From an optimization exercise on the open Yosys and OpenROAD flow, aimed at small area; shortcuts taken in it are not production practice. In this exercise RTL edits were held to simulation tests only and were not proved equivalent to the original. The series may have gaps, and a smaller design here may also do less where the tests do not look. No activity file was given, so power comes from the tool's default toggle rates.

==> design.v <==
module hvsync_generator(clk, ce, reset,vga_h_sync, vga_v_sync, inDisplayArea, CounterX, CounterY);
input clk;
input ce;
input reset;
output vga_h_sync, vga_v_sync;
output inDisplayArea;
output [9:0] CounterX;
output [9:0] CounterY;
reg [9:0] CounterX;
reg [9:0] CounterY;
reg vga_HS, vga_VS;
reg inDisplayArea;
always @(posedge clk)
begin
   if(reset)
      CounterX <= 0;
   else if(!ce)
      CounterX <= CounterX;
   else if(CounterX==10'h320)
	   CounterX <= 0;
   else
	   CounterX <= CounterX +1;
end
always @(posedge clk)
begin
   if(reset)
      CounterY<=0; 
   else if(!ce)
      CounterY <= CounterY;
   else if(CounterY==10'h209)     
      CounterY<=0;
   else if(CounterX==10'h320)     
      CounterY <= CounterY + 1;
end
always @(posedge clk)
if(reset || ce)
begin
	vga_HS <= (CounterX>655 && CounterX<752); 	 
	vga_VS <= (CounterY==490 ||CounterY==491); 	 
end 
always @(posedge clk)
   if(reset)
      inDisplayArea<=0;
   else if(ce)
	   inDisplayArea <= (CounterX<640) && (CounterY<480);
assign vga_h_sync = ~vga_HS;
assign vga_v_sync = ~vga_VS;
endmodule
`timescale 1ns / 1ps
module ee354_spinvaders_sm(Clk, ce, reset, L, R, shoot, topY, midY, botY, position, projectileX, projectileY, returnX, returnY,
	alien1X, alien2X,alien3X,alien4X,alien5X,alien6X,alien7X,alien8X,alien9X,alien10X,alien11X,alien12X,alien13X,alien14X,alien15X, score  
		);
    input Clk, ce, reset;
	 input L, R;
	 input shoot;
	 output[9:0] topY, midY, botY;
	 output[3:0] score;
	 output reg[9:0] position;
	 output reg[9:0] alien1X, alien2X,alien3X,alien4X,alien5X;
	 output reg[9:0] alien6X, alien7X,alien8X,alien9X,alien10X;
	 output reg[9:0] alien11X, alien12X,alien13X,alien14X,alien15X;
	 reg[9:0] topY, midY, botY, base;
	 reg[3:0] score;
	 reg[3:0] direction;
	 wire gameOver;
	 output reg[9:0] returnX, returnY;
	 reg[3:0] alienSel;
	 output reg[9:0] projectileX, projectileY;
	assign gameOver = (score == 15) || (botY > 410) || ( returnY > 415 && returnY < 435 && returnX > position-10 && returnX < position+10);
    always @(posedge Clk)  
		if(reset || ce)
		begin
			if(reset || gameOver)
			begin
				position <= 300;
			end
			else if(R && ~L)
				position <= position+5;
			else if(L && ~R)
				position <= position-5;
		end
	always @(posedge Clk)  
	if(reset || ce)
	begin
		if(reset)
		begin
			alienSel <= 1;
			returnX <= 0;
			returnY <= 0;
		end
		else if( returnY >= 480 )
		begin
			case(alienSel)
			4'd0: alienSel <= alienSel + 6;
			4'd1: 
			if(alien1X == 950) alienSel <=alienSel + 6;
			else
			begin
				returnX <= alien1X;
				returnY <= topY;
			end
			4'd2: 
			if(alien2X == 950)alienSel <= alienSel + 6;
			else
			begin
				returnX <= alien2X;
				returnY <= topY;
			end
			4'd3: 
			if(alien3X == 950)alienSel <= alienSel + 6;
			else
			begin
				returnX <= alien3X;
				returnY <= topY;
			end
			4'd4: 
			if(alien4X == 950)alienSel <= alienSel + 6;
			else
			begin
				returnX <= alien4X;
				returnY <= topY;
			end
			4'd5: 
			if(alien5X == 950)alienSel <= alienSel + 6;
			else
			begin
				returnX <= alien5X;
				returnY <= topY;
			end
			4'd6: 
			if(alien6X == 950)alienSel <= alienSel + 6;
			else
			begin
				returnX <= alien6X;
				returnY <= midY;
			end
			4'd7: 
			if(alien7X == 950)alienSel <= alienSel + 6;
			else
			begin
				returnX <= alien7X;
				returnY <= midY;
			end
			4'd8: 
			if(alien8X == 950)alienSel <= alienSel + 6;
			else
			begin
				returnX <= alien8X;
				returnY <= midY;
			end
			4'd9: 
			if(alien9X == 950)alienSel <= alienSel + 6;
			else
			begin
				returnX <= alien9X;
				returnY <= midY;
			end
			4'd10: 
			if(alien10X == 950)alienSel <= alienSel + 6;
			else
			begin
				returnX <= alien10X;
				returnY <= midY;
			end
			4'd11: 
			if(alien11X == 950)alienSel <= alienSel + 6;
			else
			begin
				returnX <= alien11X;
				returnY <= botY;
			end
			4'd12: 
			if(alien12X == 950)alienSel <= alienSel + 6;
			else
			begin
				returnX <= alien12X;
				returnY <= botY;
			end
			4'd13: 
			if(alien13X == 950)alienSel <= alienSel + 6;
			else
			begin
				returnX <= alien13X;
				returnY <= botY;
			end
			4'd14: 
			if(alien14X == 950)alienSel <= alienSel + 6;
			else
			begin
				returnX <= alien14X;
				returnY <= botY;
			end
			4'd15: 
			if(alien15X == 950)alienSel <= alienSel + 6;
			else
			begin
				returnX <= alien15X;
				returnY <= botY;
			end
			endcase
		end
		else
		begin
			returnY <= returnY + 10;
		end
	end
	 always @ (posedge Clk)  
	 if(reset || ce)
	 begin
		if(direction)
		begin
			if(base > 25)
			begin
				direction <= 0;
				topY <= topY + 7;
				midY <= midY + 7;
				botY <= botY + 7;
			end
			else
			begin
				alien1X <= alien1X + 2; 		
				alien2X <= alien2X + 2;
				alien3X <= alien3X + 2;
				alien4X <= alien4X + 2;
				alien5X <= alien5X + 2;
				alien6X <= alien6X + 2;
				alien7X <= alien7X + 2;
				alien8X <= alien8X + 2;
				alien9X <= alien9X + 2;
				alien10X <= alien10X + 2;
				alien11X <= alien11X + 2;
				alien12X <= alien12X + 2;
				alien13X <= alien13X + 2;
				alien14X <= alien14X + 2;
				alien15X <= alien15X + 2;
				base <= base + 1;
			end
		end
		else
		begin
		if(base == 0)
		begin
				direction <=1;
				topY <= topY + 7;
				midY <= midY + 7;
				botY <= botY + 7;
		end
			else
			begin
				base <= base-1;
				alien1X <= alien1X - 2; 		
				alien2X <= alien2X - 2;
				alien3X <= alien3X - 2;
				alien4X <= alien4X - 2;
				alien5X <= alien5X - 2;
				alien6X <= alien6X - 2;
				alien7X <= alien7X - 2;
				alien8X <= alien8X - 2;
				alien9X <= alien9X - 2;
				alien10X <= alien10X - 2;
				alien11X <= alien11X - 2;
				alien12X <= alien12X - 2;
				alien13X <= alien13X - 2;
				alien14X <= alien14X - 2;
				alien15X <= alien15X - 2;
			end
		end
		if(reset || gameOver)
		begin
			direction <= 1;
			base <= 0;
			projectileX <= 10'd900;
			projectileY <= 0;
			alien1X <= 10'd75; 		
			alien2X <= 10'd175;
			alien3X <= 10'd275;
			alien4X <= 10'd375;
			alien5X <= 10'd475;
			alien6X <= 10'd150;
			alien7X <= 10'd250;
			alien8X <= 10'd350;
			alien9X <= 10'd450;
			alien10X <= 10'd550;
			alien11X <= 10'd75;
			alien12X <= 10'd175;
			alien13X <= 10'd275;
			alien14X <= 10'd375;
			alien15X <= 10'd475;
			topY <= 10'd50;
			midY <= 10'd100;
			botY <= 10'd150;
			score <= 0;
		end
		 else if(projectileX == 10'd900 )  
		 begin
			if(shoot)  
			begin
				projectileX <= position;
				projectileY <= 400;
			end
		 end
		 else if(projectileY == 0)  
		 begin
			projectileX <= 10'd900;  
			projectileY <= 10;
		 end
		 else if( projectileY <= topY +10 && projectileY >= topY-10)  
		 begin 
			if(projectileX <= alien1X+20 && projectileX >=alien1X-20)
			begin
				projectileX <= 10'd900;
				projectileY <=10;
				alien1X <= 10'd950;
				score <= score + 1;
			end
			else if(projectileX <= alien2X+20 && projectileX >=alien2X-20)
			begin
				projectileX <= 10'd900;
				projectileY <= 10;
				alien2X <= 10'd950;
				score <= score + 1;
			end
			else if(projectileX <= alien3X+20 && projectileX >=alien3X-20)
			begin
				projectileX <= 10'd900;
				projectileY <= 10;
				alien3X <= 10'd950;
				score <= score + 1;
			end
			else if(projectileX <= alien4X+20 && projectileX >=alien4X-20)
			begin
				projectileX <= 10'd900;
				projectileY <= 10;
				alien4X <= 10'd950;
				score <= score + 1;
			end
			else if(projectileX <= alien5X+20 && projectileX >=alien5X-20)
			begin
				projectileX <= 10'd900;
				projectileY <=0;
				alien5X <= 10'd950;
				score <= score + 1;
			end
			else
				projectileY <= projectileY - 10;
		 end
		 else if( projectileY <= midY +10 && projectileY >= midY-10)  
		 begin
			if(projectileX <= alien6X+20 && projectileX >=alien6X-20)
			begin
				projectileX <= 10'd900;
				projectileY <=0;
				alien6X <= 10'd950;
				score <= score + 1;
			end
			else if(projectileX <= alien7X+20 && projectileX >=alien7X-20) 
			begin
				projectileX <= 10'd900;
				projectileY <=0;
				alien7X <= 10'd950;
				score <= score + 1;
			end
			else if(projectileX <= alien8X+20 && projectileX >=alien8X-20)
			begin
				projectileX <= 10'd900;
				projectileY <=0;
				alien8X <= 10'd950;
				score <= score + 1;
			end
			else if(projectileX <= alien9X+20 && projectileX >=alien9X-20)
			begin
				projectileX <= 10'd900;
				projectileY <=0;
				alien9X <= 10'd950;
				score <= score + 1;
			end
			else if(projectileX <= alien10X+20 && projectileX >=alien10X-20)
			begin
				projectileX <= 10'd900;
				projectileY <=0;
				alien10X <= 10'd950;
				score <= score + 1;
			end
			else
				projectileY <= projectileY - 10;
		 end
		 else if( projectileY <= botY +10 && projectileY >= botY-10)  
		 begin
			if(projectileX <= alien11X+20 && projectileX >=alien11X-20)
			begin
				projectileX <= 10'd900;
				projectileY <=0;
				alien11X <= 10'd950;
				score <= score + 1;
			end
			else if(projectileX <= alien12X+20 && projectileX >=alien12X-20)
			begin
				projectileX <= 10'd900;
				projectileY <=0;
				alien12X <= 10'd950;
				score <= score + 1;
			end
			else if(projectileX <= alien13X+20 && projectileX >=alien13X-20)
			begin
				projectileX <= 10'd900;
				projectileY <=0;
				alien13X <= 10'd950;
				score <= score + 1;
			end
			else if(projectileX <= alien14X+20 && projectileX >=alien14X-20)
			begin
				projectileX <= 10'd900;
				projectileY <=0;
				alien14X <= 10'd950;
				score <= score + 1;
			end
			else if(projectileX <= alien15X+20 && projectileX >=alien15X-20)
			begin
				projectileX <= 10'd900;
				projectileY <=0;
				alien15X <= 10'd950;
				score <= score + 1;
			end
			else
				projectileY <= projectileY - 10;
		 end
		 else  
		 begin
			projectileY <= projectileY - 10; 
		 end
	 end
endmodule 
`timescale 1ns / 1ps
module vga_demo(ClkPort, vga_h_sync, vga_v_sync, vga_r, vga_g, vga_b, Sw0, Sw1, btnU, btnR, btnL,
	St_ce_bar, St_rp_bar, Mt_ce_bar, Mt_St_oe_bar, Mt_St_we_bar,
	An0, An1, An2, An3, Ca, Cb, Cc, Cd, Ce, Cf, Cg, Dp,
	LD0, LD1, LD2, LD3, LD4, LD5, LD6, LD7);
	input ClkPort, btnU, btnR, btnL, Sw0, Sw1;
	output St_ce_bar, St_rp_bar, Mt_ce_bar, Mt_St_oe_bar, Mt_St_we_bar;
	output vga_h_sync, vga_v_sync, vga_r, vga_g, vga_b;
	output An0, An1, An2, An3, Ca, Cb, Cc, Cd, Ce, Cf, Cg, Dp;
	output LD0, LD1, LD2, LD3, LD4, LD5, LD6, LD7;
	reg vga_r, vga_g, vga_b;
	wire	reset, start, board_clk, pixel_ce, game_ce;
	assign board_clk = ClkPort;
	assign reset = Sw0;
	assign start = Sw1;
	reg [12:0]	DIV_CLK;
	always @ (posedge board_clk)
	begin : CLOCK_DIVIDER
      if (reset)
			DIV_CLK <= 0;
      else
			DIV_CLK <= DIV_CLK + 1'b1;
	end	
	assign	pixel_ce = (DIV_CLK[1:0] == 2'b01);        
	assign	game_ce = (DIV_CLK[12:0] == 13'h0FFF);     
	assign 	{St_ce_bar, St_rp_bar, Mt_ce_bar, Mt_St_oe_bar, Mt_St_we_bar} = {5'b11111};
	wire inDisplayArea;
	wire [9:0] CounterX;
	wire [9:0] CounterY;
	wire[9:0] alien1X, alien2X,alien3X,alien4X,alien5X;
	wire[9:0] alien6X, alien7X,alien8X,alien9X,alien10X;
	wire[9:0] alien11X, alien12X,alien13X,alien14X,alien15X;
	wire[9:0] topY, midY, botY;
	wire[3:0] score;
	wire[9:0] projectileX, projectileY;
	hvsync_generator syncgen(.clk(board_clk), .ce(pixel_ce), .reset(reset),.vga_h_sync(vga_h_sync), .vga_v_sync(vga_v_sync), .inDisplayArea(inDisplayArea), .CounterX(CounterX), .CounterY(CounterY));
	wire [9:0] playerX;
	reg [9:0] playerY;
	wire[9:0] returnX, returnY;
	ee354_spinvaders_sm Invaders(.Clk(board_clk), .ce(game_ce), .reset(reset), .L(btnL), .R(btnR), .shoot(btnU), .topY(topY), .midY(midY), .botY(botY), .position(playerX), .projectileX(projectileX), .projectileY(projectileY), .returnX(returnX), .returnY(returnY),
	.alien1X(alien1X), .alien2X(alien2X), .alien3X(alien3X),.alien4X(alien4X), .alien5X(alien5X), 
	.alien6X(alien6X), .alien7X(alien7X), .alien8X(alien8X), .alien9X(alien9X), .alien10X(alien10X), 
	.alien11X(alien11X), .alien12X(alien12X), .alien13X(alien13X), .alien14X(alien14X),.alien15X(alien15X), .score(score));
	wire R = (CounterX>=(alien1X-20) && CounterX<=(alien1X+20) && CounterY<=(topY+10) && CounterY>=(topY-10)) || 
		(CounterX>=(alien2X-20) && CounterX<=(alien2X+20) && CounterY<=(topY+10) && CounterY>=(topY-10)) || 
		(CounterX>=(alien3X-20) && CounterX<=(alien3X+20) && CounterY<=(topY+10) && CounterY>=(topY-10)) || 
		(CounterX>=(alien4X-20) && CounterX<=(alien4X+20) && CounterY<=(topY+10) && CounterY>=(topY-10)) || 
		(CounterX>=(alien5X-20) && CounterX<=(alien5X+20) && CounterY<=(topY+10) && CounterY>=(topY-10)) || 
		(CounterX>=(alien6X-20) && CounterX<=(alien6X+20) && CounterY<=(midY+10) && CounterY>=(midY-10)) || 
		(CounterX>=(alien7X-20) && CounterX<=(alien7X+20) && CounterY<=(midY+10) && CounterY>=(midY-10)) || 
		(CounterX>=(alien8X-20) && CounterX<=(alien8X+20) && CounterY<=(midY+10) && CounterY>=(midY-10)) || 
		(CounterX>=(alien9X-20) && CounterX<=(alien9X+20) && CounterY<=(midY+10) && CounterY>=(midY-10)) || 
		(CounterX>=(alien10X-20) && CounterX<=(alien10X+20) && CounterY<=(midY+10) && CounterY>=(midY-10)) || 
		(CounterX>=(alien11X-20) && CounterX<=(alien11X+20) && CounterY<=(botY+10) && CounterY>=(botY-10)) || 
		(CounterX>=(alien12X-20) && CounterX<=(alien12X+20) && CounterY<=(botY+10) && CounterY>=(botY-10)) ||
		(CounterX>=(alien13X-20) && CounterX<=(alien13X+20) && CounterY<=(botY+10) && CounterY>=(botY-10)) || 
		(CounterX>=(alien14X-20) && CounterX<=(alien14X+20) && CounterY<=(botY+10) && CounterY>=(botY-10)) || 
		(CounterX>=(alien15X-20) && CounterX<=(alien15X+20) && CounterY<=(botY+10) && CounterY>=(botY-10)); 
	wire G = CounterX>=(playerX-20) && CounterX<=(playerX+20) && CounterY<=(425+10) && CounterY>=(425-10);
	wire B = (CounterX>=(projectileX-2) && CounterX<=(projectileX+2) && CounterY<=(projectileY+5) && CounterY>=(projectileY-5)) ||
				(CounterX>=(returnX-2) && CounterX<=(returnX+2) && CounterY<=(returnY+5) && CounterY>=(returnY-5));
	always @(posedge board_clk)
	if (reset || pixel_ce)
	begin
		vga_r <= R & inDisplayArea;
		vga_g <= G & inDisplayArea;
		vga_b <= B & inDisplayArea;
	end
	wire [3:0] p2_score = 4'b0000;
	wire [3:0] p1_score = 4'b0000;
	wire [1:0] state = 2'b00;
	wire LD0, LD1, LD2, LD3, LD4, LD5, LD6, LD7;
	assign LD0 = (p1_score == 4'b1010);
	assign LD1 = (p2_score == 4'b1010);
	assign LD2 = start;
	assign LD4 = reset;
	assign LD3 = (state == 2'b00);
	assign LD5 = (state == 2'b01);	
	assign LD6 = (state == 2'b10);
	assign LD7 = (state == 2'b11);
	reg 	[3:0]	SSD;
	wire 	[3:0]	SSD0, SSD1, SSD2, SSD3;
	wire 	[1:0] ssdscan_clk;
	assign SSD3 = 4'b1111;
	assign SSD2 = 4'b1111;
	assign SSD1 = 4'B1111;
	assign SSD0 = score[3:0];
	assign ssdscan_clk = DIV_CLK[10:9];	
	assign An0	= !(~(ssdscan_clk[1]) && ~(ssdscan_clk[0]));   
	assign An1	= !(~(ssdscan_clk[1]) &&  (ssdscan_clk[0]));   
	assign An2	= !( (ssdscan_clk[1]) && ~(ssdscan_clk[0]));   
	assign An3	= !( (ssdscan_clk[1]) &&  (ssdscan_clk[0]));   
	always @ (ssdscan_clk, SSD0, SSD1, SSD2, SSD3)
	begin : SSD_SCAN_OUT
		case (ssdscan_clk) 
			2'b00:
					SSD = SSD0;
			2'b01:
					SSD = SSD1;
			2'b10:
					SSD = SSD2;
			2'b11:
					SSD = SSD3;
		endcase 
	end	
	reg [6:0]  SSD_CATHODES;
	assign {Ca, Cb, Cc, Cd, Ce, Cf, Cg, Dp} = {SSD_CATHODES, 1'b1};
	always @ (SSD) 
	begin : HEX_TO_SSD
		case (SSD)		
			4'b1111: SSD_CATHODES = 7'b1111111 ;  
			4'b0000: SSD_CATHODES = 7'b0000001 ;  
			4'b0001: SSD_CATHODES = 7'b1001111 ;  
			4'b0010: SSD_CATHODES = 7'b0010010 ;  
			4'b0011: SSD_CATHODES = 7'b0000110 ;  
			4'b0100: SSD_CATHODES = 7'b1001100 ;  
			4'b0101: SSD_CATHODES = 7'b0100100 ;  
			4'b0110: SSD_CATHODES = 7'b0100000 ;  
			4'b0111: SSD_CATHODES = 7'b0001111 ;  
			4'b1000: SSD_CATHODES = 7'b0000000 ;  
			4'b1001: SSD_CATHODES = 7'b0000100 ;  
			4'b1010: SSD_CATHODES = 7'b0001000 ;  
			4'b1011: SSD_CATHODES = 7'b1100000 ;  
			4'b1100: SSD_CATHODES = 7'b0110001 ;  
			4'b1101: SSD_CATHODES = 7'b1000010 ;  
			4'b1110: SSD_CATHODES = 7'b0110000 ;  
			4'b1111: SSD_CATHODES = 7'b0111000 ;  
			default: SSD_CATHODES = 7'b1111111 ;  
		endcase
	end
endmodule
==> run.sh <==
#!/bin/bash
# synth_recipe.tcl (not shown) runs the flow's synth.tcl, then flattens the netlist and writes it again
# the make line also repeats each setting of config.mk as NAME=value (left out here)
make -C /OpenROAD-flow-scripts/flow DESIGN_CONFIG=/design/flow/config.mk WORK_HOME=/design/flow/orfs CLKGATE_MAP_FILE= SYNTH_SCRIPT=/design/flow/synth_recipe.tcl finish
==> config.mk <==
export PLATFORM = sky130hd
export DESIGN_NAME = vga_demo
export DESIGN_NICKNAME = vga_demo
export VERILOG_FILES = /design/flow/design.v
export SDC_FILE = /design/flow/constraint.sdc
export NUM_CORES = 4
export LEC_CHECK = 0
export CAP_MARGIN = 20
export CORE_MARGIN = 2
export CORE_UTILIZATION = 40
export PLACE_DENSITY = 0.6
export SLEW_MARGIN = 20
==> constraint.sdc <==
create_clock -name core_clock -period 10.0 [get_ports {ClkPort}]
set_input_delay 2.0000 -clock core_clock [delete_from_list [all_inputs] [get_ports {ClkPort}]]
set_output_delay 2.0000 -clock core_clock [all_outputs]
set_load 0.01 [all_outputs]
Figure 1. The metal 2 layer (run 1).
(1 px per µm)
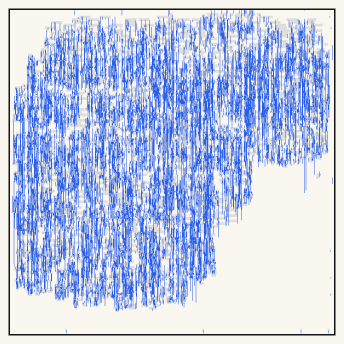
share of all routed wire: 45%
wire length on this layer: 60.1 mm
longest straight run: 95.2 µm
main direction: vertical
DRT Wirelength: 133.2 mm
met2 Use GR: 0.4109
Via Count: 36820

Figure 2. Metal 3 (run 1).
(2 px per µm)
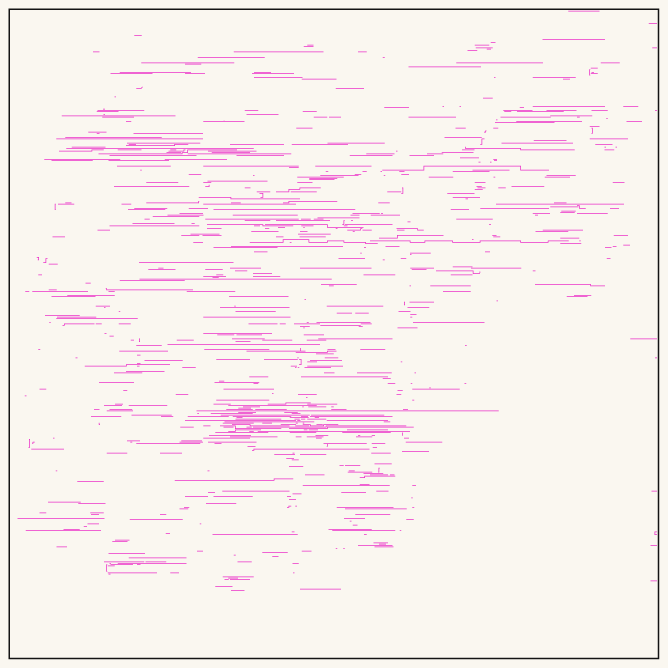
wire length on this layer: 8710 µm
main direction: horizontal
nets with wire on the layer: 331
share of all routed wire: 6.5%
met3 GRT Util: 0.03259

==> flow_summary.yaml, run 1 <==
finish:
  final_common_cell: "ha_1"
  register_area_um2: 8289
  regMostFlops: "DIV_CLK"
  nets: 5594
  layout_common_cells: "ha_1, nand2_1, nor2_1, o21ai_0, a21oi_1"
  drive_above_1_share: 0.04019
  largest_reg_flops: 13
  n_fill_cell: 10170
  fin_cells: 6121
  syn_to_final_growth_pct: 6.609
  multi_input_area_um2: 31120
  diodes: 0
critical_path:
  worst_setup_path_end_kind: "primary output"
  reg2reg_to: "Invaders.projectileX[9]"
  critPathLaunchType: "input pin"
  critPathMaxFanout: 17
  critPathMaxStageDelay_ns: 0.60
  path_buf_inv: 3
  crit_arrival_ns: 3.28
  crit_family: "buffers and inverters"
  crit_type: "input pin to primary output"
  reg2reg_from: "Invaders.alien7X[5]"
  r2r_slack_ns: 4.84
  required_ns: 8.00
  critPathSlowestCell: "clkdlybuf4s50_1"
  crit_chain: "buf_2 > buf_4 > clkdlybuf4s50_1"
  r2r_cells: 13
min_path:
  min_from: "DIV_CLK[0]"
  hold_path_depth: 1
  whs_endpoint: "DIV_CLK[0]"
  min_path_type: "register to register"
sta:
  fin_worst_skew_ns: 0.02934
  min_period_over_period: 0.5279
  finalSetupTns_ns: 0
  slew_viol_final: 0
  max_slew.worst_pin.slew_ns: 1.180
  rsz0062_at_grt: "false"
  clock.fmax_mhz: 189.4
  setup_viol: 0
  slew_headroom: 0.2088
  final_hold_viol_count: 0
  period_minus_slack_ns: 5.279
yosys:
  yosysSeqAreaShare: 0.2022
  synth_ff_type: "edfxtp_1"
  synthArstFlopShare: 0
  ys_types: 93
  syn-cell-area_um2: 40930
  synth_edf_count: 253
  avgSynthCellArea_um2: 8.497
  syn_inst: 4817
  yosys_warnings: 3
  synth-seq-cells: 287
floorplanning:
  io_pins: 36
  die_x_um: 323.9
  start_util: 0.4029
  die_h_um: 323.9
  die_area_um2: 104900
  rows: 117
  core_area_um2: 101600
run_status:
  status: "no timing/DRC/antenna violations"
clock_tree:
  cts.sinks: 287
  clockBufferDepth: 3
  cts_hold_buf: 0
  insertion_delay_ns: 0.58
  root_buffer: "clkbuf_16"
  cts.clk_slew.worst_paths_ns: 0.06
  cts_tree: "done"
  postCtsSetupBuffers: 0
  htree_levels: 2
  post_cts_resized: 0
  numCtsBuffers: 37
place:
  place_congestion: 0.9453
  dpl.cell_count: 6052
  portBuffers: 21
  hpwl_mm: 94.74
power:
  power.density_nw_per_um2: 131.2
  ir_drop_mv: 0.1046
  finalPower_mw: 5.725
  power_leakage_nw: 18.16
drt:
  drt-initial-drc-count: 2989
  drc: 0
  dr.pass1.iters: 6
  wl_per_cell_um: 21.76
  avgViaCountPerCell: 6.016
  postRouteAntennaNets: 0
global_routing:
  grt_pass1_vias: 35170
  grt_overflow: 0
  antenna_found_initial: 3
  busiest_layer: "met2"
  use_met1: 0.3351
  grt_max_degree: 68
  grt_pass1_wl_mm: 205.8
  grt_use_total: 0.2496
job:
  cap_violations: 0
Figure 3. Clock wiring as the flow saved it (run 1).
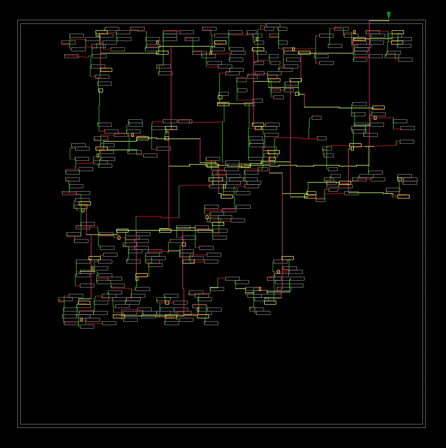
sequential cell count: 287
P_clk: 1.34 mW
CLK BUF: 45

run 1: cell families (layout without fill, tap and decap cells):
group | after synthesis | in the layout | synth area share
and+or+nand+nor | 1540 | 1540 | 0.1868
AOI/OAI and AO/OA | 1205 | 1205 | 0.1910
adders and majority gates | 865 | 865 | 0.2647
xor gates and xnor gates | 499 | 499 | 0.1068
buffers and inverters | 392 | 317 | 0.03968
DFF | 287 | 287 | 0.2022
muxes | 27 | 27 | 0.008559
other | 2 | 13 | 0.0001835
run 1: worst max path at each step:
stage                               startpoint                 endpoint  slack [ns]  cells after the start
after detailed placement                   Sw0  Invaders.projectileX[0]        4.39                      8
after global placement                     Sw0  Invaders.projectileX[0]        4.45                      8
after floorplan                            Sw0  Invaders.projectileX[0]        3.63                      4
final                                      Sw0                      LD4        4.72                      3
after global routing      Invaders.position[2]  Invaders.projectileX[4]        4.57                     15
after CTS                                  Sw0                      LD4        4.71                      3
run 1: per-layer routing:
| metal | vias to the layer above | routed length, µm |
|---|---|---|
| met5 | - | 11 |
| met4 | 2 | 5004 |
| met3 | 232 | 8709 |
| li1 | 17740 | - |
| met1 | 17670 | 59350 |
| met2 | 1178 | 60140 |
run 1: power breakdown:
group / switching [mW] / total [mW] / internal, mW
sequential: 0.275 / 1.74 / 1.46
combinational: 1.59 / 2.65 / 1.06
clock: 0.593 / 1.34 / 0.744
total: 2.46 / 5.73 / 3.26
run 1: final cells by class:
class / instances / area share
Clock buffer: 45 / 0.02285
Multi-Input combinational cell: 4149 / 0.7133
Inverter: 160 / 0.01388
Timing Repair Buffer: 89 / 0.01686
Clock inverter: 23 / 0.003928
Sequential cell: 287 / 0.1900
Tap cell: 1368 / 0.03923
run 1: Yosys cell counts, types with 26 or more instances:
library cell | instances | area [µm²]
a21o_1 | 105 | 788.3
nand3_1 | 154 | 770.7
o211ai_1 | 65 | 488.0
nor2_1 | 364 | 1366
and3_1 | 53 | 331.6
inv_1 | 158 | 593.1
buf_1 | 38 | 142.6
buf_2 | 37 | 185.2
nand4_1 | 110 | 688.2
or3_1 | 33 | 206.5
o21ai_0 | 292 | 1461
xnor2_1 | 241 | 2111
a21oi_1 | 288 | 1441
nand2_1 | 366 | 1374
dfxtp_1 | 34 | 680.7
or4_1 | 26 | 195.2
a211oi_1 | 48 | 360.4
edfxtp_1 | 253 | 7597
xor2_1 | 258 | 2260
clkbuf_1 | 135 | 506.7
nor2b_1 | 78 | 488.0
nor3_1 | 125 | 625.6
a2111oi_0 | 33 | 289.0
o21a_1 | 71 | 533.0
nor4_1 | 50 | 312.8
o21bai_1 | 27 | 202.7
ha_1 | 862 | 10790
nand2b_1 | 86 | 538.0
a31oi_1 | 54 | 337.8
a221oi_1 | 31 | 271.5
run 1: stage by stage:
step / setup slack (ns) / util / area (µm²) / hold WS, ns
floorplan: 3.634 / - / 40970 / 0.4295
global route: 4.574 / 0.4295 / 43640 / 0.5023
global placement: 4.452 / 0.4176 / 42430 / 0.4444
finish: 4.721 / 0.4295 / 43640 / 0.4646
detailed placement: 4.393 / 0.4177 / 42430 / 0.4605
CTS: 4.707 / 0.4292 / 43600 / 0.4748
==> run 2: a larger rewrite; changed files in full <==
==> design.v <==
module hvsync_generator(clk, ce, reset,vga_h_sync, vga_v_sync, inDisplayArea, CounterX, CounterY);
input clk;
input ce;
input reset;
output vga_h_sync, vga_v_sync;
output inDisplayArea;
output [9:0] CounterX;
output [9:0] CounterY;
reg [9:0] CounterX;
reg [9:0] CounterY;
reg vga_HS, vga_VS;
reg inDisplayArea;
always @(posedge clk)
begin
   if(reset)
      CounterX <= 0;
   else if(!ce)
      CounterX <= CounterX;
   else if(CounterX==10'h320)
	   CounterX <= 0;
   else
	   CounterX <= CounterX +1;
end
always @(posedge clk)
begin
   if(reset)
      CounterY<=0; 
   else if(!ce)
      CounterY <= CounterY;
   else if(CounterY==10'h209)     
      CounterY<=0;
   else if(CounterX==10'h320)     
      CounterY <= CounterY + 1;
end
always @(posedge clk)
if(reset || ce)
begin
	vga_HS <= (CounterX>655 && CounterX<752); 	 
	vga_VS <= (CounterY==490 ||CounterY==491); 	 
end 
always @(posedge clk)
   if(reset)
      inDisplayArea<=0;
   else if(ce)
	   inDisplayArea <= (CounterX<640) && (CounterY<480);
assign vga_h_sync = ~vga_HS;
assign vga_v_sync = ~vga_VS;
endmodule
`timescale 1ns / 1ps
module ee354_spinvaders_sm(Clk, ce, win, p, reset, L, R, shoot,
	position, projX, py, returnX, returnY, topY, base, alive, score);
	input Clk, ce, win, reset;
	input [3:0] p;
	input L, R, shoot;
	output reg [9:0] position;
	output reg [9:0] projX;
	output reg [7:0] py;           
	output reg [9:0] returnX;
	output reg [8:0] returnY;
	output reg [8:0] topY;         
	output reg [4:0] base;         
	output reg [14:0] alive;       
	output reg [3:0] score;
	reg dir;
	reg [2:0] selh;                
	reg [79:0] ring;
	reg found;
	reg [4:0] sel_bk;
	reg sel_dead;
	wire [4:0] head = ring[4:0];
	wire go = (score == 4'd15) || (topY > 9'd310) ||
		(returnY > 9'd415 && returnY < 9'd435 && position >= 10'd10 &&
		 {1'b0, returnX} + 11'd10 > {1'b0, position} && {1'b0, returnX} < {1'b0, position} + 11'd10);
	wire turn = dir ? (base > 5'd25) : (base == 5'd0);
	wire [4:0] base_next = turn ? base : (dir ? base + 5'd1 : base - 5'd1);
	wire [9:0] projY = {1'b0, py, 1'b0};
	wire [11:0] f = {2'b0, projY} + 12'd16 - {3'b0, topY};
	wire prow0 = (f >= 12'd6) && (f <= 12'd26);
	wire prow1 = (f >= 12'd56) && (f <= 12'd76);
	wire prow2 = (f >= 12'd106) && (f <= 12'd126);
	wire active = !go && (projX != 10'd900) && (py != 8'd0);
	wire [11:0] g = {2'b0, projX} + 12'd64 - {6'b0, base, 1'b0};
	wire [4:0] gA, gB;
	genvar m;
	generate for (m = 0; m < 5; m = m + 1) begin : cols
		assign gA[m] = (g >= 119 + 100*m) && (g <= 159 + 100*m);
		assign gB[m] = (g >= 194 + 100*m) && (g <= 234 + 100*m);
	end endgenerate
	wire [14:0] ahit = alive & {{5{prow2}} & gA, {5{prow1}} & gB, {5{prow0}} & gA};
	wire head_alive = (p == 4'd15) ? 1'b1 : alive[p];
	wire head_row = (p < 4'd5) ? prow0 : (p < 4'd10) ? prow1 : (p < 4'd15) ? prow2 : 1'b0;
	wire [11:0] s = g + {6'b0, head, 1'b0};
	wire cand = win && active && head_row && !head_alive && (s >= 12'd994) && (s <= 12'd1034);
	wire found_eff = found && (p != 4'd0);
	wire first = cand && !found_eff;
	always @(posedge Clk) begin
		found <= found_eff | cand;
		ring <= {(head_alive | first) ? base_next : head, ring[79:5]};
		if (p == {selh, 1'b0}) begin
			sel_bk <= head;
			sel_dead <= !head_alive;
		end
	end
	wire sel_is950 = sel_dead && (sel_bk == base);
	reg [9:0] sel_init;
	reg [1:0] sel_row;
	always @(*) begin
		case (selh)
			3'd0: begin sel_init = 10'd75;  sel_row = 2'd0; end
			3'd1: begin sel_init = 10'd275; sel_row = 2'd0; end
			3'd2: begin sel_init = 10'd475; sel_row = 2'd0; end
			3'd3: begin sel_init = 10'd250; sel_row = 2'd1; end
			3'd4: begin sel_init = 10'd450; sel_row = 2'd1; end
			3'd5: begin sel_init = 10'd75;  sel_row = 2'd2; end
			3'd6: begin sel_init = 10'd275; sel_row = 2'd2; end
			default: begin sel_init = 10'd475; sel_row = 2'd2; end
		endcase
	end
	wire [9:0] selX = {base, 1'b0} + (sel_dead ? 10'd950 - {4'b0, sel_bk, 1'b0} : sel_init);
	wire [8:0] selY = topY + ((sel_row == 2'd0) ? 9'd0 : (sel_row == 2'd1) ? 9'd50 : 9'd100);
	always @(posedge Clk)
	if (reset || ce) begin
		if (reset || go)
			position <= 10'd300;
		else if (R && !L)
			position <= position + 10'd5;
		else if (L && !R)
			position <= position - 10'd5;
		if (reset) begin
			selh <= 3'd0;
			returnX <= 10'd0;
			returnY <= 9'd0;
		end else if (returnY >= 9'd480) begin
			if (sel_is950)
				selh <= selh + 3'd3;
			else begin
				returnX <= selX;
				returnY <= selY;
			end
		end else
			returnY <= returnY + 9'd10;
		if (reset || go) begin
			dir <= 1'b1;
			base <= 5'd0;
			projX <= 10'd900;
			py <= 8'd0;
			alive <= 15'h7fff;
			topY <= 9'd50;
			score <= 4'd0;
		end else begin
			base <= base_next;
			if (turn) begin
				dir <= !dir;
				topY <= topY + 9'd7;
			end
			if (projX == 10'd900) begin
				if (shoot) begin
					projX <= position;
					py <= 8'd200;
				end
			end else if (py == 8'd0)
				projX <= 10'd900;
			else if ((|ahit) || found) begin
				projX <= 10'd900;
				score <= score + 4'd1;
				alive <= alive & ~ahit;
			end else
				py <= py - 8'd5;
		end
	end
endmodule
`timescale 1ns / 1ps
module vga_demo(ClkPort, vga_h_sync, vga_v_sync, vga_r, vga_g, vga_b, Sw0, Sw1, btnU, btnR, btnL,
	St_ce_bar, St_rp_bar, Mt_ce_bar, Mt_St_oe_bar, Mt_St_we_bar,
	An0, An1, An2, An3, Ca, Cb, Cc, Cd, Ce, Cf, Cg, Dp,
	LD0, LD1, LD2, LD3, LD4, LD5, LD6, LD7);
	input ClkPort, btnU, btnR, btnL, Sw0, Sw1;
	output St_ce_bar, St_rp_bar, Mt_ce_bar, Mt_St_oe_bar, Mt_St_we_bar;
	output vga_h_sync, vga_v_sync, vga_r, vga_g, vga_b;
	output An0, An1, An2, An3, Ca, Cb, Cc, Cd, Ce, Cf, Cg, Dp;
	output LD0, LD1, LD2, LD3, LD4, LD5, LD6, LD7;
	reg vga_r, vga_g, vga_b;
	wire board_clk = ClkPort;
	wire reset = Sw0;
	reg [12:0] DIV_CLK;
	always @(posedge board_clk)
		if (reset)
			DIV_CLK <= 13'd0;
		else
			DIV_CLK <= DIV_CLK + 1'b1;
	wire pixel_ce = (DIV_CLK[1:0] == 2'b01);
	wire game_ce = (DIV_CLK == 13'h0FFF);
	wire scan_win = (DIV_CLK[12:4] == 9'h0FF);    
	assign {St_ce_bar, St_rp_bar, Mt_ce_bar, Mt_St_oe_bar, Mt_St_we_bar} = 5'b11111;
	wire inDisplayArea;
	wire [9:0] CounterX, CounterY;
	hvsync_generator syncgen(.clk(board_clk), .ce(pixel_ce), .reset(reset), .vga_h_sync(vga_h_sync),
		.vga_v_sync(vga_v_sync), .inDisplayArea(inDisplayArea), .CounterX(CounterX), .CounterY(CounterY));
	wire [9:0] position, projX, returnX;
	wire [7:0] py;
	wire [8:0] returnY, topY;
	wire [4:0] base;
	wire [14:0] alive;
	wire [3:0] score;
	ee354_spinvaders_sm Invaders(.Clk(board_clk), .ce(game_ce), .win(scan_win), .p(DIV_CLK[3:0]), .reset(reset),
		.L(btnL), .R(btnR), .shoot(btnU), .position(position), .projX(projX), .py(py),
		.returnX(returnX), .returnY(returnY), .topY(topY), .base(base), .alive(alive), .score(score));
	wire [11:0] d = {2'b0, CounterX} + 12'd64 - {6'b0, base, 1'b0};
	wire [11:0] e = {2'b0, CounterY} + 12'd16 - {3'b0, topY};
	wire row0 = (e >= 12'd6) && (e <= 12'd26);
	wire row1 = (e >= 12'd56) && (e <= 12'd76);
	wire row2 = (e >= 12'd106) && (e <= 12'd126);
	wire [4:0] dA, dB;
	genvar m;
	generate for (m = 0; m < 5; m = m + 1) begin : cols
		assign dA[m] = (d >= 119 + 100*m) && (d <= 159 + 100*m);
		assign dB[m] = (d >= 194 + 100*m) && (d <= 234 + 100*m);
	end endgenerate
	wire R = (row0 && |(alive[4:0] & dA)) || (row1 && |(alive[9:5] & dB)) || (row2 && |(alive[14:10] & dA));
	wire [10:0] cx = {1'b0, CounterX};
	wire [10:0] cy = {1'b0, CounterY};
	wire G = (CounterY >= 10'd415) && (CounterY <= 10'd435) && (position >= 10'd20) &&
		(cx + 11'd20 >= {1'b0, position}) && (cx <= {1'b0, position} + 11'd20);
	wire [9:0] projY = {1'b0, py, 1'b0};
	wire B = ((projX >= 10'd2) && (cx + 11'd2 >= {1'b0, projX}) && (cx <= {1'b0, projX} + 11'd2) &&
		  (projY >= 10'd5) && (cy + 11'd5 >= {1'b0, projY}) && (cy <= {1'b0, projY} + 11'd5)) ||
		 ((returnX >= 10'd2) && (cx + 11'd2 >= {1'b0, returnX}) && (cx <= {1'b0, returnX} + 11'd2) &&
		  (returnY >= 9'd5) && (cy + 11'd5 >= {2'b0, returnY}) && (cy <= {2'b0, returnY} + 11'd5));
	always @(posedge board_clk)
	if (reset || pixel_ce) begin
		vga_r <= R & inDisplayArea;
		vga_g <= G & inDisplayArea;
		vga_b <= B & inDisplayArea;
	end
	assign {LD0, LD1, LD2, LD3, LD4, LD5, LD6, LD7} = {1'b0, 1'b0, Sw1, 1'b1, reset, 1'b0, 1'b0, 1'b0};
	wire [1:0] ssdscan_clk = DIV_CLK[10:9];
	assign An0 = !(ssdscan_clk == 2'b00);
	assign An1 = !(ssdscan_clk == 2'b01);
	assign An2 = !(ssdscan_clk == 2'b10);
	assign An3 = !(ssdscan_clk == 2'b11);
	reg [6:0] seg;
	always @(*)
		case (score)
			4'b0000: seg = 7'b0000001;
			4'b0001: seg = 7'b1001111;
			4'b0010: seg = 7'b0010010;
			4'b0011: seg = 7'b0000110;
			4'b0100: seg = 7'b1001100;
			4'b0101: seg = 7'b0100100;
			4'b0110: seg = 7'b0100000;
			4'b0111: seg = 7'b0001111;
			4'b1000: seg = 7'b0000000;
			4'b1001: seg = 7'b0000100;
			4'b1010: seg = 7'b0001000;
			4'b1011: seg = 7'b1100000;
			4'b1100: seg = 7'b0110001;
			4'b1101: seg = 7'b1000010;
			4'b1110: seg = 7'b0110000;
			default: seg = 7'b1111111;
		endcase
	assign {Ca, Cb, Cc, Cd, Ce, Cf, Cg, Dp} = {(ssdscan_clk == 2'b00) ? seg : 7'b1111111, 1'b1};
endmodule
Figure 4. Sequential cells grouped by signal name (run 2).
(3 px per µm) Other sequential cells in the stronger grey, the rest of the logic in the fainter grey.
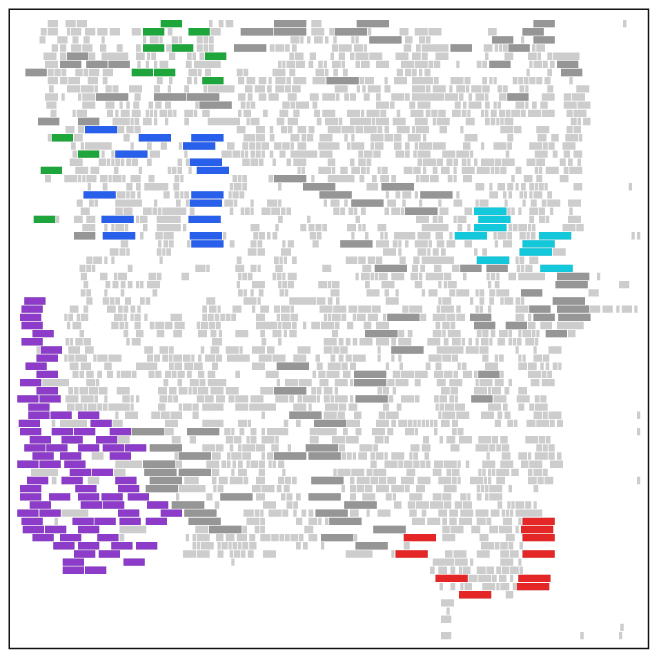
| colour | netlist name | placed flops |
|---|---|---|
| blue | `Invaders.alive` | 15 |
| purple | `Invaders.ring` | 80 |
| cyan | `Invaders.returnY` | 9 |
| red | `Invaders.position` | 10 |
| green | `DIV_CLK` | 13 |
not coloured: 90
Post-Route Utilization: 0.4418
P_seq: 1.17 mW
Seq area share: 0.2789
FF/Latch Area: 5295 µm²

Figure 5. The metal 2 layer (run 2).
(2 px per µm)
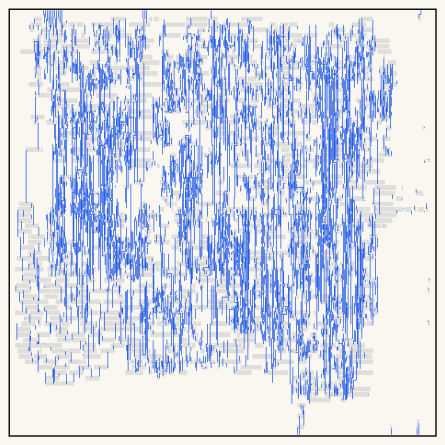
nets with wire on the layer: 1812
share of all routed wire: 44%
longest straight run: 80.2 µm
wire length on this layer: 21.4 mm
main direction: vertical
DRT Wirelength: 48.10 mm
Via Count: 14370
met2 Use GR: 0.3418

==> run 2 against run 1 <==
Critical endpoint is now seg[2]. Area after synthesis decreased by 57%. Maximum frequency down 7.6%. Highest routed layer unchanged. Non-clock buffer count fell by 54. Still clean. Hold slack got worse by 0.14 ns. Via count decreased by 61%.
==> flow_summary.yaml, run 2 <==
run_status:
  status: "no timing/DRC/antenna violations"
clock_tree:
  cts.sinks: 217
  htree_levels: 1
  cts.clk_slew.worst_paths_ns: 0.06
  post_cts_resized: 0
  clockBufferDepth: 3
  root_buffer: "clkbuf_16"
  postCtsSetupBuffers: 0
  cts_hold_buf: 0
yosys:
  yosys_warnings: 3
  avgSynthCellArea_um2: 8.768
  synthTopCellsByCount: "ha_1, nor2_1, inv_1, xnor2_1, nand2_1"
  synth_ff_type: "dfxtp_1"
  synth-seq-cells: 217
  yosysSeqAreaShare: 0.3042
  yosysTopAreaCell: "ha_1"
  syn_inst: 1985
  synth_edf_count: 95
  ys_types: 90
  synthArstFlopShare: 0
drt:
  postRouteAntennaNets: 0
  dr.pass1.iters: 5
  drt-initial-drc-count: 1055
critical_path:
  reg2reg_from: "Invaders.py[3]"
  critPathSlowestCell: "edfxtp_1"
  critPathMaxFanout: 20
  required_ns: 10.40
  crit_chain: "inv_1 > ha_1 > ha_1 > a21o_1 > a221oi_1 > a21oi_1 > o211a_1 > o2111a_1 > o21bai_1 > a221oi_1 > a221o_1 > or3_1 > nand2_1 > a21oi_4 > o22ai_1 > inv_1 > ha_1 > o21ai_0 > o32ai_1"
  critPathLaunchType: "register"
  worst_setup_path_end_kind: "register"
sta:
  min_period_over_period: 0.5716
  max_slew.worst_pin.slew_ns: 1.051
  period_minus_slack_ns: 5.716
  whs_ns: 0.3237
  finalSetupTns_ns: 0
  final_hold_viol_count: 0
  clock.fmax_mhz: 174.9
  slew_headroom: 0.2945
  rsz0062_at_grt: "false"
  fin_worst_skew_ns: 0.02119
floorplanning:
  die_h_um: 212.6
  die_x_um: 212.6
  io_pins: 36
  start_util: 0.4050
global_routing:
  grt_use_total: 0.2136
  grt_pass1_wl_mm: 76.14
  grt_max_degree: 46
  use_met1: 0.2923
finish:
  regMostFlops: "Invaders.ring"
  syn_to_final_growth_pct: 9.087
  diodes: 0
  layout_common_cells: "ha_1, nor2_1, inv_1, xnor2_1, nand2_1"
  largest_reg_flops: 80
  nets: 2239
power:
  power.density_nw_per_um2: 157.2
  power_leakage_nw: 7.801
place:
  dpl_cell_area_um2: 18120
  place_congestion: 0.9109
job:
  cap_violations: 0
min_path:
  min_path_type: "register to register"
Figure 6. Metal 3 (run 2).
(4 px per µm)
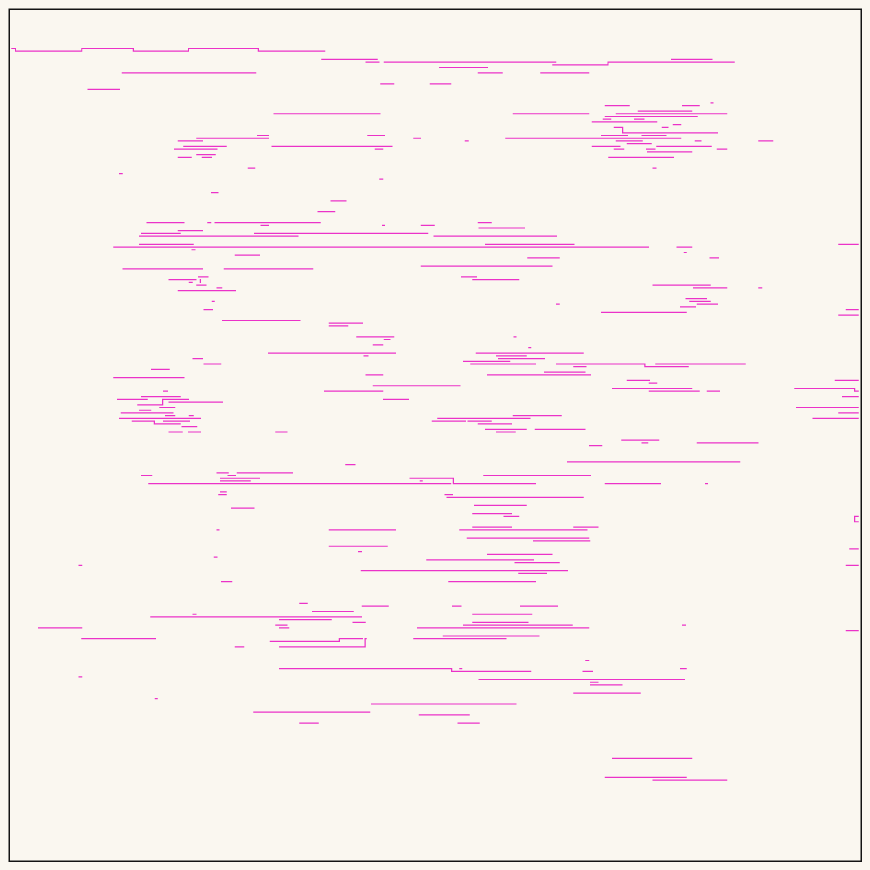
wire length on this layer: 3110 µm
nets with wire on the layer: 184
longest straight run: 134 µm
main direction: horizontal
share of all routed wire: 6.5%
met3 GRT Util: 0.02984

Figure 7. Selected gate families (run 2).
(3 px per µm)
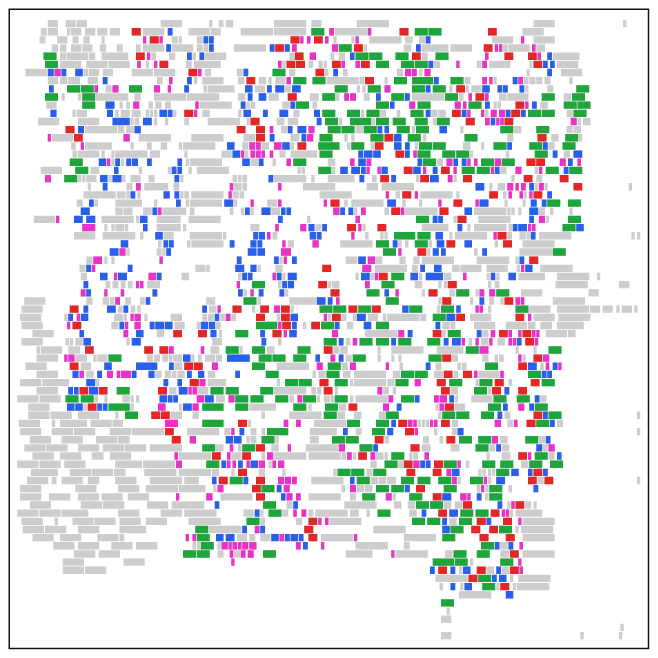
| colour | family | cells | most used |
|---|---|---|---|
| green | fa/ha/maj cells | 253 | ha_1 |
| red | xor and xnor cells | 176 | xnor2_1 |
| blue | aoi and oai cells | 357 | a21oi_1 |
| magenta | nor cells | 304 | nor2_1 |
commonest non-fill, non-tap cell in the layout: ha_1
fraction of area in multi-input gates: 0.5920
final cell count without fillers: 2584

run 2: final timing paths:
check	end	slack, ns	depth (start not counted)
setup / recovery	seg[2]	4.28	19
hold / removal	Invaders.ring[0]	0.32	0
setup reg to reg	seg[2]	4.28	19
hold reg to reg	Invaders.ring[0]	0.32	0
run 2: per-layer routing:
layer,share of wire,wire length (µm)
met5,0.00025,12
met4,0.033,1591
met3,0.065,3105
met2,0.44,21380
met1,0.46,22020
run 2: kinds of logic after synthesis:
kind of cell / after synthesis / synth area share
AOI/OAI and AO/OA: 433 / 0.1613
xor gates and xnor gates: 176 / 0.08856
adders and majority gates: 253 / 0.1862
buffers and inverters: 228 / 0.05406
DFF: 217 / 0.3042
muxes: 26 / 0.01833
other: 2 / 0.0004315
and+or+nand+nor: 650 / 0.1869
run 2: cell type report:
| cell class | instances | area [µm²] |
|---|---|---|
| Timing Repair Buffer | 35 | 310.3 |
| Multi-Input combinational cell | 1550 | 11240 |
| Sequential cell | 217 | 5295 |
| Clock inverter | 18 | 195.2 |
| Inverter | 151 | 566.8 |
| Clock buffer | 28 | 646.9 |
| Tap cell | 585 | 732.0 |
| Fill cell | 4262 | 23990 |
run 2: report_power, final:
group          leakage (nW)  internal, mW  switching (mW)
Sequential             1.89          1.08          0.0924
Combinational          5.50         0.351           0.521
Clock                 0.409         0.550           0.395
run 2: stage by stage:
step	instances	worst slack (ns)
after global routing	2584	3.926
final	2584	4.284
after floorplan	1995	4.570
after global placement	2538	4.396
after CTS	2584	4.068
after detailed placement	2538	4.143
--- run 3 (diff from run 2) ---
--- a/design.v
+++ b/design.v
@@ -68,9 +68,9 @@
 	reg [4:0] sel_bk;
 	reg sel_dead;
 	wire [4:0] head = ring[4:0];
+	wire [10:0] rpd = {1'b0, returnX} + 11'd9 - {1'b0, position};
 	wire go = (score == 4'd15) || (topY > 9'd310) ||
-		(returnY > 9'd415 && returnY < 9'd435 && position >= 10'd10 &&
-		 {1'b0, returnX} + 11'd10 > {1'b0, position} && {1'b0, returnX} < {1'b0, position} + 11'd10);
+		(returnY > 9'd415 && returnY < 9'd435 && position >= 10'd10 && rpd <= 11'd18);
 	wire turn = dir ? (base > 5'd25) : (base == 5'd0);
 	wire [4:0] base_next = turn ? base : (dir ? base + 5'd1 : base - 5'd1);
 	wire [9:0] projY = {1'b0, py, 1'b0};
@@ -205,27 +205,26 @@
 	ee354_spinvaders_sm Invaders(.Clk(board_clk), .ce(game_ce), .win(scan_win), .p(DIV_CLK[3:0]), .reset(reset),
 		.L(btnL), .R(btnR), .shoot(btnU), .position(position), .projX(projX), .py(py),
 		.returnX(returnX), .returnY(returnY), .topY(topY), .base(base), .alive(alive), .score(score));
-	wire [11:0] d = {2'b0, CounterX} + 12'd64 - {6'b0, base, 1'b0};
 	wire [11:0] e = {2'b0, CounterY} + 12'd16 - {3'b0, topY};
 	wire row0 = (e >= 12'd6) && (e <= 12'd26);
 	wire row1 = (e >= 12'd56) && (e <= 12'd76);
 	wire row2 = (e >= 12'd106) && (e <= 12'd126);
-	wire [4:0] dA, dB;
+	wire [11:0] q = {2'b0, CounterX} - {6'b0, base, 1'b0} + (row1 ? 12'd126 : 12'd201);
+	wire [4:0] rowalive = ({5{row0}} & alive[4:0]) | ({5{row1}} & alive[9:5]) | ({5{row2}} & alive[14:10]);
+	wire [4:0] col;
 	genvar m;
 	generate for (m = 0; m < 5; m = m + 1) begin : cols
-		assign dA[m] = (d >= 119 + 100*m) && (d <= 159 + 100*m);
-		assign dB[m] = (d >= 194 + 100*m) && (d <= 234 + 100*m);
+		assign col[m] = (q >= 256 + 100*m) && (q <= 296 + 100*m);
 	end endgenerate
-	wire R = (row0 && |(alive[4:0] & dA)) || (row1 && |(alive[9:5] & dB)) || (row2 && |(alive[14:10] & dA));
-	wire [10:0] cx = {1'b0, CounterX};
-	wire [10:0] cy = {1'b0, CounterY};
-	wire G = (CounterY >= 10'd415) && (CounterY <= 10'd435) && (position >= 10'd20) &&
-		(cx + 11'd20 >= {1'b0, position}) && (cx <= {1'b0, position} + 11'd20);
-	wire [9:0] projY = {1'b0, py, 1'b0};
-	wire B = ((projX >= 10'd2) && (cx + 11'd2 >= {1'b0, projX}) && (cx <= {1'b0, projX} + 11'd2) &&
-		  (projY >= 10'd5) && (cy + 11'd5 >= {1'b0, projY}) && (cy <= {1'b0, projY} + 11'd5)) ||
-		 ((returnX >= 10'd2) && (cx + 11'd2 >= {1'b0, returnX}) && (cx <= {1'b0, returnX} + 11'd2) &&
-		  (returnY >= 9'd5) && (cy + 11'd5 >= {2'b0, returnY}) && (cy <= {2'b0, returnY} + 11'd5));
+	wire R = |(rowalive & col);
+	wire [10:0] gx = {1'b0, CounterX} + 11'd20 - {1'b0, position};
+	wire G = (CounterY >= 10'd415) && (CounterY <= 10'd435) && (position >= 10'd20) && (gx <= 11'd40);
+	wire [10:0] pxd = {1'b0, CounterX} + 11'd2 - {1'b0, projX};
+	wire [10:0] pyd = {1'b0, CounterY} + 11'd5 - {2'b0, py, 1'b0};
+	wire [10:0] rxd = {1'b0, CounterX} + 11'd2 - {1'b0, returnX};
+	wire [10:0] ryd = {1'b0, CounterY} + 11'd5 - {2'b0, returnY};
+	wire B = (|projX[9:1] && pxd <= 11'd4 && py >= 8'd3 && pyd <= 11'd10) ||
+		 (|returnX[9:1] && rxd <= 11'd4 && returnY >= 9'd5 && ryd <= 11'd10);
 	always @(posedge board_clk)
 	if (reset || pixel_ce) begin
 		vga_r <= R & inDisplayArea;
--- a/config.mk
+++ b/config.mk
@@ -7,6 +7,9 @@
 export LEC_CHECK = 0
 export CAP_MARGIN = 20
 export CORE_MARGIN = 2
-export CORE_UTILIZATION = 40
-export PLACE_DENSITY = 0.6
+export CORE_UTILIZATION = 60
+export CTS_BUF_LIST = sky130_fd_sc_hd__clkbuf_8
+export CTS_CLUSTER_DIAMETER = 50
+export CTS_CLUSTER_SIZE = 12
+export PLACE_DENSITY = 0.75
 export SLEW_MARGIN = 20
Figure 8. Metal 3 (run 3).
(4 px per µm)
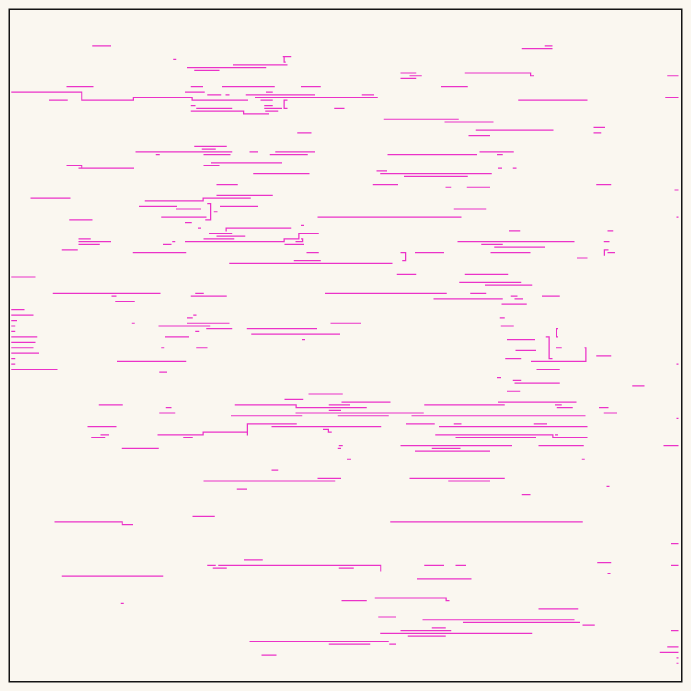
wire length on this layer: 2340 µm
share of all routed wire: 5.7%
nets with wire on the layer: 186
longest straight run: 47.8 µm
main direction: horizontal
met3 GRT Util: 0.03333
DRT Wirelength: 41.23 mm
Via Count: 13180

Figure 9. The metal 2 layer (run 3).
(2 px per µm)
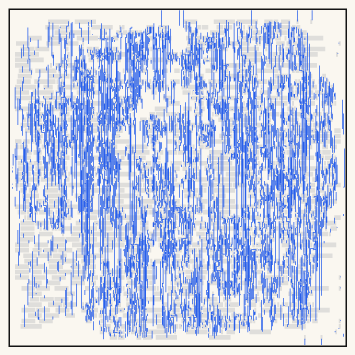
nets with wire on the layer: 1707
wire length on this layer: 18900 µm
met2 Use GR: 0.4848

==> run 3 against run 2 <==
Flip-flop and latch count stayed put. Power is 10% lower. Critical path depth is 3 higher. Final area is 9.9% lower. Worst setup slack worse by 0.33 ns. Cell count is 17% lower. Register-to-register slack worse by 0.33 ns. Critical path type unchanged. Critical endpoint is now vga_r. Largest cell class unchanged. Highest routed layer is now met4.
==> flow_summary.yaml, run 3 <==
run_status:
  status: "no timing/DRC/antenna violations"
yosys:
  yosys.area_share.simple: 0.1745
  synth.mux.area_fraction: 0.02544
  synthArstFlopShare: 0
  avgSynthCellArea_um2: 9.011
  syn_inst: 1785
  synth_compound_area_frac: 0.1734
  yosysTopAreaCell: "edfxtp_1"
  yosys_warnings: 3
  synthTopCellsByCount: "ha_1, inv_1, nor2_1, nand2_1, dfxtp_1"
  synth-seq-cells: 217
  yosys.area_share.xor_xnor: 0.08051
  synth_top_family_by_area: "simple AND/OR/NAND/NOR gates"
sta:
  rsz0062_at_grt: "false"
  clock.fmax_mhz: 165.5
  finalSetupTns_ns: 0
  fin_worst_skew_ns: 0.03795
  period_minus_slack_ns: 6.043
  max_slew.worst_pin.slew_ns: 1.155
  slew_headroom: 0.2302
clock_tree:
  root_buffer: "clkbuf_8"
  postCtsSetupBuffers: 0
  cts.sinks: 217
  post_cts_resized: 0
  clockBufferDepth: 3
finish:
  largest_reg_flops: 80
  syn_to_final_growth_pct: 6.371
  regMostFlops: "Invaders.ring"
  final_common_cell: "ha_1"
  nets: 1996
  diodes: 0
  n_fill_cell: 2160
  layout_common_cells: "ha_1, inv_1, nor2_1, nand2_1, dfxtp_1"
critical_path:
  critPathLaunchType: "register"
  worst_setup_path_end_kind: "register"
  required_ns: 10.41
job:
  cap_violations: 0
global_routing:
  grt_max_degree: 46
  grt_pass1_wl_mm: 66.45
  grt_use_total: 0.2923
power:
  p_switching_mw: 0.9424
  power.density_nw_per_um2: 156.5
  power_leakage_nw: 7.218
  pwr-share-comb: 0.310
drt:
  dr.pass1.iters: 7
  postRouteAntennaNets: 0
  drt-initial-drc-count: 1099
place:
  place_congestion: 0.9910
  dpl_cell_area_um2: 16520
floorplanning:
  die_h_um: 167.7
  io_pins: 36
  die_x_um: 167.7
Figure 10. Sequential cells grouped by signal name (run 3).
(4 px per µm) Other sequential cells in the stronger grey, the rest of the logic in the fainter grey.
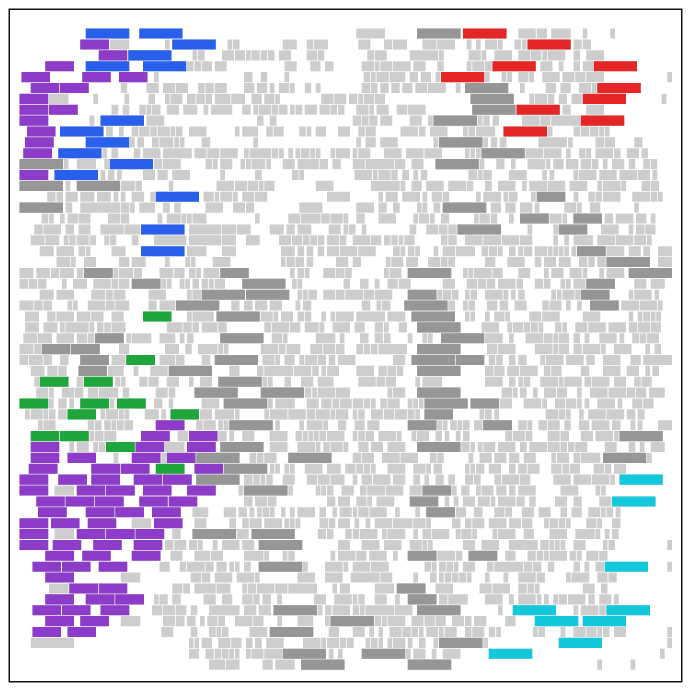
| colour | netlist name | placed flops | where |
|---|---|---|---|
| purple | `Invaders.ring` | 80 | a column on the left |
| red | `Invaders.position` | 10 | upper right |
| green | `DIV_CLK` | 13 | middle left |
| cyan | `Invaders.returnY` | 9 | lower right |
| blue | `Invaders.alive` | 15 | upper left |
not coloured: 90
P_seq: 1.16 mW
Seq area share: 0.3095
Post-Route Utilization: 0.6529

Figure 11. Clock wiring as the flow saved it (run 3).
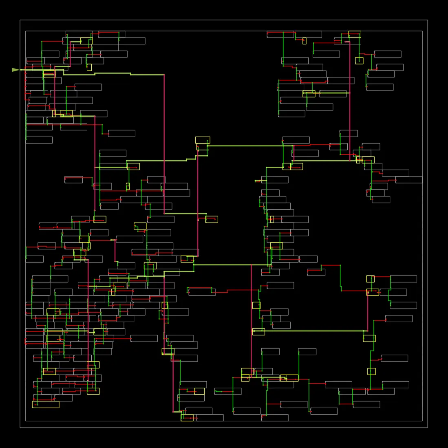
sequential cell count: 217
Clock Latency Late Sink: 0.61 ns

==> run 3: cell count changes in the layout (fill, tap and decap cells not counted), sizes merged, moves of 11 or more <==
cell    change
ha         -61
xnor2      -40
a21oi      -35
inv        +21
nand3      -20
nor2       -14
nand2      -13
nand2b     -12
nor2b      -11
xor2       +11
==> run 3: kinds of logic (layout without fill, tap and decap cells) <==
logic type / count (synthesis) / after routing
other: 2 / 12
AO/OA/AOI/OAI: 399 / 399
flip-flops: 217 / 217
XOR/XNOR: 147 / 147
adder cells (fa/ha/maj): 196 / 196
multiplexers: 36 / 36
buffers and inverters: 224 / 243
AND/OR/NAND/NOR: 564 / 564
==> run 3: worst max-delay path, stage by stage, from the launching register on <==
cell and delay [ns]:
edfxtp_1 0.45, inv_1 0.23, ha_1 0.31, ha_1 0.30
a21o_1 0.16, a21oi_1 0.29, o21bai_1 0.11, a21oi_1 0.24
xnor2_1 0.22, mux2i_1 0.71, nor2b_1 0.39, ha_1 0.32
nor2b_1 0.14, nor3_1 0.23, nor2b_1 0.09, o21ai_0 0.22
nand2_1 0.11, xor2_1 0.42, mux2i_1 0.14, nor3_1 0.19
a21oi_1 0.09, a211o_1 0.29, a211oi_1 0.20
==> run 3: power by group through the flow <==
stage,Combinational [mW],Sequential [mW],Clock (mW)
after detailed placement,0.809,1.18,0
after floorplan,0.633,1.14,0
after global routing,0.922,1.18,0.729
final,0.829,1.16,0.687
after global placement,0.787,1.18,0
after CTS,0.815,1.16,0.695
==> run 3: worst paths after layout <==
| check | from | to | slack (ns) | depth (start not counted) |
|---|---|---|---|---|
| max | Invaders.topY[2] | vga_r | 3.96 | 22 |
| min | Invaders.ring[75] | Invaders.ring[70] | 0.32 | 0 |
| min reg2reg | Invaders.ring[75] | Invaders.ring[70] | 0.32 | 0 |
| max reg2reg | Invaders.topY[2] | vga_r | 3.96 | 22 |
==> run 3: layout make-up <==
cell class | count | area (µm²) | share of cell area
well taps | 335 | 419.2 | 0.02450
multi-input cells | 1354 | 9926 | 0.5801
flip-flops and latches | 217 | 5295 | 0.3095
inverters | 161 | 604.3 | 0.03532
clock inverters | 20 | 165.2 | 0.009653
repair buffers | 32 | 287.8 | 0.01682
clock buffers | 30 | 412.9 | 0.02413
==> run 3: routing by layer <==
layer / wire length (µm) / share of wire / GRT usage / vias up
met1: 18490 / 0.45 / 0.3956 / 6253
met5: 0 / 0 / 0 / -
li1: - / - / - / 6384
met3: 2341 / 0.057 / 0.03333 / 94
met2: 18940 / 0.46 / 0.4848 / 447
met4: 1457 / 0.035 / 0.1089 / 0
==> run 3: stage by stage <==
stage	cells	setup slack (ns)	hold slack [ns]	utilization
2_1_floorplan	1795	4.846	0.3096	-
5_1_grt	2149	3.476	0.3293	0.6529
3_3_place_gp	2099	4.292	0.3101	0.6304
6_report	2149	3.957	0.3193	0.6529
3_5_place_dp	2099	4.071	0.3121	0.6304
4_1_cts	2149	4.006	0.3209	0.6524
--- run 4 (diff from run 3) ---
--- a/config.mk
+++ b/config.mk
@@ -9,7 +9,7 @@
 export CORE_MARGIN = 2
 export CORE_UTILIZATION = 60
 export CTS_BUF_LIST = sky130_fd_sc_hd__clkbuf_8
-export CTS_CLUSTER_DIAMETER = 50
-export CTS_CLUSTER_SIZE = 12
+export CTS_CLUSTER_DIAMETER = 60
+export CTS_CLUSTER_SIZE = 18
 export PLACE_DENSITY = 0.75
 export SLEW_MARGIN = 20
Figure 12. Selected gate families (run 4).
(4 px per µm)
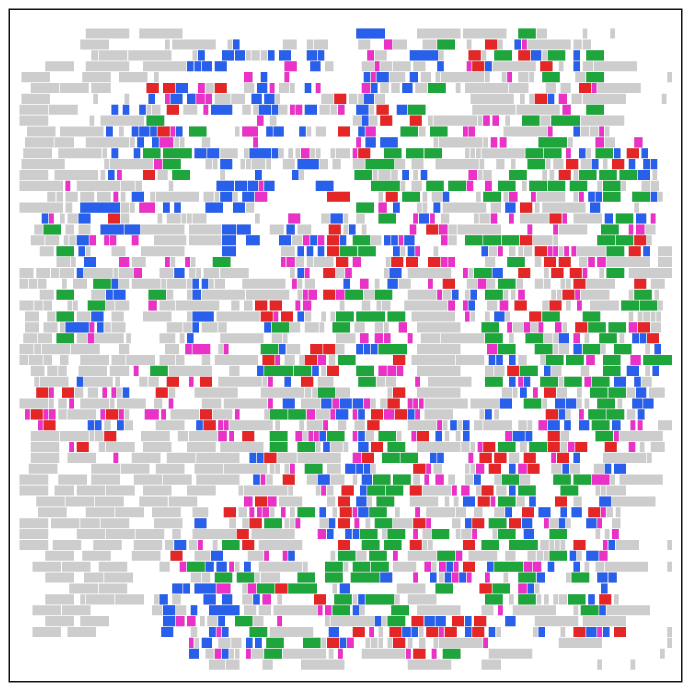
| colour | family | cells | most used |
|---|---|---|---|
| magenta | nor cells | 271 | nor2_1 |
| blue | aoi and oai cells | 317 | a21oi_1 |
| green | fa/ha/maj cells | 196 | ha_1 |
| red | xor and xnor cells | 147 | xnor2_1 |
fraction of area in multi-input gates: 0.5851
final cell count without fillers: 2132

Figure 13. Sequential cells grouped by signal name (run 4).
(4 px per µm) Other sequential cells in the stronger grey, the rest of the logic in the fainter grey.
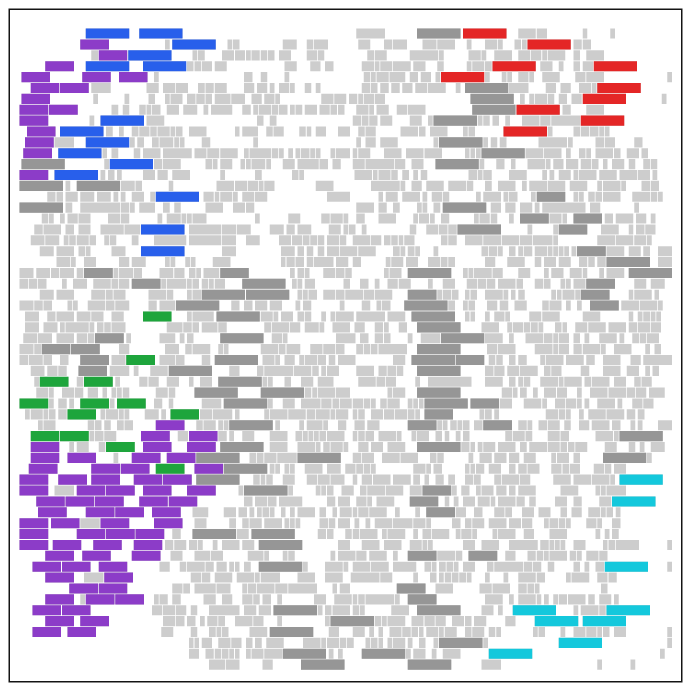
| colour | netlist name | placed flops | where |
|---|---|---|---|
| red | `Invaders.position` | 10 | upper right |
| green | `DIV_CLK` | 13 | middle left |
| blue | `Invaders.alive` | 15 | upper left |
| cyan | `Invaders.returnY` | 9 | lower right |
| purple | `Invaders.ring` | 80 | a column on the left |
not coloured: 90
Seq area share: 0.3121
Post-Route Utilization: 0.6474

==> run 4 against run 3 <==
Still clean. Critical path depth unchanged. Flip-flop and latch count unchanged. Wire length down 0.16%. Clock skew down 0.0075 ns. Count of clock-buffer cells in the layout down 10. Power down 4.1%. Die area unchanged. First-iteration DRC count up 3.9%. Utilization down 0.55 points. Largest power group unchanged.
==> flow_summary.yaml, run 4 <==
run_status:
  status: "no timing/DRC/antenna violations"
critical_path:
  reg2reg_from: "Invaders.topY[2]"
  crit_arrival_ns: 6.41
  r2r_slack_ns: 3.98
  worst_setup_path_end_kind: "register"
  crit_start: "Invaders.topY[2]"
  critPathMaxFanout: 7
  cp-endpoint: "vga_r"
  r2r_cells: 22
  reg2reg_to: "vga_r"
  required_ns: 10.39
  critPathLaunchType: "register"
  crit_type: "register to register"
yosys:
  yosys.area_share.xor_xnor: 0.08051
  synth_compound_area_frac: 0.1734
  synth_top_family_by_area: "simple AND/OR/NAND/NOR gates"
  synth-seq-cells: 217
  yosysTopAreaCell: "edfxtp_1"
  yosysMostFrequentCell: "ha_1"
  synthAdderAreaFrac: 0.1590
  yosysSeqAreaShare: 0.3292
  avgSynthCellArea_um2: 9.011
  synthTopCellsByCount: "ha_1, inv_1, nor2_1, nand2_1, dfxtp_1"
  synth_area_leaders: "edfxtp_1, dfxtp_1, ha_1"
  yosys.area_share.simple: 0.1745
  ys_types: 102
  synthArstFlopShare: 0
  syn_inst: 1785
  synth_edf_count: 95
  synth_top_area_share: 0.1773
  syn-cell-area_um2: 16090
  synth_ff_type: "dfxtp_1"
  synth.mux.area_fraction: 0.02544
  yosys_warnings: 3
power:
  power_leakage_nw: 7.120
  p_sw_frac: 0.3514
  pwr-share-clk: 0.225
  p_int_mw: 1.666
  ir_drop_mv: 0.1929
  p_switching_mw: 0.9024
  power.density_nw_per_um2: 151.4
  finalPower_mw: 2.568
  p_seq_frac: 0.452
  pwr-share-comb: 0.324
clock_tree:
  cts_hold_buf: 0
  postCtsSetupBuffers: 0
  cts_tree: "done"
  clockBufferDepth: 3
  cts.clk_slew.worst_paths_ns: 0.11
  root_buffer: "clkbuf_8"
  post_cts_resized: 0
  htree_levels: 1
  insertion_delay_ns: 0.56
  cts.sinks: 217
sta:
  max_slew.worst_pin.slew_ns: 1.118
  slew_headroom: 0.2548
  final_hold_viol_count: 0
  min_period_over_period: 0.6024
  clock.fmax_mhz: 166.0
  rsz0062_at_grt: "false"
  slew_viol_final: 0
  finalSetupTns_ns: 0
  period_minus_slack_ns: 6.024
  setup_viol: 0
place:
  place_congestion: 0.9910
  hpwl_mm: 32.22
  dpl.cell_count: 2099
  portBuffers: 21
min_path:
  hold_path_depth: 0
  min_path_type: "register to register"
finish:
  final_common_cell: "ha_1"
  syn_to_final_growth_pct: 5.468
  largestRegisters: "Invaders.ring (80), Invaders.alive (15), DIV_CLK (13)"
  layout_common_cells: "ha_1, inv_1, nor2_1, nand2_1, dfxtp_1"
  largest_reg_flops: 80
  regMostFlops: "Invaders.ring"
  diodes: 0
  nets: 1987
  n_fill_cell: 2180
  drive_above_1_share: 0.05509
drt:
  postRouteAntennaNets: 0
  wl_per_cell_um: 19.31
  dr.pass1.iters: 5
  drt-initial-drc-count: 1142
  avgViaCountPerCell: 6.153
  drc: 0
global_routing:
  grt_overflow: 0
  grt_pass1_wl_mm: 66.27
  grt_pass1_vias: 12660
  grt_use_met2: 0.4851
  grt_use_total: 0.2917
  use_met1: 0.3986
  busiest_layer: "met2"
  grtUsageMet3: 0.02931
  grt_max_degree: 46
  antenna_found_initial: 0
floorplanning:
  core_area_um2: 26210
  start_util: 0.6138
  rows: 59
  die_area_um2: 28140
  io_pins: 36
  die_h_um: 167.7
  die_x_um: 167.7
job:
  cap_violations: 0
Figure 14. The metal 2 layer (run 4).
(2 px per µm)
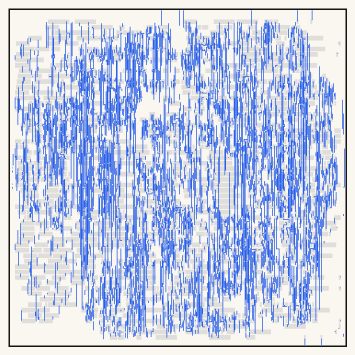
nets with wire on the layer: 1699
share of all routed wire: 46%
DRT Wirelength: 41.17 mm
Via Count: 13120

Figure 15. Clock wiring as the flow saved it (run 4).
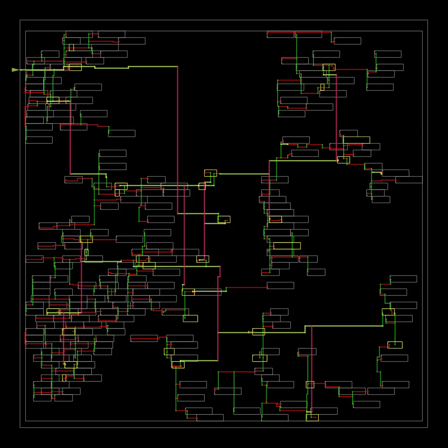
P_clk: 0.577 mW
Max Clock Skew: 0.03045 ns
CTS buffer count: 19

-- run 4: cell counts after synthesis --
No cell type changed its count.
-- run 4: worst min-delay path by stage --
| stage | start | endpoint | slack [ns] |
|---|---|---|---|
| 2_1_floorplan | Invaders.ring[5] | Invaders.ring[0] | 0.31 |
| 3_3_place_gp | Invaders.ring[8] | Invaders.ring[3] | 0.31 |
| 3_5_place_dp | Invaders.ring[55] | Invaders.ring[50] | 0.31 |
| 4_1_cts | Invaders.ring[26] | Invaders.ring[21] | 0.33 |
| 5_1_grt | Invaders.ring[53] | Invaders.ring[48] | 0.33 |
| 6_report | Invaders.ring[26] | Invaders.ring[21] | 0.32 |
-- run 4: final cells by class --
cell class | instances | area [µm²] | share of cell area
flip-flops and latches | 217 | 5295 | 0.3121
clock inverters | 13 | 157.7 | 0.009293
well taps | 335 | 419.2 | 0.02471
multi-input cells | 1354 | 9926 | 0.5851
repair buffers | 32 | 287.8 | 0.01696
inverters | 161 | 604.3 | 0.03562
clock buffers | 20 | 275.3 | 0.01623
-- run 4: cell families (layout without fill, tap and decap cells) --
logic type | after synthesis | in the layout
DFF | 217 | 217
buffers and inverters | 224 | 226
adders and majority gates | 196 | 196
other | 2 | 12
and+or+nand+nor | 564 | 564
AOI/OAI and AO/OA | 399 | 399
xor gates and xnor gates | 147 | 147
muxes | 36 | 36
-- run 4: power groups by stage --
stage	clock network [mW]	logic, mW	registers (mW)
floorplan	0	0.633	1.14
global route	0.617	0.923	1.18
finish	0.577	0.832	1.16
CTS	0.584	0.816	1.16
global placement	0	0.787	1.18
detailed placement	0	0.809	1.18
-- run 4: critical path, stage by stage, from the launching register on --
cell	delay, ns
edfxtp_1	0.46
inv_1	0.22
ha_1	0.31
ha_1	0.30
a21o_1	0.15
a21oi_1	0.29
o21bai_1	0.11
a21oi_1	0.23
xnor2_1	0.22
mux2i_1	0.71
nor2b_1	0.39
ha_1	0.33
nor2b_1	0.14
nor3_1	0.24
nor2b_1	0.09
o21ai_0	0.22
nand2_1	0.10
xor2_1	0.42
mux2i_1	0.14
nor3_1	0.20
a21oi_1	0.09
a211o_1	0.29
a211oi_1	0.20
-- run 4: routing by layer --
| layer | part of all wire | vias up | wire length [µm] |
|---|---|---|---|
| li1 | - | 6356 | - |
| met1 | 0.45 | 6223 | 18600 |
| met2 | 0.46 | 451 | 18850 |
| met3 | 0.055 | 88 | 2270 |
| met4 | 0.035 | 0 | 1438 |
| met5 | 0 | - | 0 |
-- run 4: metrics by stage --
| stage | hold slack [ns] | cell area (µm²) | setup slack [ns] |
|---|---|---|---|
| floorplan | 0.3096 | 16120 | 4.846 |
| global placement | 0.3101 | 16520 | 4.292 |
| detailed placement | 0.3121 | 16520 | 4.071 |
| CTS | 0.3276 | 16950 | 4.046 |
| global route | 0.3340 | 16970 | 3.509 |
| finish | 0.3223 | 16970 | 3.976 |
--- run 5 (diff from run 4) ---
--- a/config.mk
+++ b/config.mk
@@ -8,8 +8,8 @@
 export CAP_MARGIN = 20
 export CORE_MARGIN = 2
 export CORE_UTILIZATION = 60
-export CTS_BUF_LIST = sky130_fd_sc_hd__clkbuf_8
-export CTS_CLUSTER_DIAMETER = 60
-export CTS_CLUSTER_SIZE = 18
+export CTS_BUF_LIST = sky130_fd_sc_hd__clkbuf_4
+export CTS_CLUSTER_DIAMETER = 30
+export CTS_CLUSTER_SIZE = 8
 export PLACE_DENSITY = 0.75
 export SLEW_MARGIN = 20
Figure 16. The metal 2 layer (run 5).
(2 px per µm)
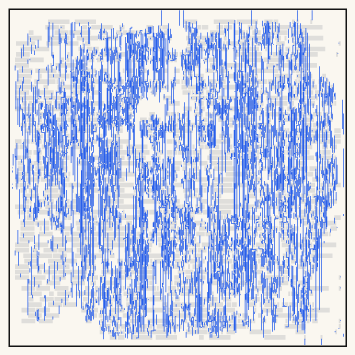
nets with wire on the layer: 1722
wire length on this layer: 19000 µm
main direction: vertical
longest straight run: 63.1 µm
met2 Use GR: 0.4903
Via Count: 13310
DRT Wirelength: 41.41 mm

Figure 17. Sequential cells grouped by signal name (run 5).
(4 px per µm) Other sequential cells in the stronger grey, the rest of the logic in the fainter grey.
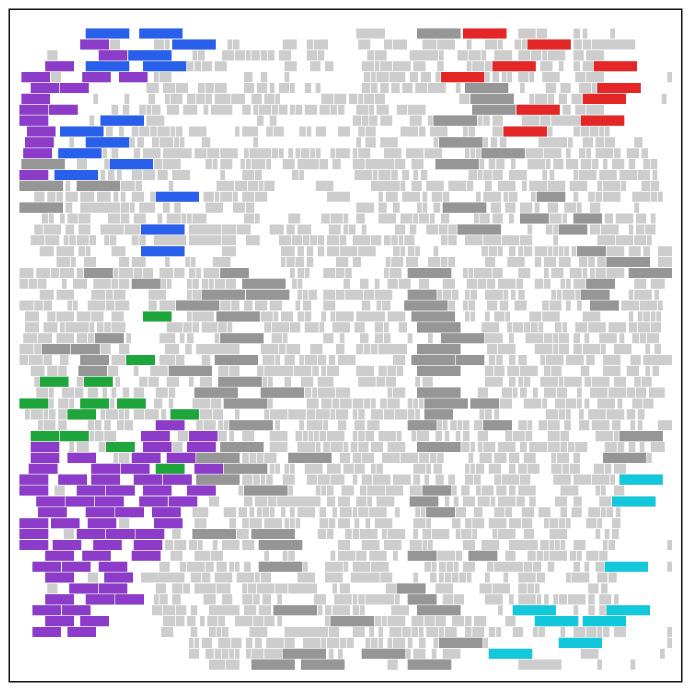
| colour | netlist name | placed flops | where |
|---|---|---|---|
| red | `Invaders.position` | 10 | upper right |
| purple | `Invaders.ring` | 80 | a column on the left |
| blue | `Invaders.alive` | 15 | upper left |
| green | `DIV_CLK` | 13 | middle left |
| cyan | `Invaders.returnY` | 9 | lower right |
not coloured: 90
Post-Route Utilization: 0.6574
Seq area share: 0.3074

==> run 5 against run 4 <==
Still clean on timing, DRC and antenna. Clock skew grew 0.043 ns. Synthesized cell count is the same. Sequential share of layout area shrank 0.48 points. Register-to-register slack lost 0.08 ns. Maximum frequency shrank 1.3%. Cell count grew 2.1%. Hold slack is essentially flat. Critical endpoint unchanged. Largest power group unchanged. Highest routed layer unchanged.
==> flow_summary.yaml, run 5 <==
power:
  power.density_nw_per_um2: 161.2
  power_leakage_nw: 7.262
  ir_drop_mv: 0.1710
finish:
  largest_reg_flops: 80
  final_area_um2: 17230
  n_fill_cell: 2159
  syn_to_final_growth_pct: 7.102
  layout_common_cells: "ha_1, inv_1, nor2_1, nand2_1, dfxtp_1"
  drive_above_1_share: 0.07772
  regMostFlops: "Invaders.ring"
  largestRegisters: "Invaders.ring (80), Invaders.alive (15), DIV_CLK (13)"
  final_common_cell: "ha_1"
  nets: 2013
yosys:
  synth-seq-cells: 217
  yosysSeqAreaShare: 0.3292
  syn_inst: 1785
  synth_ff_type: "dfxtp_1"
  synthTopCellsByCount: "ha_1, inv_1, nor2_1, nand2_1, dfxtp_1"
  syn-cell-area_um2: 16090
  synth_area_leaders: "edfxtp_1, dfxtp_1, ha_1"
  avgSynthCellArea_um2: 9.011
  ys_types: 102
  synth_top_area_share: 0.1773
  yosysTopAreaCell: "edfxtp_1"
  synth_edf_count: 95
  yosys_warnings: 3
  synthArstFlopShare: 0
  yosysMostFrequentCell: "ha_1"
global_routing:
  grt_pass1_vias: 12890
  grt_pass1_wl_mm: 66.77
  antenna_found_initial: 2
  grt_overflow: 0
  grt_use_total: 0.2949
clock_tree:
  clockBufferDepth: 3
  cts_tree: "done"
  cts.clk_slew.worst_paths_ns: 0.10
  cts.sinks: 217
  postCtsSetupBuffers: 0
  root_buffer: "clkbuf_4"
  cts_hold_buf: 0
  htree_levels: 2
  post_cts_resized: 0
drt:
  drt-initial-drc-count: 1142
  postRouteAntennaNets: 0
  dr.pass1.iters: 6
  wl_per_cell_um: 19.02
  avgViaCountPerCell: 6.114
  drc: 0
sta:
  period_minus_slack_ns: 6.106
  whs_ns: 0.3219
  slew_headroom: 0.2502
  final_hold_viol_count: 0
  slew_viol_final: 0
  min_period_over_period: 0.6106
  max_slew.worst_pin.slew_ns: 1.118
  rsz0062_at_grt: "false"
  finalSetupTns_ns: 0
  setup_viol: 0
floorplanning:
  core_area_um2: 26210
  die_h_um: 167.7
  die_area_um2: 28140
  rows: 59
  io_pins: 36
  die_x_um: 167.7
place:
  dpl_cell_area_um2: 16520
  portBuffers: 21
  place_congestion: 0.9910
  hpwl_mm: 32.22
critical_path:
  cp-endpoint: "vga_r"
  reg2reg_to: "vga_r"
  required_ns: 10.46
  worst_setup_path_end_kind: "register"
  crit_start: "Invaders.topY[2]"
  reg2reg_from: "Invaders.topY[2]"
  r2r_slack_ns: 3.89
  r2r_cells: 22
  crit_arrival_ns: 6.57
  crit_type: "register to register"
  critPathMaxFanout: 7
  critPathLaunchType: "register"
job:
  cap_violations: 0
min_path:
  min_path_type: "register to register"
run_status:
  status: "no timing/DRC/antenna violations"
Figure 18. Clock wiring as the flow saved it (run 5).
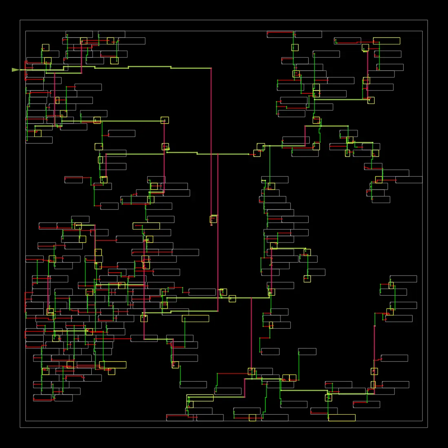
CTS buffer count: 45
Clock Latency Late Sink: 0.70 ns
P_clk: 0.785 mW
Max Clock Skew: 0.07296 ns

Figure 19. Metal 3 (run 5).
(4 px per µm)
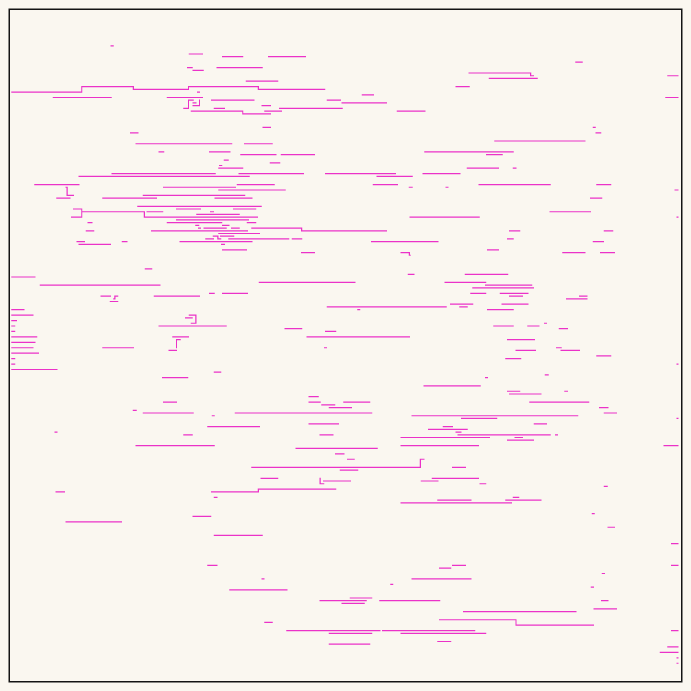
wire length on this layer: 2160 µm
longest straight run: 42.6 µm
main direction: horizontal
met3 GRT Util: 0.03876

==> run 5: cell counts after synthesis <==
Identical to the previous run, type by type.
==> run 5: kinds of logic (layout without fill, tap and decap cells) <==
family,count (synthesis),in the layout,synth area share
simple gates,564,564,0.1745
compound gates,399,399,0.1734
buf+inv,224,269,0.05756
flops,217,217,0.3292
fa+ha+maj,196,196,0.1590
xor+xnor,147,147,0.08051
mux,36,36,0.02544
other cells,2,14,0.0004669
==> run 5: where the power goes <==
group | internal [mW] | switching [mW]
Sequential | 1.08 | 0.0797
Clock | 0.420 | 0.366
Combinational | 0.333 | 0.497
Total | 1.83 | 0.942
==> run 5: worst min path at each step <==
stage	depth (start not counted)	start	slack, ns	end
2_1_floorplan	0	Invaders.ring[5]	0.31	Invaders.ring[0]
3_3_place_gp	0	Invaders.ring[8]	0.31	Invaders.ring[3]
3_5_place_dp	0	Invaders.ring[55]	0.31	Invaders.ring[50]
4_1_cts	0	Invaders.ring[9]	0.32	Invaders.ring[4]
5_1_grt	0	Invaders.ring[5]	0.32	Invaders.ring[0]
6_report	0	Invaders.ring[11]	0.32	Invaders.ring[6]
==> run 5: worst max-delay path: stages (launching register included) <==
cell and delay, ns:
edfxtp_1 0.45, inv_1 0.23, ha_1 0.31, ha_1 0.30, a21o_1 0.16, a21oi_1 0.29
o21bai_1 0.12, a21oi_1 0.25, xnor2_1 0.23, mux2i_1 0.71, nor2b_1 0.39, ha_1 0.33
nor2b_1 0.15, nor3_1 0.23, nor2b_1 0.09, o21ai_0 0.21, nand2_1 0.10, xor2_1 0.42
mux2i_1 0.14, nor3_1 0.19, a21oi_1 0.09, a211o_1 0.29, a211oi_1 0.20
==> run 5: layer usage <==
layer,vias up,global-route usage,part of all wire
li1,6435,-,-
met1,6309,0.3950,0.45
met2,455,0.4903,0.46
met3,112,0.03876,0.052
met4,0,0.1089,0.037
met5,-,0,0
==> run 5: area by class of cell <==
cell class / count / area (µm²) / area share
diodes: 2 / 5.005 / 0.0002905
clock buffers: 53 / 397.9 / 0.02310
repair buffers: 32 / 287.8 / 0.01670
well taps: 335 / 419.2 / 0.02433
multi-input cells: 1354 / 9926 / 0.5761
clock inverters: 23 / 292.8 / 0.01699
inverters: 161 / 604.3 / 0.03508
flip-flops and latches: 217 / 5295 / 0.3074
==> run 5: stage by stage <==
| step | power, mW | utilization | setup slack [ns] | instances |
|---|---|---|---|---|
| 6_report | 2.776 | 0.6574 | 3.894 | 2177 |
| 4_1_cts | 2.777 | 0.6567 | 3.939 | 2175 |
| 3_5_place_dp | 1.988 | 0.6304 | 4.071 | 2099 |
| 3_3_place_gp | 1.964 | 0.6304 | 4.292 | 2099 |
| 2_1_floorplan | 1.773 | - | 4.846 | 1795 |
| 5_1_grt | 2.940 | 0.6574 | 3.434 | 2177 |
--- run 6 (diff from run 5) ---
==> config.mk (replaced) <==
export PLATFORM = sky130hd
export DESIGN_NAME = vga_demo
export DESIGN_NICKNAME = vga_demo
export VERILOG_FILES = /design/flow/design.v
export SDC_FILE = /design/flow/constraint.sdc
export NUM_CORES = 4
export LEC_CHECK = 0
export CAP_MARGIN = 20
export CORE_MARGIN = 2
export CORE_UTILIZATION = 40
export PLACE_DENSITY = 0.6
export SLEW_MARGIN = 20
Figure 20. The metal 2 layer (run 6).
(2 px per µm)
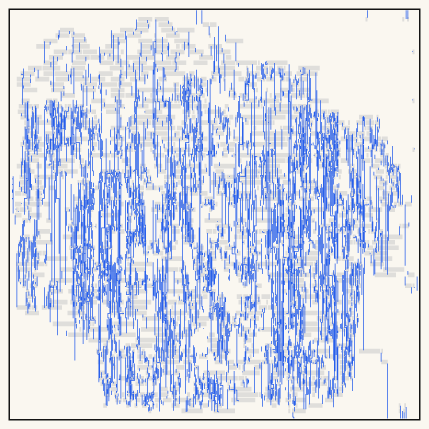
share of all routed wire: 44%
main direction: vertical
nets with wire on the layer: 1703
longest straight run: 73.4 µm
wire length on this layer: 19300 µm
met2 Use GR: 0.3338
Via Count: 13000
DRT Wirelength: 43.39 mm

Figure 21. Selected gate families (run 6).
(3 px per µm)
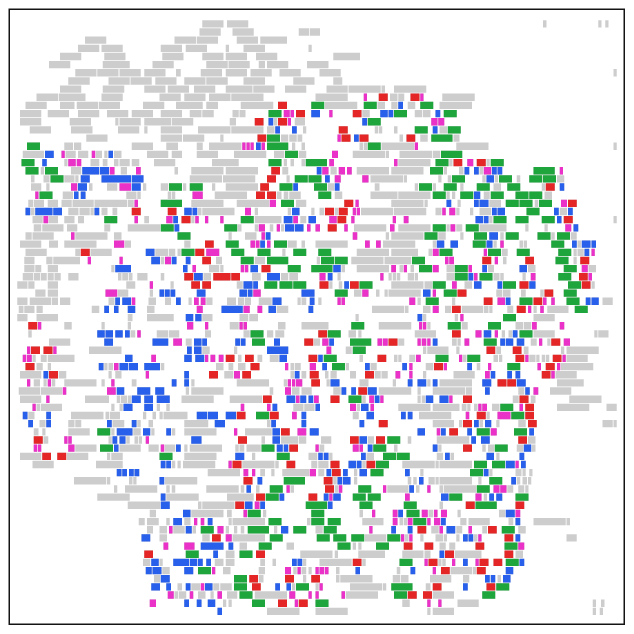
| colour | family | cells | most used |
|---|---|---|---|
| magenta | nor cells | 271 | nor2_1 |
| red | xor and xnor cells | 147 | xnor2_1 |
| blue | aoi and oai cells | 317 | a21oi_1 |
| green | fa/ha/maj cells | 196 | ha_1 |
final cell count without fillers: 2331
fraction of area in multi-input gates: 0.5660

==> run 6 against run 5 <==
Synthesized cell count is the same. Via count shrank 2.4%. Hold slack gained 0.0037 ns. Utilization shrank 22 points. Clock skew shrank 0.056 ns. Still clean. Largest cell class unchanged. Worst setup slack gained 0.021 ns. Critical endpoint unchanged. Sequential share of layout area shrank 0.55 points. Die area grew 49%. Area after synthesis is the same. Cell count grew 7.1%. Maximum frequency grew 0.35%.
==> flow_summary.yaml, run 6 <==
clock_tree:
  root_buffer: "clkbuf_16"
  htree_levels: 1
  cts_tree: "done"
  cts_hold_buf: 0
  clockBufferDepth: 3
floorplanning:
  io_pins: 36
  core_area_um2: 39730
  die_h_um: 204.5
  die_area_um2: 41830
  die_x_um: 204.5
sta:
  final_hold_viol_count: 0
  rsz0062_at_grt: "false"
  finalSetupTns_ns: 0
  period_minus_slack_ns: 6.085
  max_slew.worst_pin.slew_ns: 1.043
  setup_viol: 0
  min_period_over_period: 0.6085
critical_path:
  critPathMaxFanout: 7
  crit_arrival_ns: 6.44
  required_ns: 10.36
  crit_type: "register to register"
  worst_setup_path_end_kind: "register"
  r2r_cells: 22
yosys:
  syn-cell-area_um2: 16090
  yosysTopAreaCell: "edfxtp_1"
  avgSynthCellArea_um2: 9.011
  synth_edf_count: 95
  yosys_warnings: 3
  synth_ff_type: "dfxtp_1"
  ys_types: 102
place:
  dpl_cell_area_um2: 16740
  hpwl_mm: 33.84
  dpl.cell_count: 2287
run_status:
  status: "no timing/DRC/antenna violations"
drt:
  drc: 0
  avgViaCountPerCell: 5.576
  drt-initial-drc-count: 1032
  postRouteAntennaNets: 0
  wl_per_cell_um: 18.61
finish:
  fin_util: 0.4415
  final_area_um2: 17540
  final_common_cell: "ha_1"
  layout_common_cells: "ha_1, inv_1, nor2_1, nand2_1, dfxtp_1"
  nets: 1990
min_path:
  hold_path_depth: 0
global_routing:
  grt_pass1_wl_mm: 68.51
  antenna_found_initial: 0
  grt_use_total: 0.2083
  grt_pass1_vias: 12460
  grt_overflow: 0
power:
  ir_drop_mv: 0.1717
  power_leakage_nw: 7.272
job:
  cap_violations: 0
Figure 22. Metal 3 (run 6).
(4 px per µm)
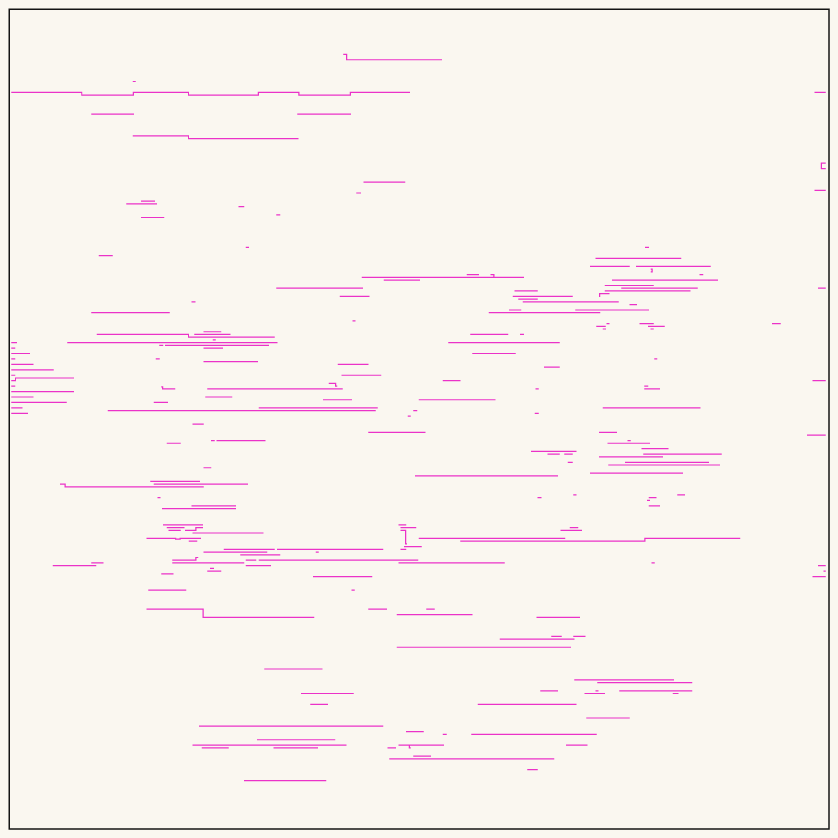
share of all routed wire: 5.4%
nets with wire on the layer: 151
longest straight run: 66.7 µm
main direction: horizontal
met3 GRT Util: 0.02975

Figure 23. Clock wiring as the flow saved it (run 6).
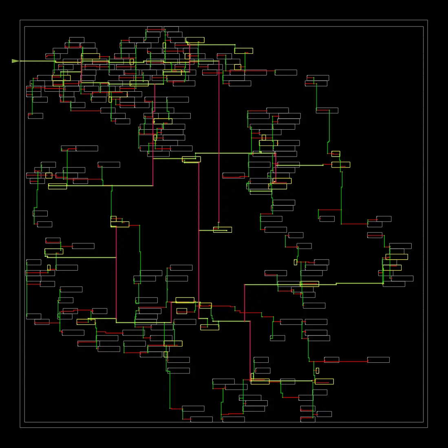
Clock Latency Late Sink: 0.55 ns
P_clk: 0.881 mW
CLK BUF: 31
CTS buffer count: 24
CTS Sinks: 217

[run 6: changes by cell type in the layout (fill, tap and decap cells not counted), sizes merged]
| cell | previous run | this run |
|---|---|---|
| clkbuf | 53 | 31 |
| bufinv | 6 | 1 |
| clkinvlp | 6 | 1 |
| buf | 12 | 10 |
| clkinv | 10 | 8 |
| diode | 2 | 0 |
| inv | 162 | 164 |
[run 6: worst paths after layout]
kind,from,endpoint,slack [ns]
worst max register to register,Invaders.topY[2],vga_r,3.92
worst min-delay path,Invaders.ring[9],Invaders.ring[4],0.33
worst max-delay path,Invaders.topY[2],vga_r,3.92
worst min register to register,Invaders.ring[9],Invaders.ring[4],0.33
[run 6: kinds of logic after synthesis]
family | after synthesis | share of synthesized area
fa+ha+maj | 196 | 0.1590
other cells | 2 | 0.0004669
buf+inv | 224 | 0.05756
xor+xnor | 147 | 0.08051
simple gates | 564 | 0.1745
compound gates | 399 | 0.1734
flops | 217 | 0.3292
mux | 36 | 0.02544
[run 6: worst max-delay path, stage by stage, from the launching register on]
cell	delay [ns]
edfxtp_1	0.44
inv_1	0.26
ha_1	0.33
ha_1	0.30
a21o_1	0.16
a21oi_1	0.30
o21bai_1	0.11
a21oi_1	0.23
xnor2_1	0.23
mux2i_1	0.64
nor2b_1	0.41
ha_1	0.33
nor2b_1	0.14
nor3_1	0.26
nor2b_1	0.08
o21ai_0	0.21
nand2_1	0.10
xor2_1	0.42
mux2i_1	0.14
nor3_1	0.22
a21oi_1	0.08
a211o_1	0.30
a211oi_1	0.22
[run 6: area by class of cell]
| class | instances | area [µm²] |
|---|---|---|
| clock buffers | 31 | 668.1 |
| clock inverters | 13 | 115.1 |
| fillers | 3854 | 22190 |
| inverters | 161 | 604.3 |
| multi-input cells | 1354 | 9930 |
| flip-flops and latches | 217 | 5295 |
| well taps | 525 | 656.9 |
| repair buffers | 30 | 272.8 |
[run 6: per-stage QoR]
| step | power [mW] | setup slack [ns] | hold WS (ns) |
|---|---|---|---|
| 2_1_floorplan | 1.773 | 4.846 | 0.3096 |
| 3_3_place_gp | 1.981 | 4.267 | 0.3106 |
| 3_5_place_dp | 1.994 | 4.088 | 0.3121 |
| 4_1_cts | 2.889 | 4.045 | 0.3263 |
| 5_1_grt | 3.034 | 3.472 | 0.3299 |
| 6_report | 2.870 | 3.915 | 0.3256 |
[run 6: power by group]
group          total (mW)  switching, mW  internal (mW)
logic               0.830          0.498          0.332
clock network       0.881          0.378          0.503
registers            1.16         0.0763           1.08
[run 6: metal layers]
metal / GRT usage / vias up / part of all wire
li1: - / 6366 / -
met1: 0.2845 / 6206 / 0.46
met2: 0.3338 / 343 / 0.44
met3: 0.02975 / 83 / 0.054
met4: 0.07790 / 0 / 0.038
met5: 0 / - / 0
--- run 7 (diff from run 6) ---
--- a/design.v
+++ b/design.v
@@ -255,7 +255,7 @@
 			4'b1100: seg = 7'b0110001;
 			4'b1101: seg = 7'b1000010;
 			4'b1110: seg = 7'b0110000;
-			default: seg = 7'b1111111;
+			default: seg = 7'b0111000;
 		endcase
-	assign {Ca, Cb, Cc, Cd, Ce, Cf, Cg, Dp} = {(ssdscan_clk == 2'b00) ? seg : 7'b1111111, 1'b1};
+	assign {Ca, Cb, Cc, Cd, Ce, Cf, Cg, Dp} = {seg | {7{(ssdscan_clk != 2'b00) || (score == 4'd15)}}, 1'b1};
 endmodule
--- a/config.mk
+++ b/config.mk
@@ -7,6 +7,9 @@
 export LEC_CHECK = 0
 export CAP_MARGIN = 20
 export CORE_MARGIN = 2
-export CORE_UTILIZATION = 40
-export PLACE_DENSITY = 0.6
+export CORE_UTILIZATION = 60
+export CTS_BUF_LIST = sky130_fd_sc_hd__clkbuf_16
+export CTS_CLUSTER_DIAMETER = 80
+export CTS_CLUSTER_SIZE = 30
+export PLACE_DENSITY = 0.75
 export SLEW_MARGIN = 20
Figure 24. The metal 2 layer (run 7).
(2 px per µm)
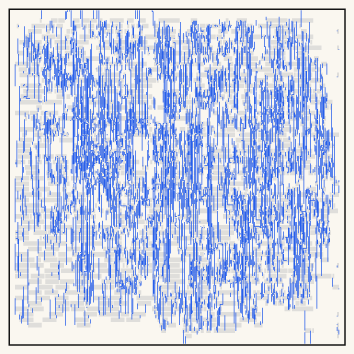
wire length on this layer: 17600 µm
longest straight run: 49.6 µm
nets with wire on the layer: 1702
Via Count: 13100
met2 Use GR: 0.4464
DRT Wirelength: 39.83 mm

Figure 25. Selected gate families (run 7).
(4 px per µm)
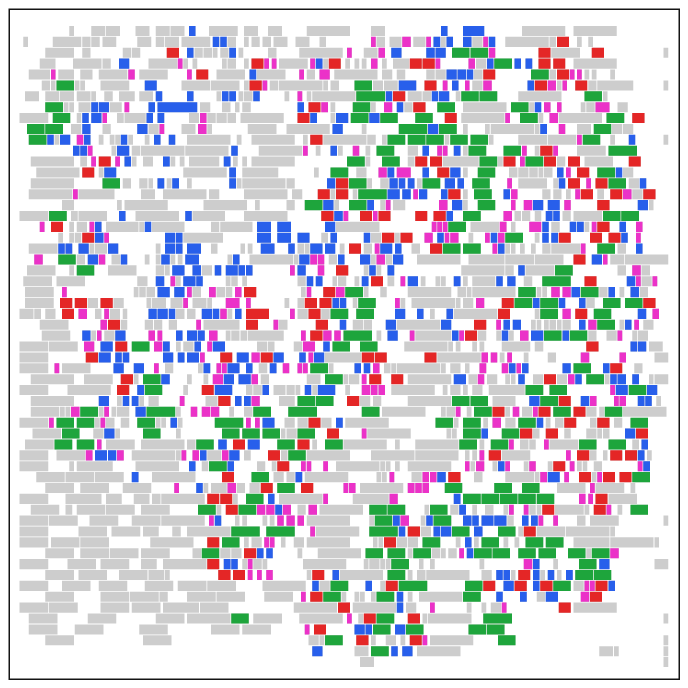
| colour | family | cells | most used |
|---|---|---|---|
| magenta | nor cells | 260 | nor2_1 |
| green | fa/ha/maj cells | 196 | ha_1 |
| red | xor and xnor cells | 158 | xnor2_1 |
| blue | aoi and oai cells | 337 | a21oi_1 |
fraction of area in multi-input gates: 0.5803
final cell count without fillers: 2135

==> run 7 against run 6 <==
Area after synthesis fell by 0.78%. Hold slack better by 0.0036 ns. Power fell by 9.4%. Critical path type unchanged. Critical endpoint unchanged. Highest routed layer unchanged. Global-route usage increased by 7.1 points.
==> flow_summary.yaml, run 7 <==
run_status:
  status: "no timing/DRC/antenna violations"
finish:
  multi_input_area_um2: 9801
  final_common_cell: "ha_1"
  register_area_um2: 5295
  syn_to_final_growth_pct: 5.824
  n_fill_cell: 2202
  diodes: 0
  nets: 1994
  largestRegisters: "Invaders.ring (80), Invaders.alive (15), DIV_CLK (13)"
  layout_common_cells: "ha_1, inv_1, nor2_1, nand2_1, dfxtp_1"
  largest_reg_flops: 80
job:
  cap_violations: 0
floorplanning:
  die_area_um2: 27920
  start_util: 0.6125
  core_area_um2: 26060
  io_pins: 36
  die_h_um: 167.1
  die_x_um: 167.1
clock_tree:
  root_buffer: "clkbuf_16"
  cts.sinks: 217
  htree_levels: 1
  cts.clk_slew.worst_paths_ns: 0.11
  post_cts_resized: 0
  postCtsSetupBuffers: 0
  cts_hold_buf: 0
  cts_tree: "done"
  clockBufferDepth: 3
global_routing:
  antenna_found_initial: 0
  grt_overflow: 0
  grt_use_total: 0.2794
  grt_pass1_vias: 12290
  grt_pass1_wl_mm: 63.13
critical_path:
  crit_arrival_ns: 6.46
  reg2reg_to: "vga_r"
  worst_setup_path_end_kind: "register"
  critPathLaunchType: "register"
  reg2reg_from: "Invaders.topY[2]"
  required_ns: 10.26
  path_buf_inv: 4
  critPathSlowestCell: "edfxtp_1"
  r2r_cells: 32
  crit_family: "compound AO/OA/AOI/OAI gates"
  critPathMaxStageDelay_ns: 0.44
  critPathMaxFanout: 7
  crit_type: "register to register"
  r2r_slack_ns: 3.80
sta:
  setup_viol: 0
  period_minus_slack_ns: 6.197
  timing.final.ws_setup_ns: 3.803
  min_period_over_period: 0.6197
  max_slew.worst_pin.slew_ns: 1.072
  clock.fmax_mhz: 161.4
  finalSetupTns_ns: 0
  slew_headroom: 0.2825
  final_hold_viol_count: 0
  whs_ns: 0.3292
  rsz0062_at_grt: "false"
yosys:
  synth_top_area_share: 0.1787
  avgSynthCellArea_um2: 8.862
  synth_area_leaders: "edfxtp_1, dfxtp_1, ha_1"
  yosys_warnings: 3
  yosysTopAreaCell: "edfxtp_1"
  ys_types: 86
  synthArstFlopShare: 0
  syn-cell-area_um2: 15960
  synth_ff_type: "dfxtp_1"
  synth_edf_count: 95
  yosysSeqAreaShare: 0.3318
  syn_inst: 1801
  synth-seq-cells: 217
  synthTopCellsByCount: "ha_1, inv_1, nor2_1, nand2_1, dfxtp_1"
place:
  portBuffers: 21
  place_congestion: 0.9899
  dp_slack_ns: 3.911
  hpwl_mm: 30.66
  dpl.cell_count: 2111
drt:
  drc: 0
  avgViaCountPerCell: 6.137
  dr.pass1.iters: 9
  wl_per_cell_um: 18.65
  postRouteAntennaNets: 0
  drt-initial-drc-count: 1411
min_path:
  min_path_type: "register to register"
  min_from: "Invaders.ring[5]"
  hold_path_depth: 0
  whs_endpoint: "Invaders.ring[0]"
power:
  ir_drop_mv: 0.1982
  power_leakage_nw: 7.101
Figure 26. Sequential cells grouped by signal name (run 7).
(4 px per µm) Other sequential cells in the stronger grey, the rest of the logic in the fainter grey.
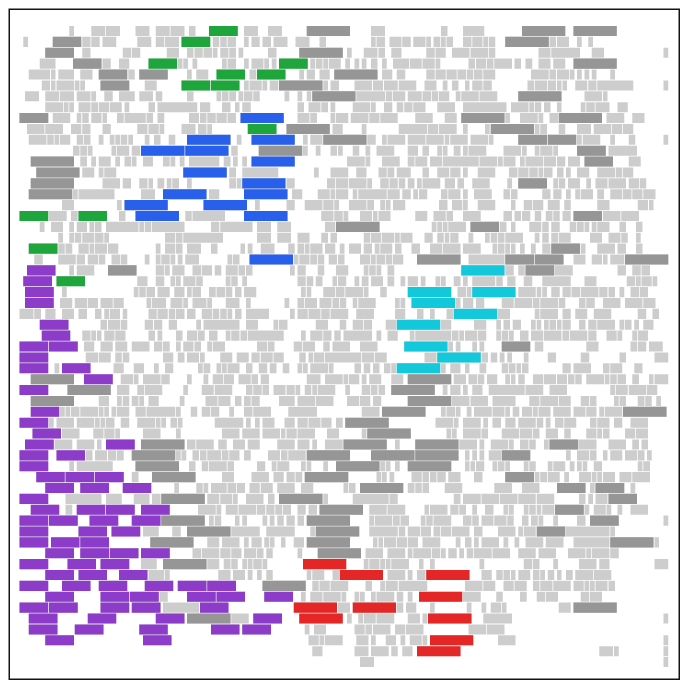
| colour | netlist name | placed flops |
|---|---|---|
| red | `Invaders.position` | 10 |
| green | `DIV_CLK` | 13 |
| purple | `Invaders.ring` | 80 |
| cyan | `Invaders.returnY` | 9 |
| blue | `Invaders.alive` | 15 |
Post-Route Utilization: 0.6481
P_seq: 1.13 mW
Seq area share: 0.3135

Figure 27. Clock wiring as the flow saved it (run 7).
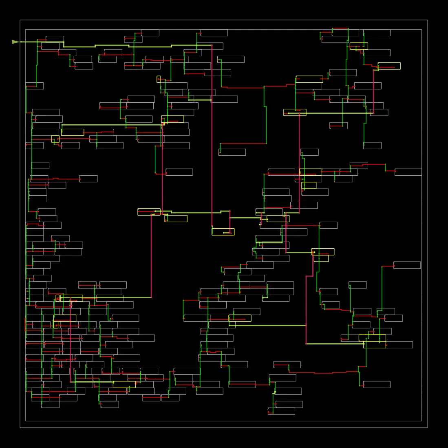
Clock Latency Late Sink: 0.51 ns
CLK BUF: 15
Max Clock Skew: 0.02152 ns
P_clk: 0.651 mW
CTS buffer count: 14

[run 7: cells by family after synthesis]
group / count (synthesis) / synth area share
adder cells (fa/ha/maj): 196 / 0.1602
flip-flops: 217 / 0.3318
multiplexers: 22 / 0.01787
AND/OR/NAND/NOR: 573 / 0.1793
XOR/XNOR: 158 / 0.08718
buffers and inverters: 223 / 0.05652
AO/OA/AOI/OAI: 410 / 0.1667
other: 2 / 0.0004705
[run 7: area by class of cell]
type / count / area share
clock buffers: 15 / 0.02222
clock inverters: 9 / 0.007927
inverters: 158 / 0.03511
multi-input cells: 1371 / 0.5803
flip-flops and latches: 217 / 0.3135
well taps: 335 / 0.02482
repair buffers: 30 / 0.01615
[run 7: how the worst max path moves through the flow]
stage | start | to | slack, ns | depth (start not counted)
3_5_place_dp | Invaders.topY[2] | vga_r | 3.91 | 32
6_report | Invaders.topY[2] | vga_r | 3.80 | 32
4_1_cts | Invaders.topY[2] | vga_r | 3.83 | 32
5_1_grt | Invaders.topY[2] | vga_r | 3.12 | 30
3_3_place_gp | Invaders.topY[2] | vga_r | 4.12 | 31
2_1_floorplan | Invaders.topY[2] | vga_r | 4.62 | 30
[run 7: layer usage]
| layer | routed length, µm | GRT usage |
|---|---|---|
| met4 | 1673 | 0.1091 |
| met2 | 17580 | 0.4464 |
| met1 | 17600 | 0.3851 |
| met3 | 2975 | 0.04042 |
| met5 | 0 | 0 |
[run 7: power by group]
| part | total, mW | switching, mW | internal, mW |
|---|---|---|---|
| Combinational | 0.815 | 0.487 | 0.328 |
| Sequential | 1.13 | 0.0701 | 1.06 |
| Clock | 0.651 | 0.351 | 0.300 |
| Total | 2.60 | 0.909 | 1.69 |
[run 7: stage by stage]
stage | cell area, µm² | power [mW]
finish | 16890 | 2.600
global route | 16890 | 2.743
CTS | 16890 | 2.600
detailed placement | 16380 | 1.946
global placement | 16380 | 1.927
floorplan | 16000 | 1.751
--- run 8 (diff from run 7) ---
--- a/config.mk
+++ b/config.mk
@@ -8,8 +8,8 @@
 export CAP_MARGIN = 20
 export CORE_MARGIN = 2
 export CORE_UTILIZATION = 60
-export CTS_BUF_LIST = sky130_fd_sc_hd__clkbuf_16
-export CTS_CLUSTER_DIAMETER = 80
-export CTS_CLUSTER_SIZE = 30
+export CTS_BUF_LIST = sky130_fd_sc_hd__clkbuf_8
+export CTS_CLUSTER_DIAMETER = 50
+export CTS_CLUSTER_SIZE = 15
 export PLACE_DENSITY = 0.75
 export SLEW_MARGIN = 20
Figure 28. Metal 3 (run 8).
(4 px per µm)
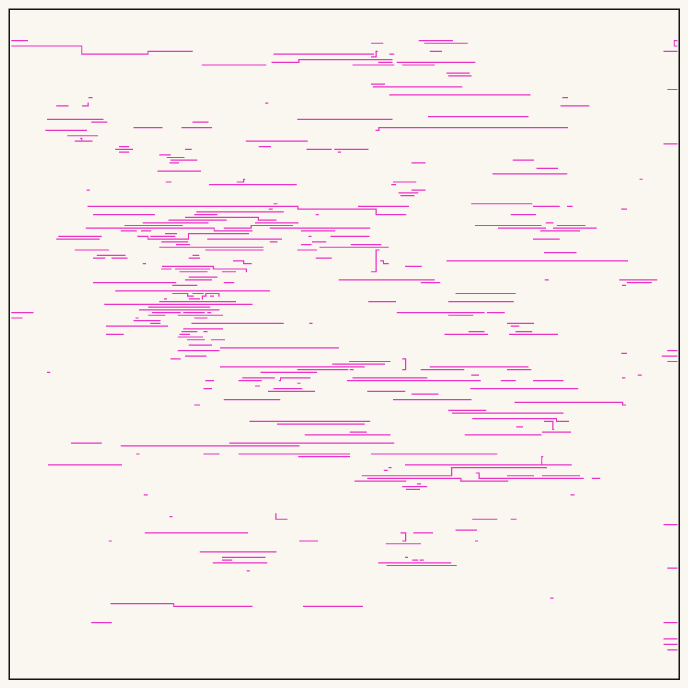
nets with wire on the layer: 221
longest straight run: 52.4 µm
main direction: horizontal
met3 GRT Util: 0.03569
DRT Wirelength: 39.69 mm
Via Count: 13200

Figure 29. The metal 2 layer (run 8).
(2 px per µm)
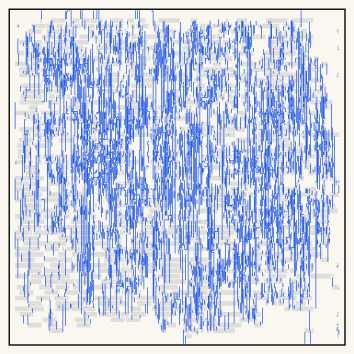
longest straight run: 89.1 µm
wire length on this layer: 17700 µm
nets with wire on the layer: 1712
met2 Use GR: 0.4509

==> run 8 against run 7 <==
Register-to-register slack better by 0.04 ns. Hold slack lost 0.0090 ns. Clock power is 2% lower. Area after synthesis is the same. Critical path depth stayed put. Wire length down 0.34%. Global-route usage decreased by 0.12 points. Maximum frequency is 0.67% higher. Still clean. Die area unchanged.
==> flow_summary.yaml, run 8 <==
sta:
  timing.final.ws_setup_ns: 3.845
  min_period_over_period: 0.6155
  fin_worst_skew_ns: 0.02727
  rsz0062_at_grt: "false"
  slew_headroom: 0.2847
  final_hold_viol_count: 0
finish:
  largest_reg_flops: 80
  n_fill_cell: 2212
  multi_input_area_um2: 9801
  nets: 2005
  largestRegisters: "Invaders.ring (80), Invaders.alive (15), DIV_CLK (13)"
place:
  dp_slack_ns: 3.911
  hpwl_mm: 30.66
floorplanning:
  die_area_um2: 27920
  die_h_um: 167.1
  die_x_um: 167.1
critical_path:
  critPathSlowestCell: "edfxtp_1"
  path_buf_inv: 4
  critPathMaxStageDelay_ns: 0.43
  crit_type: "register to register"
clock_tree:
  cts_hold_buf: 0
  htree_levels: 1
  clockBufferDepth: 3
  cts.clk_slew.worst_paths_ns: 0.09
  post_cts_resized: 0
  insertion_delay_ns: 0.57
  cts.sinks: 217
power:
  power_leakage_nw: 7.131
  p_switching_mw: 0.9126
  pwr-share-clk: 0.246
  p_seq_frac: 0.439
yosys:
  yosysTopAreaCell: "edfxtp_1"
  synthArstFlopShare: 0
  yosysSeqAreaShare: 0.3318
  syn-cell-area_um2: 15960
  avgSynthCellArea_um2: 8.862
  synth_ff_type: "dfxtp_1"
  yosys_warnings: 3
run_status:
  status: "no timing/DRC/antenna violations"
drt:
  wl_per_cell_um: 18.40
  drc: 0
min_path:
  min_path_type: "register to register"
global_routing:
  grt_use_total: 0.2782
Figure 30. Sequential cells grouped by signal name (run 8).
(4 px per µm) Other sequential cells in the stronger grey, the rest of the logic in the fainter grey.
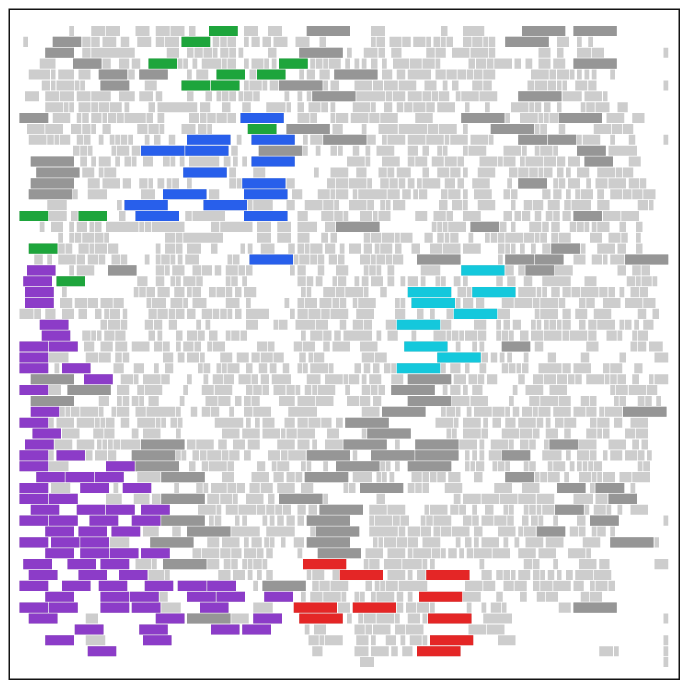
| colour | netlist name | placed flops |
|---|---|---|
| cyan | `Invaders.returnY` | 9 |
| blue | `Invaders.alive` | 15 |
| red | `Invaders.position` | 10 |
| purple | `Invaders.ring` | 80 |
| green | `DIV_CLK` | 13 |
Seq area share: 0.3132
Post-Route Utilization: 0.6487

Figure 31. Selected gate families (run 8).
(4 px per µm)
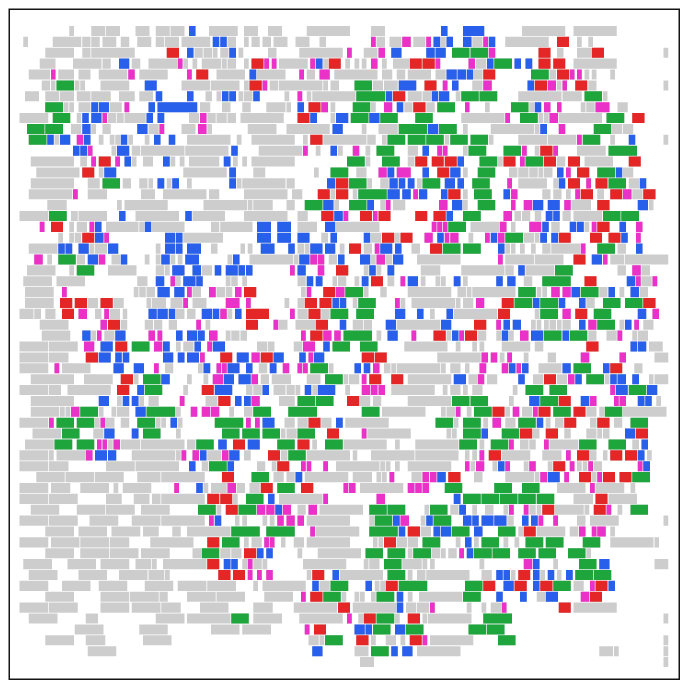
| colour | family | cells | most used |
|---|---|---|---|
| blue | aoi and oai cells | 337 | a21oi_1 |
| magenta | nor cells | 260 | nor2_1 |
| red | xor and xnor cells | 158 | xnor2_1 |
| green | fa/ha/maj cells | 196 | ha_1 |
fraction of area in multi-input gates: 0.5798
final cell count without fillers: 2157

[run 8: layout make-up]
| cell class | instances | area share |
|---|---|---|
| Inverter | 158 | 0.03509 |
| Timing Repair Buffer | 30 | 0.01614 |
| Clock buffer | 25 | 0.02036 |
| Clock inverter | 21 | 0.01058 |
| Multi-Input combinational cell | 1371 | 0.5798 |
| Tap cell | 335 | 0.02480 |
| Sequential cell | 217 | 0.3132 |
[run 8: worst paths after layout]
| check | cells past startpoint | startpoint | endpoint | slack (ns) |
|---|---|---|---|---|
| worst max register to register | 32 | Invaders.topY[2] | vga_r | 3.84 |
| worst max-delay path | 32 | Invaders.topY[2] | vga_r | 3.84 |
| worst min-delay path | 0 | Invaders.ring[50] | Invaders.ring[45] | 0.32 |
| worst min register to register | 0 | Invaders.ring[50] | Invaders.ring[45] | 0.32 |
[run 8: power groups by stage]
stage          combinational [mW]  sequential [mW]  clock [mW]
4_1_cts                     0.800             1.14       0.647
3_3_place_gp                0.777             1.15           0
3_5_place_dp                0.793             1.15           0
2_1_floorplan               0.631             1.12           0
6_report                    0.815             1.13       0.635
5_1_grt                     0.904             1.15       0.680
[run 8: cell families (layout without fill, tap and decap cells)]
logic type,count (synthesis),after routing,share of synthesized area
other,2,12,0.0004705
AND/OR/NAND/NOR,573,573,0.1793
XOR/XNOR,158,158,0.08718
buffers and inverters,223,234,0.05652
flip-flops,217,217,0.3318
multiplexers,22,22,0.01787
AO/OA/AOI/OAI,410,410,0.1667
adder cells (fa/ha/maj),196,196,0.1602
[run 8: layer usage]
layer  wire, µm  vias up  track usage  part of all wire
li1           -     6403            -                 -
met1      17690     6153       0.3874              0.45
met2      17650      542       0.4509              0.44
met3       2951      101      0.03569             0.074
met4       1400        0      0.09258             0.035
met5          0        -            0                 0
[run 8: worst reg2reg max path: cells and delay by family, from the launching register on]
family	cells	cell delay, ns
AND/OR/NAND/NOR	13	1.85
adder cells (fa/ha/maj)	4	1.04
flip-flops	1	0.43
buffers and inverters	4	0.47
AO/OA/AOI/OAI	10	2.06
XOR/XNOR	1	0.08
[run 8: through the flow]
stage	instances	instance area [µm²]
floorplan	1811	16000
global placement	2111	16380
detailed placement	2111	16380
CTS	2157	16900
global route	2157	16900
finish	2157	16900

## Gallery

Selected gate families.
(a)
(4 px per µm)
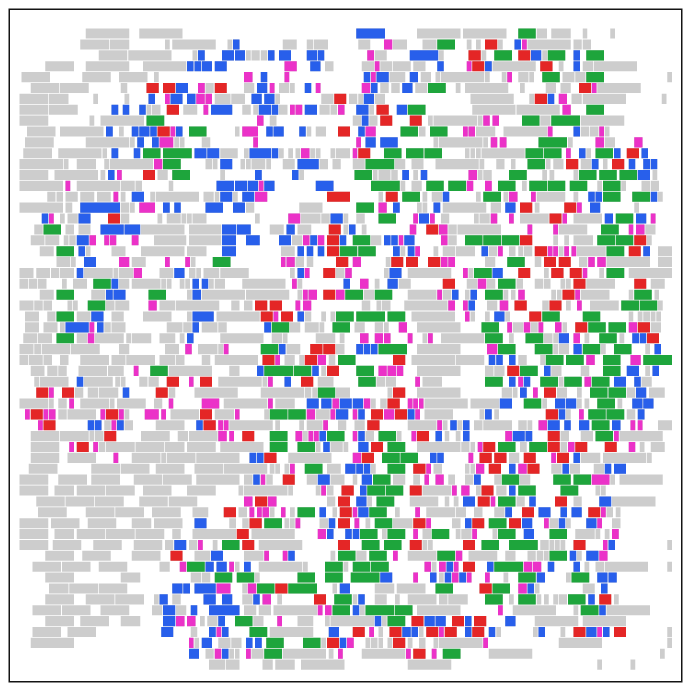
(b)
(2 px per µm)
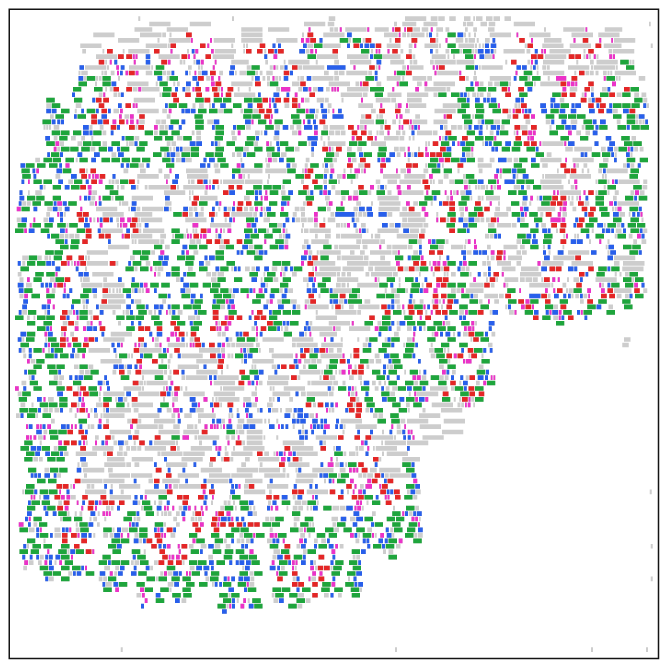
The one with the largest die is (b).
(a) -> run 3
(b) -> run 1

static timing again, ports no longer ideal:
No port has a modelled driver above. Below, the same layouts with a new extraction and two added sets of constraints. Step 1, drivers: a clkbuf_16 drives ClkPort and a buf_2 each remaining input, both assumed. Step 2 also shifts input and output timing later by t, the mid clock arrival at the registers, as if the neighbouring blocks saw the same clock. a / b / c = no drivers / after step 1 / after step 2; a / b = the first two.
run	t (ns)	setup slack, ns	hold WS [ns]	clock arrival spread, ns	cell pins on the clock port's net
run 1	0.636	4.721 / 4.690 / 4.394	0.465 / 0.465 / 0.465	0.029 / 0.030	1
run 2	0.594	4.284 / 4.284 / 4.284	0.324 / 0.324 / 0.324	0.022 / 0.022	1
run 3	0.640	3.957 / 3.957 / 3.957	0.319 / 0.319 / 0.319	0.038 / 0.038	1
run 4	0.591	3.976 / 3.976 / 3.976	0.322 / 0.322 / 0.322	0.030 / 0.031	1
run 5	0.704	3.894 / 3.894 / 3.894	0.322 / 0.322 / 0.322	0.073 / 0.073	1
run 6	0.589	3.915 / 3.915 / 3.915	0.326 / 0.326 / 0.326	0.017 / 0.017	1
run 7	0.546	3.803 / 3.803 / 3.803	0.329 / 0.329 / 0.329	0.024 / 0.024	1
run 8	0.601	3.845 / 3.845 / 3.845	0.320 / 0.320 / 0.320	0.028 / 0.027	1
After both steps every run listed still meets setup and hold. The setup slack of run 1, which loses most, moves by -0.031 ns with the drivers and by -0.327 ns with both steps.
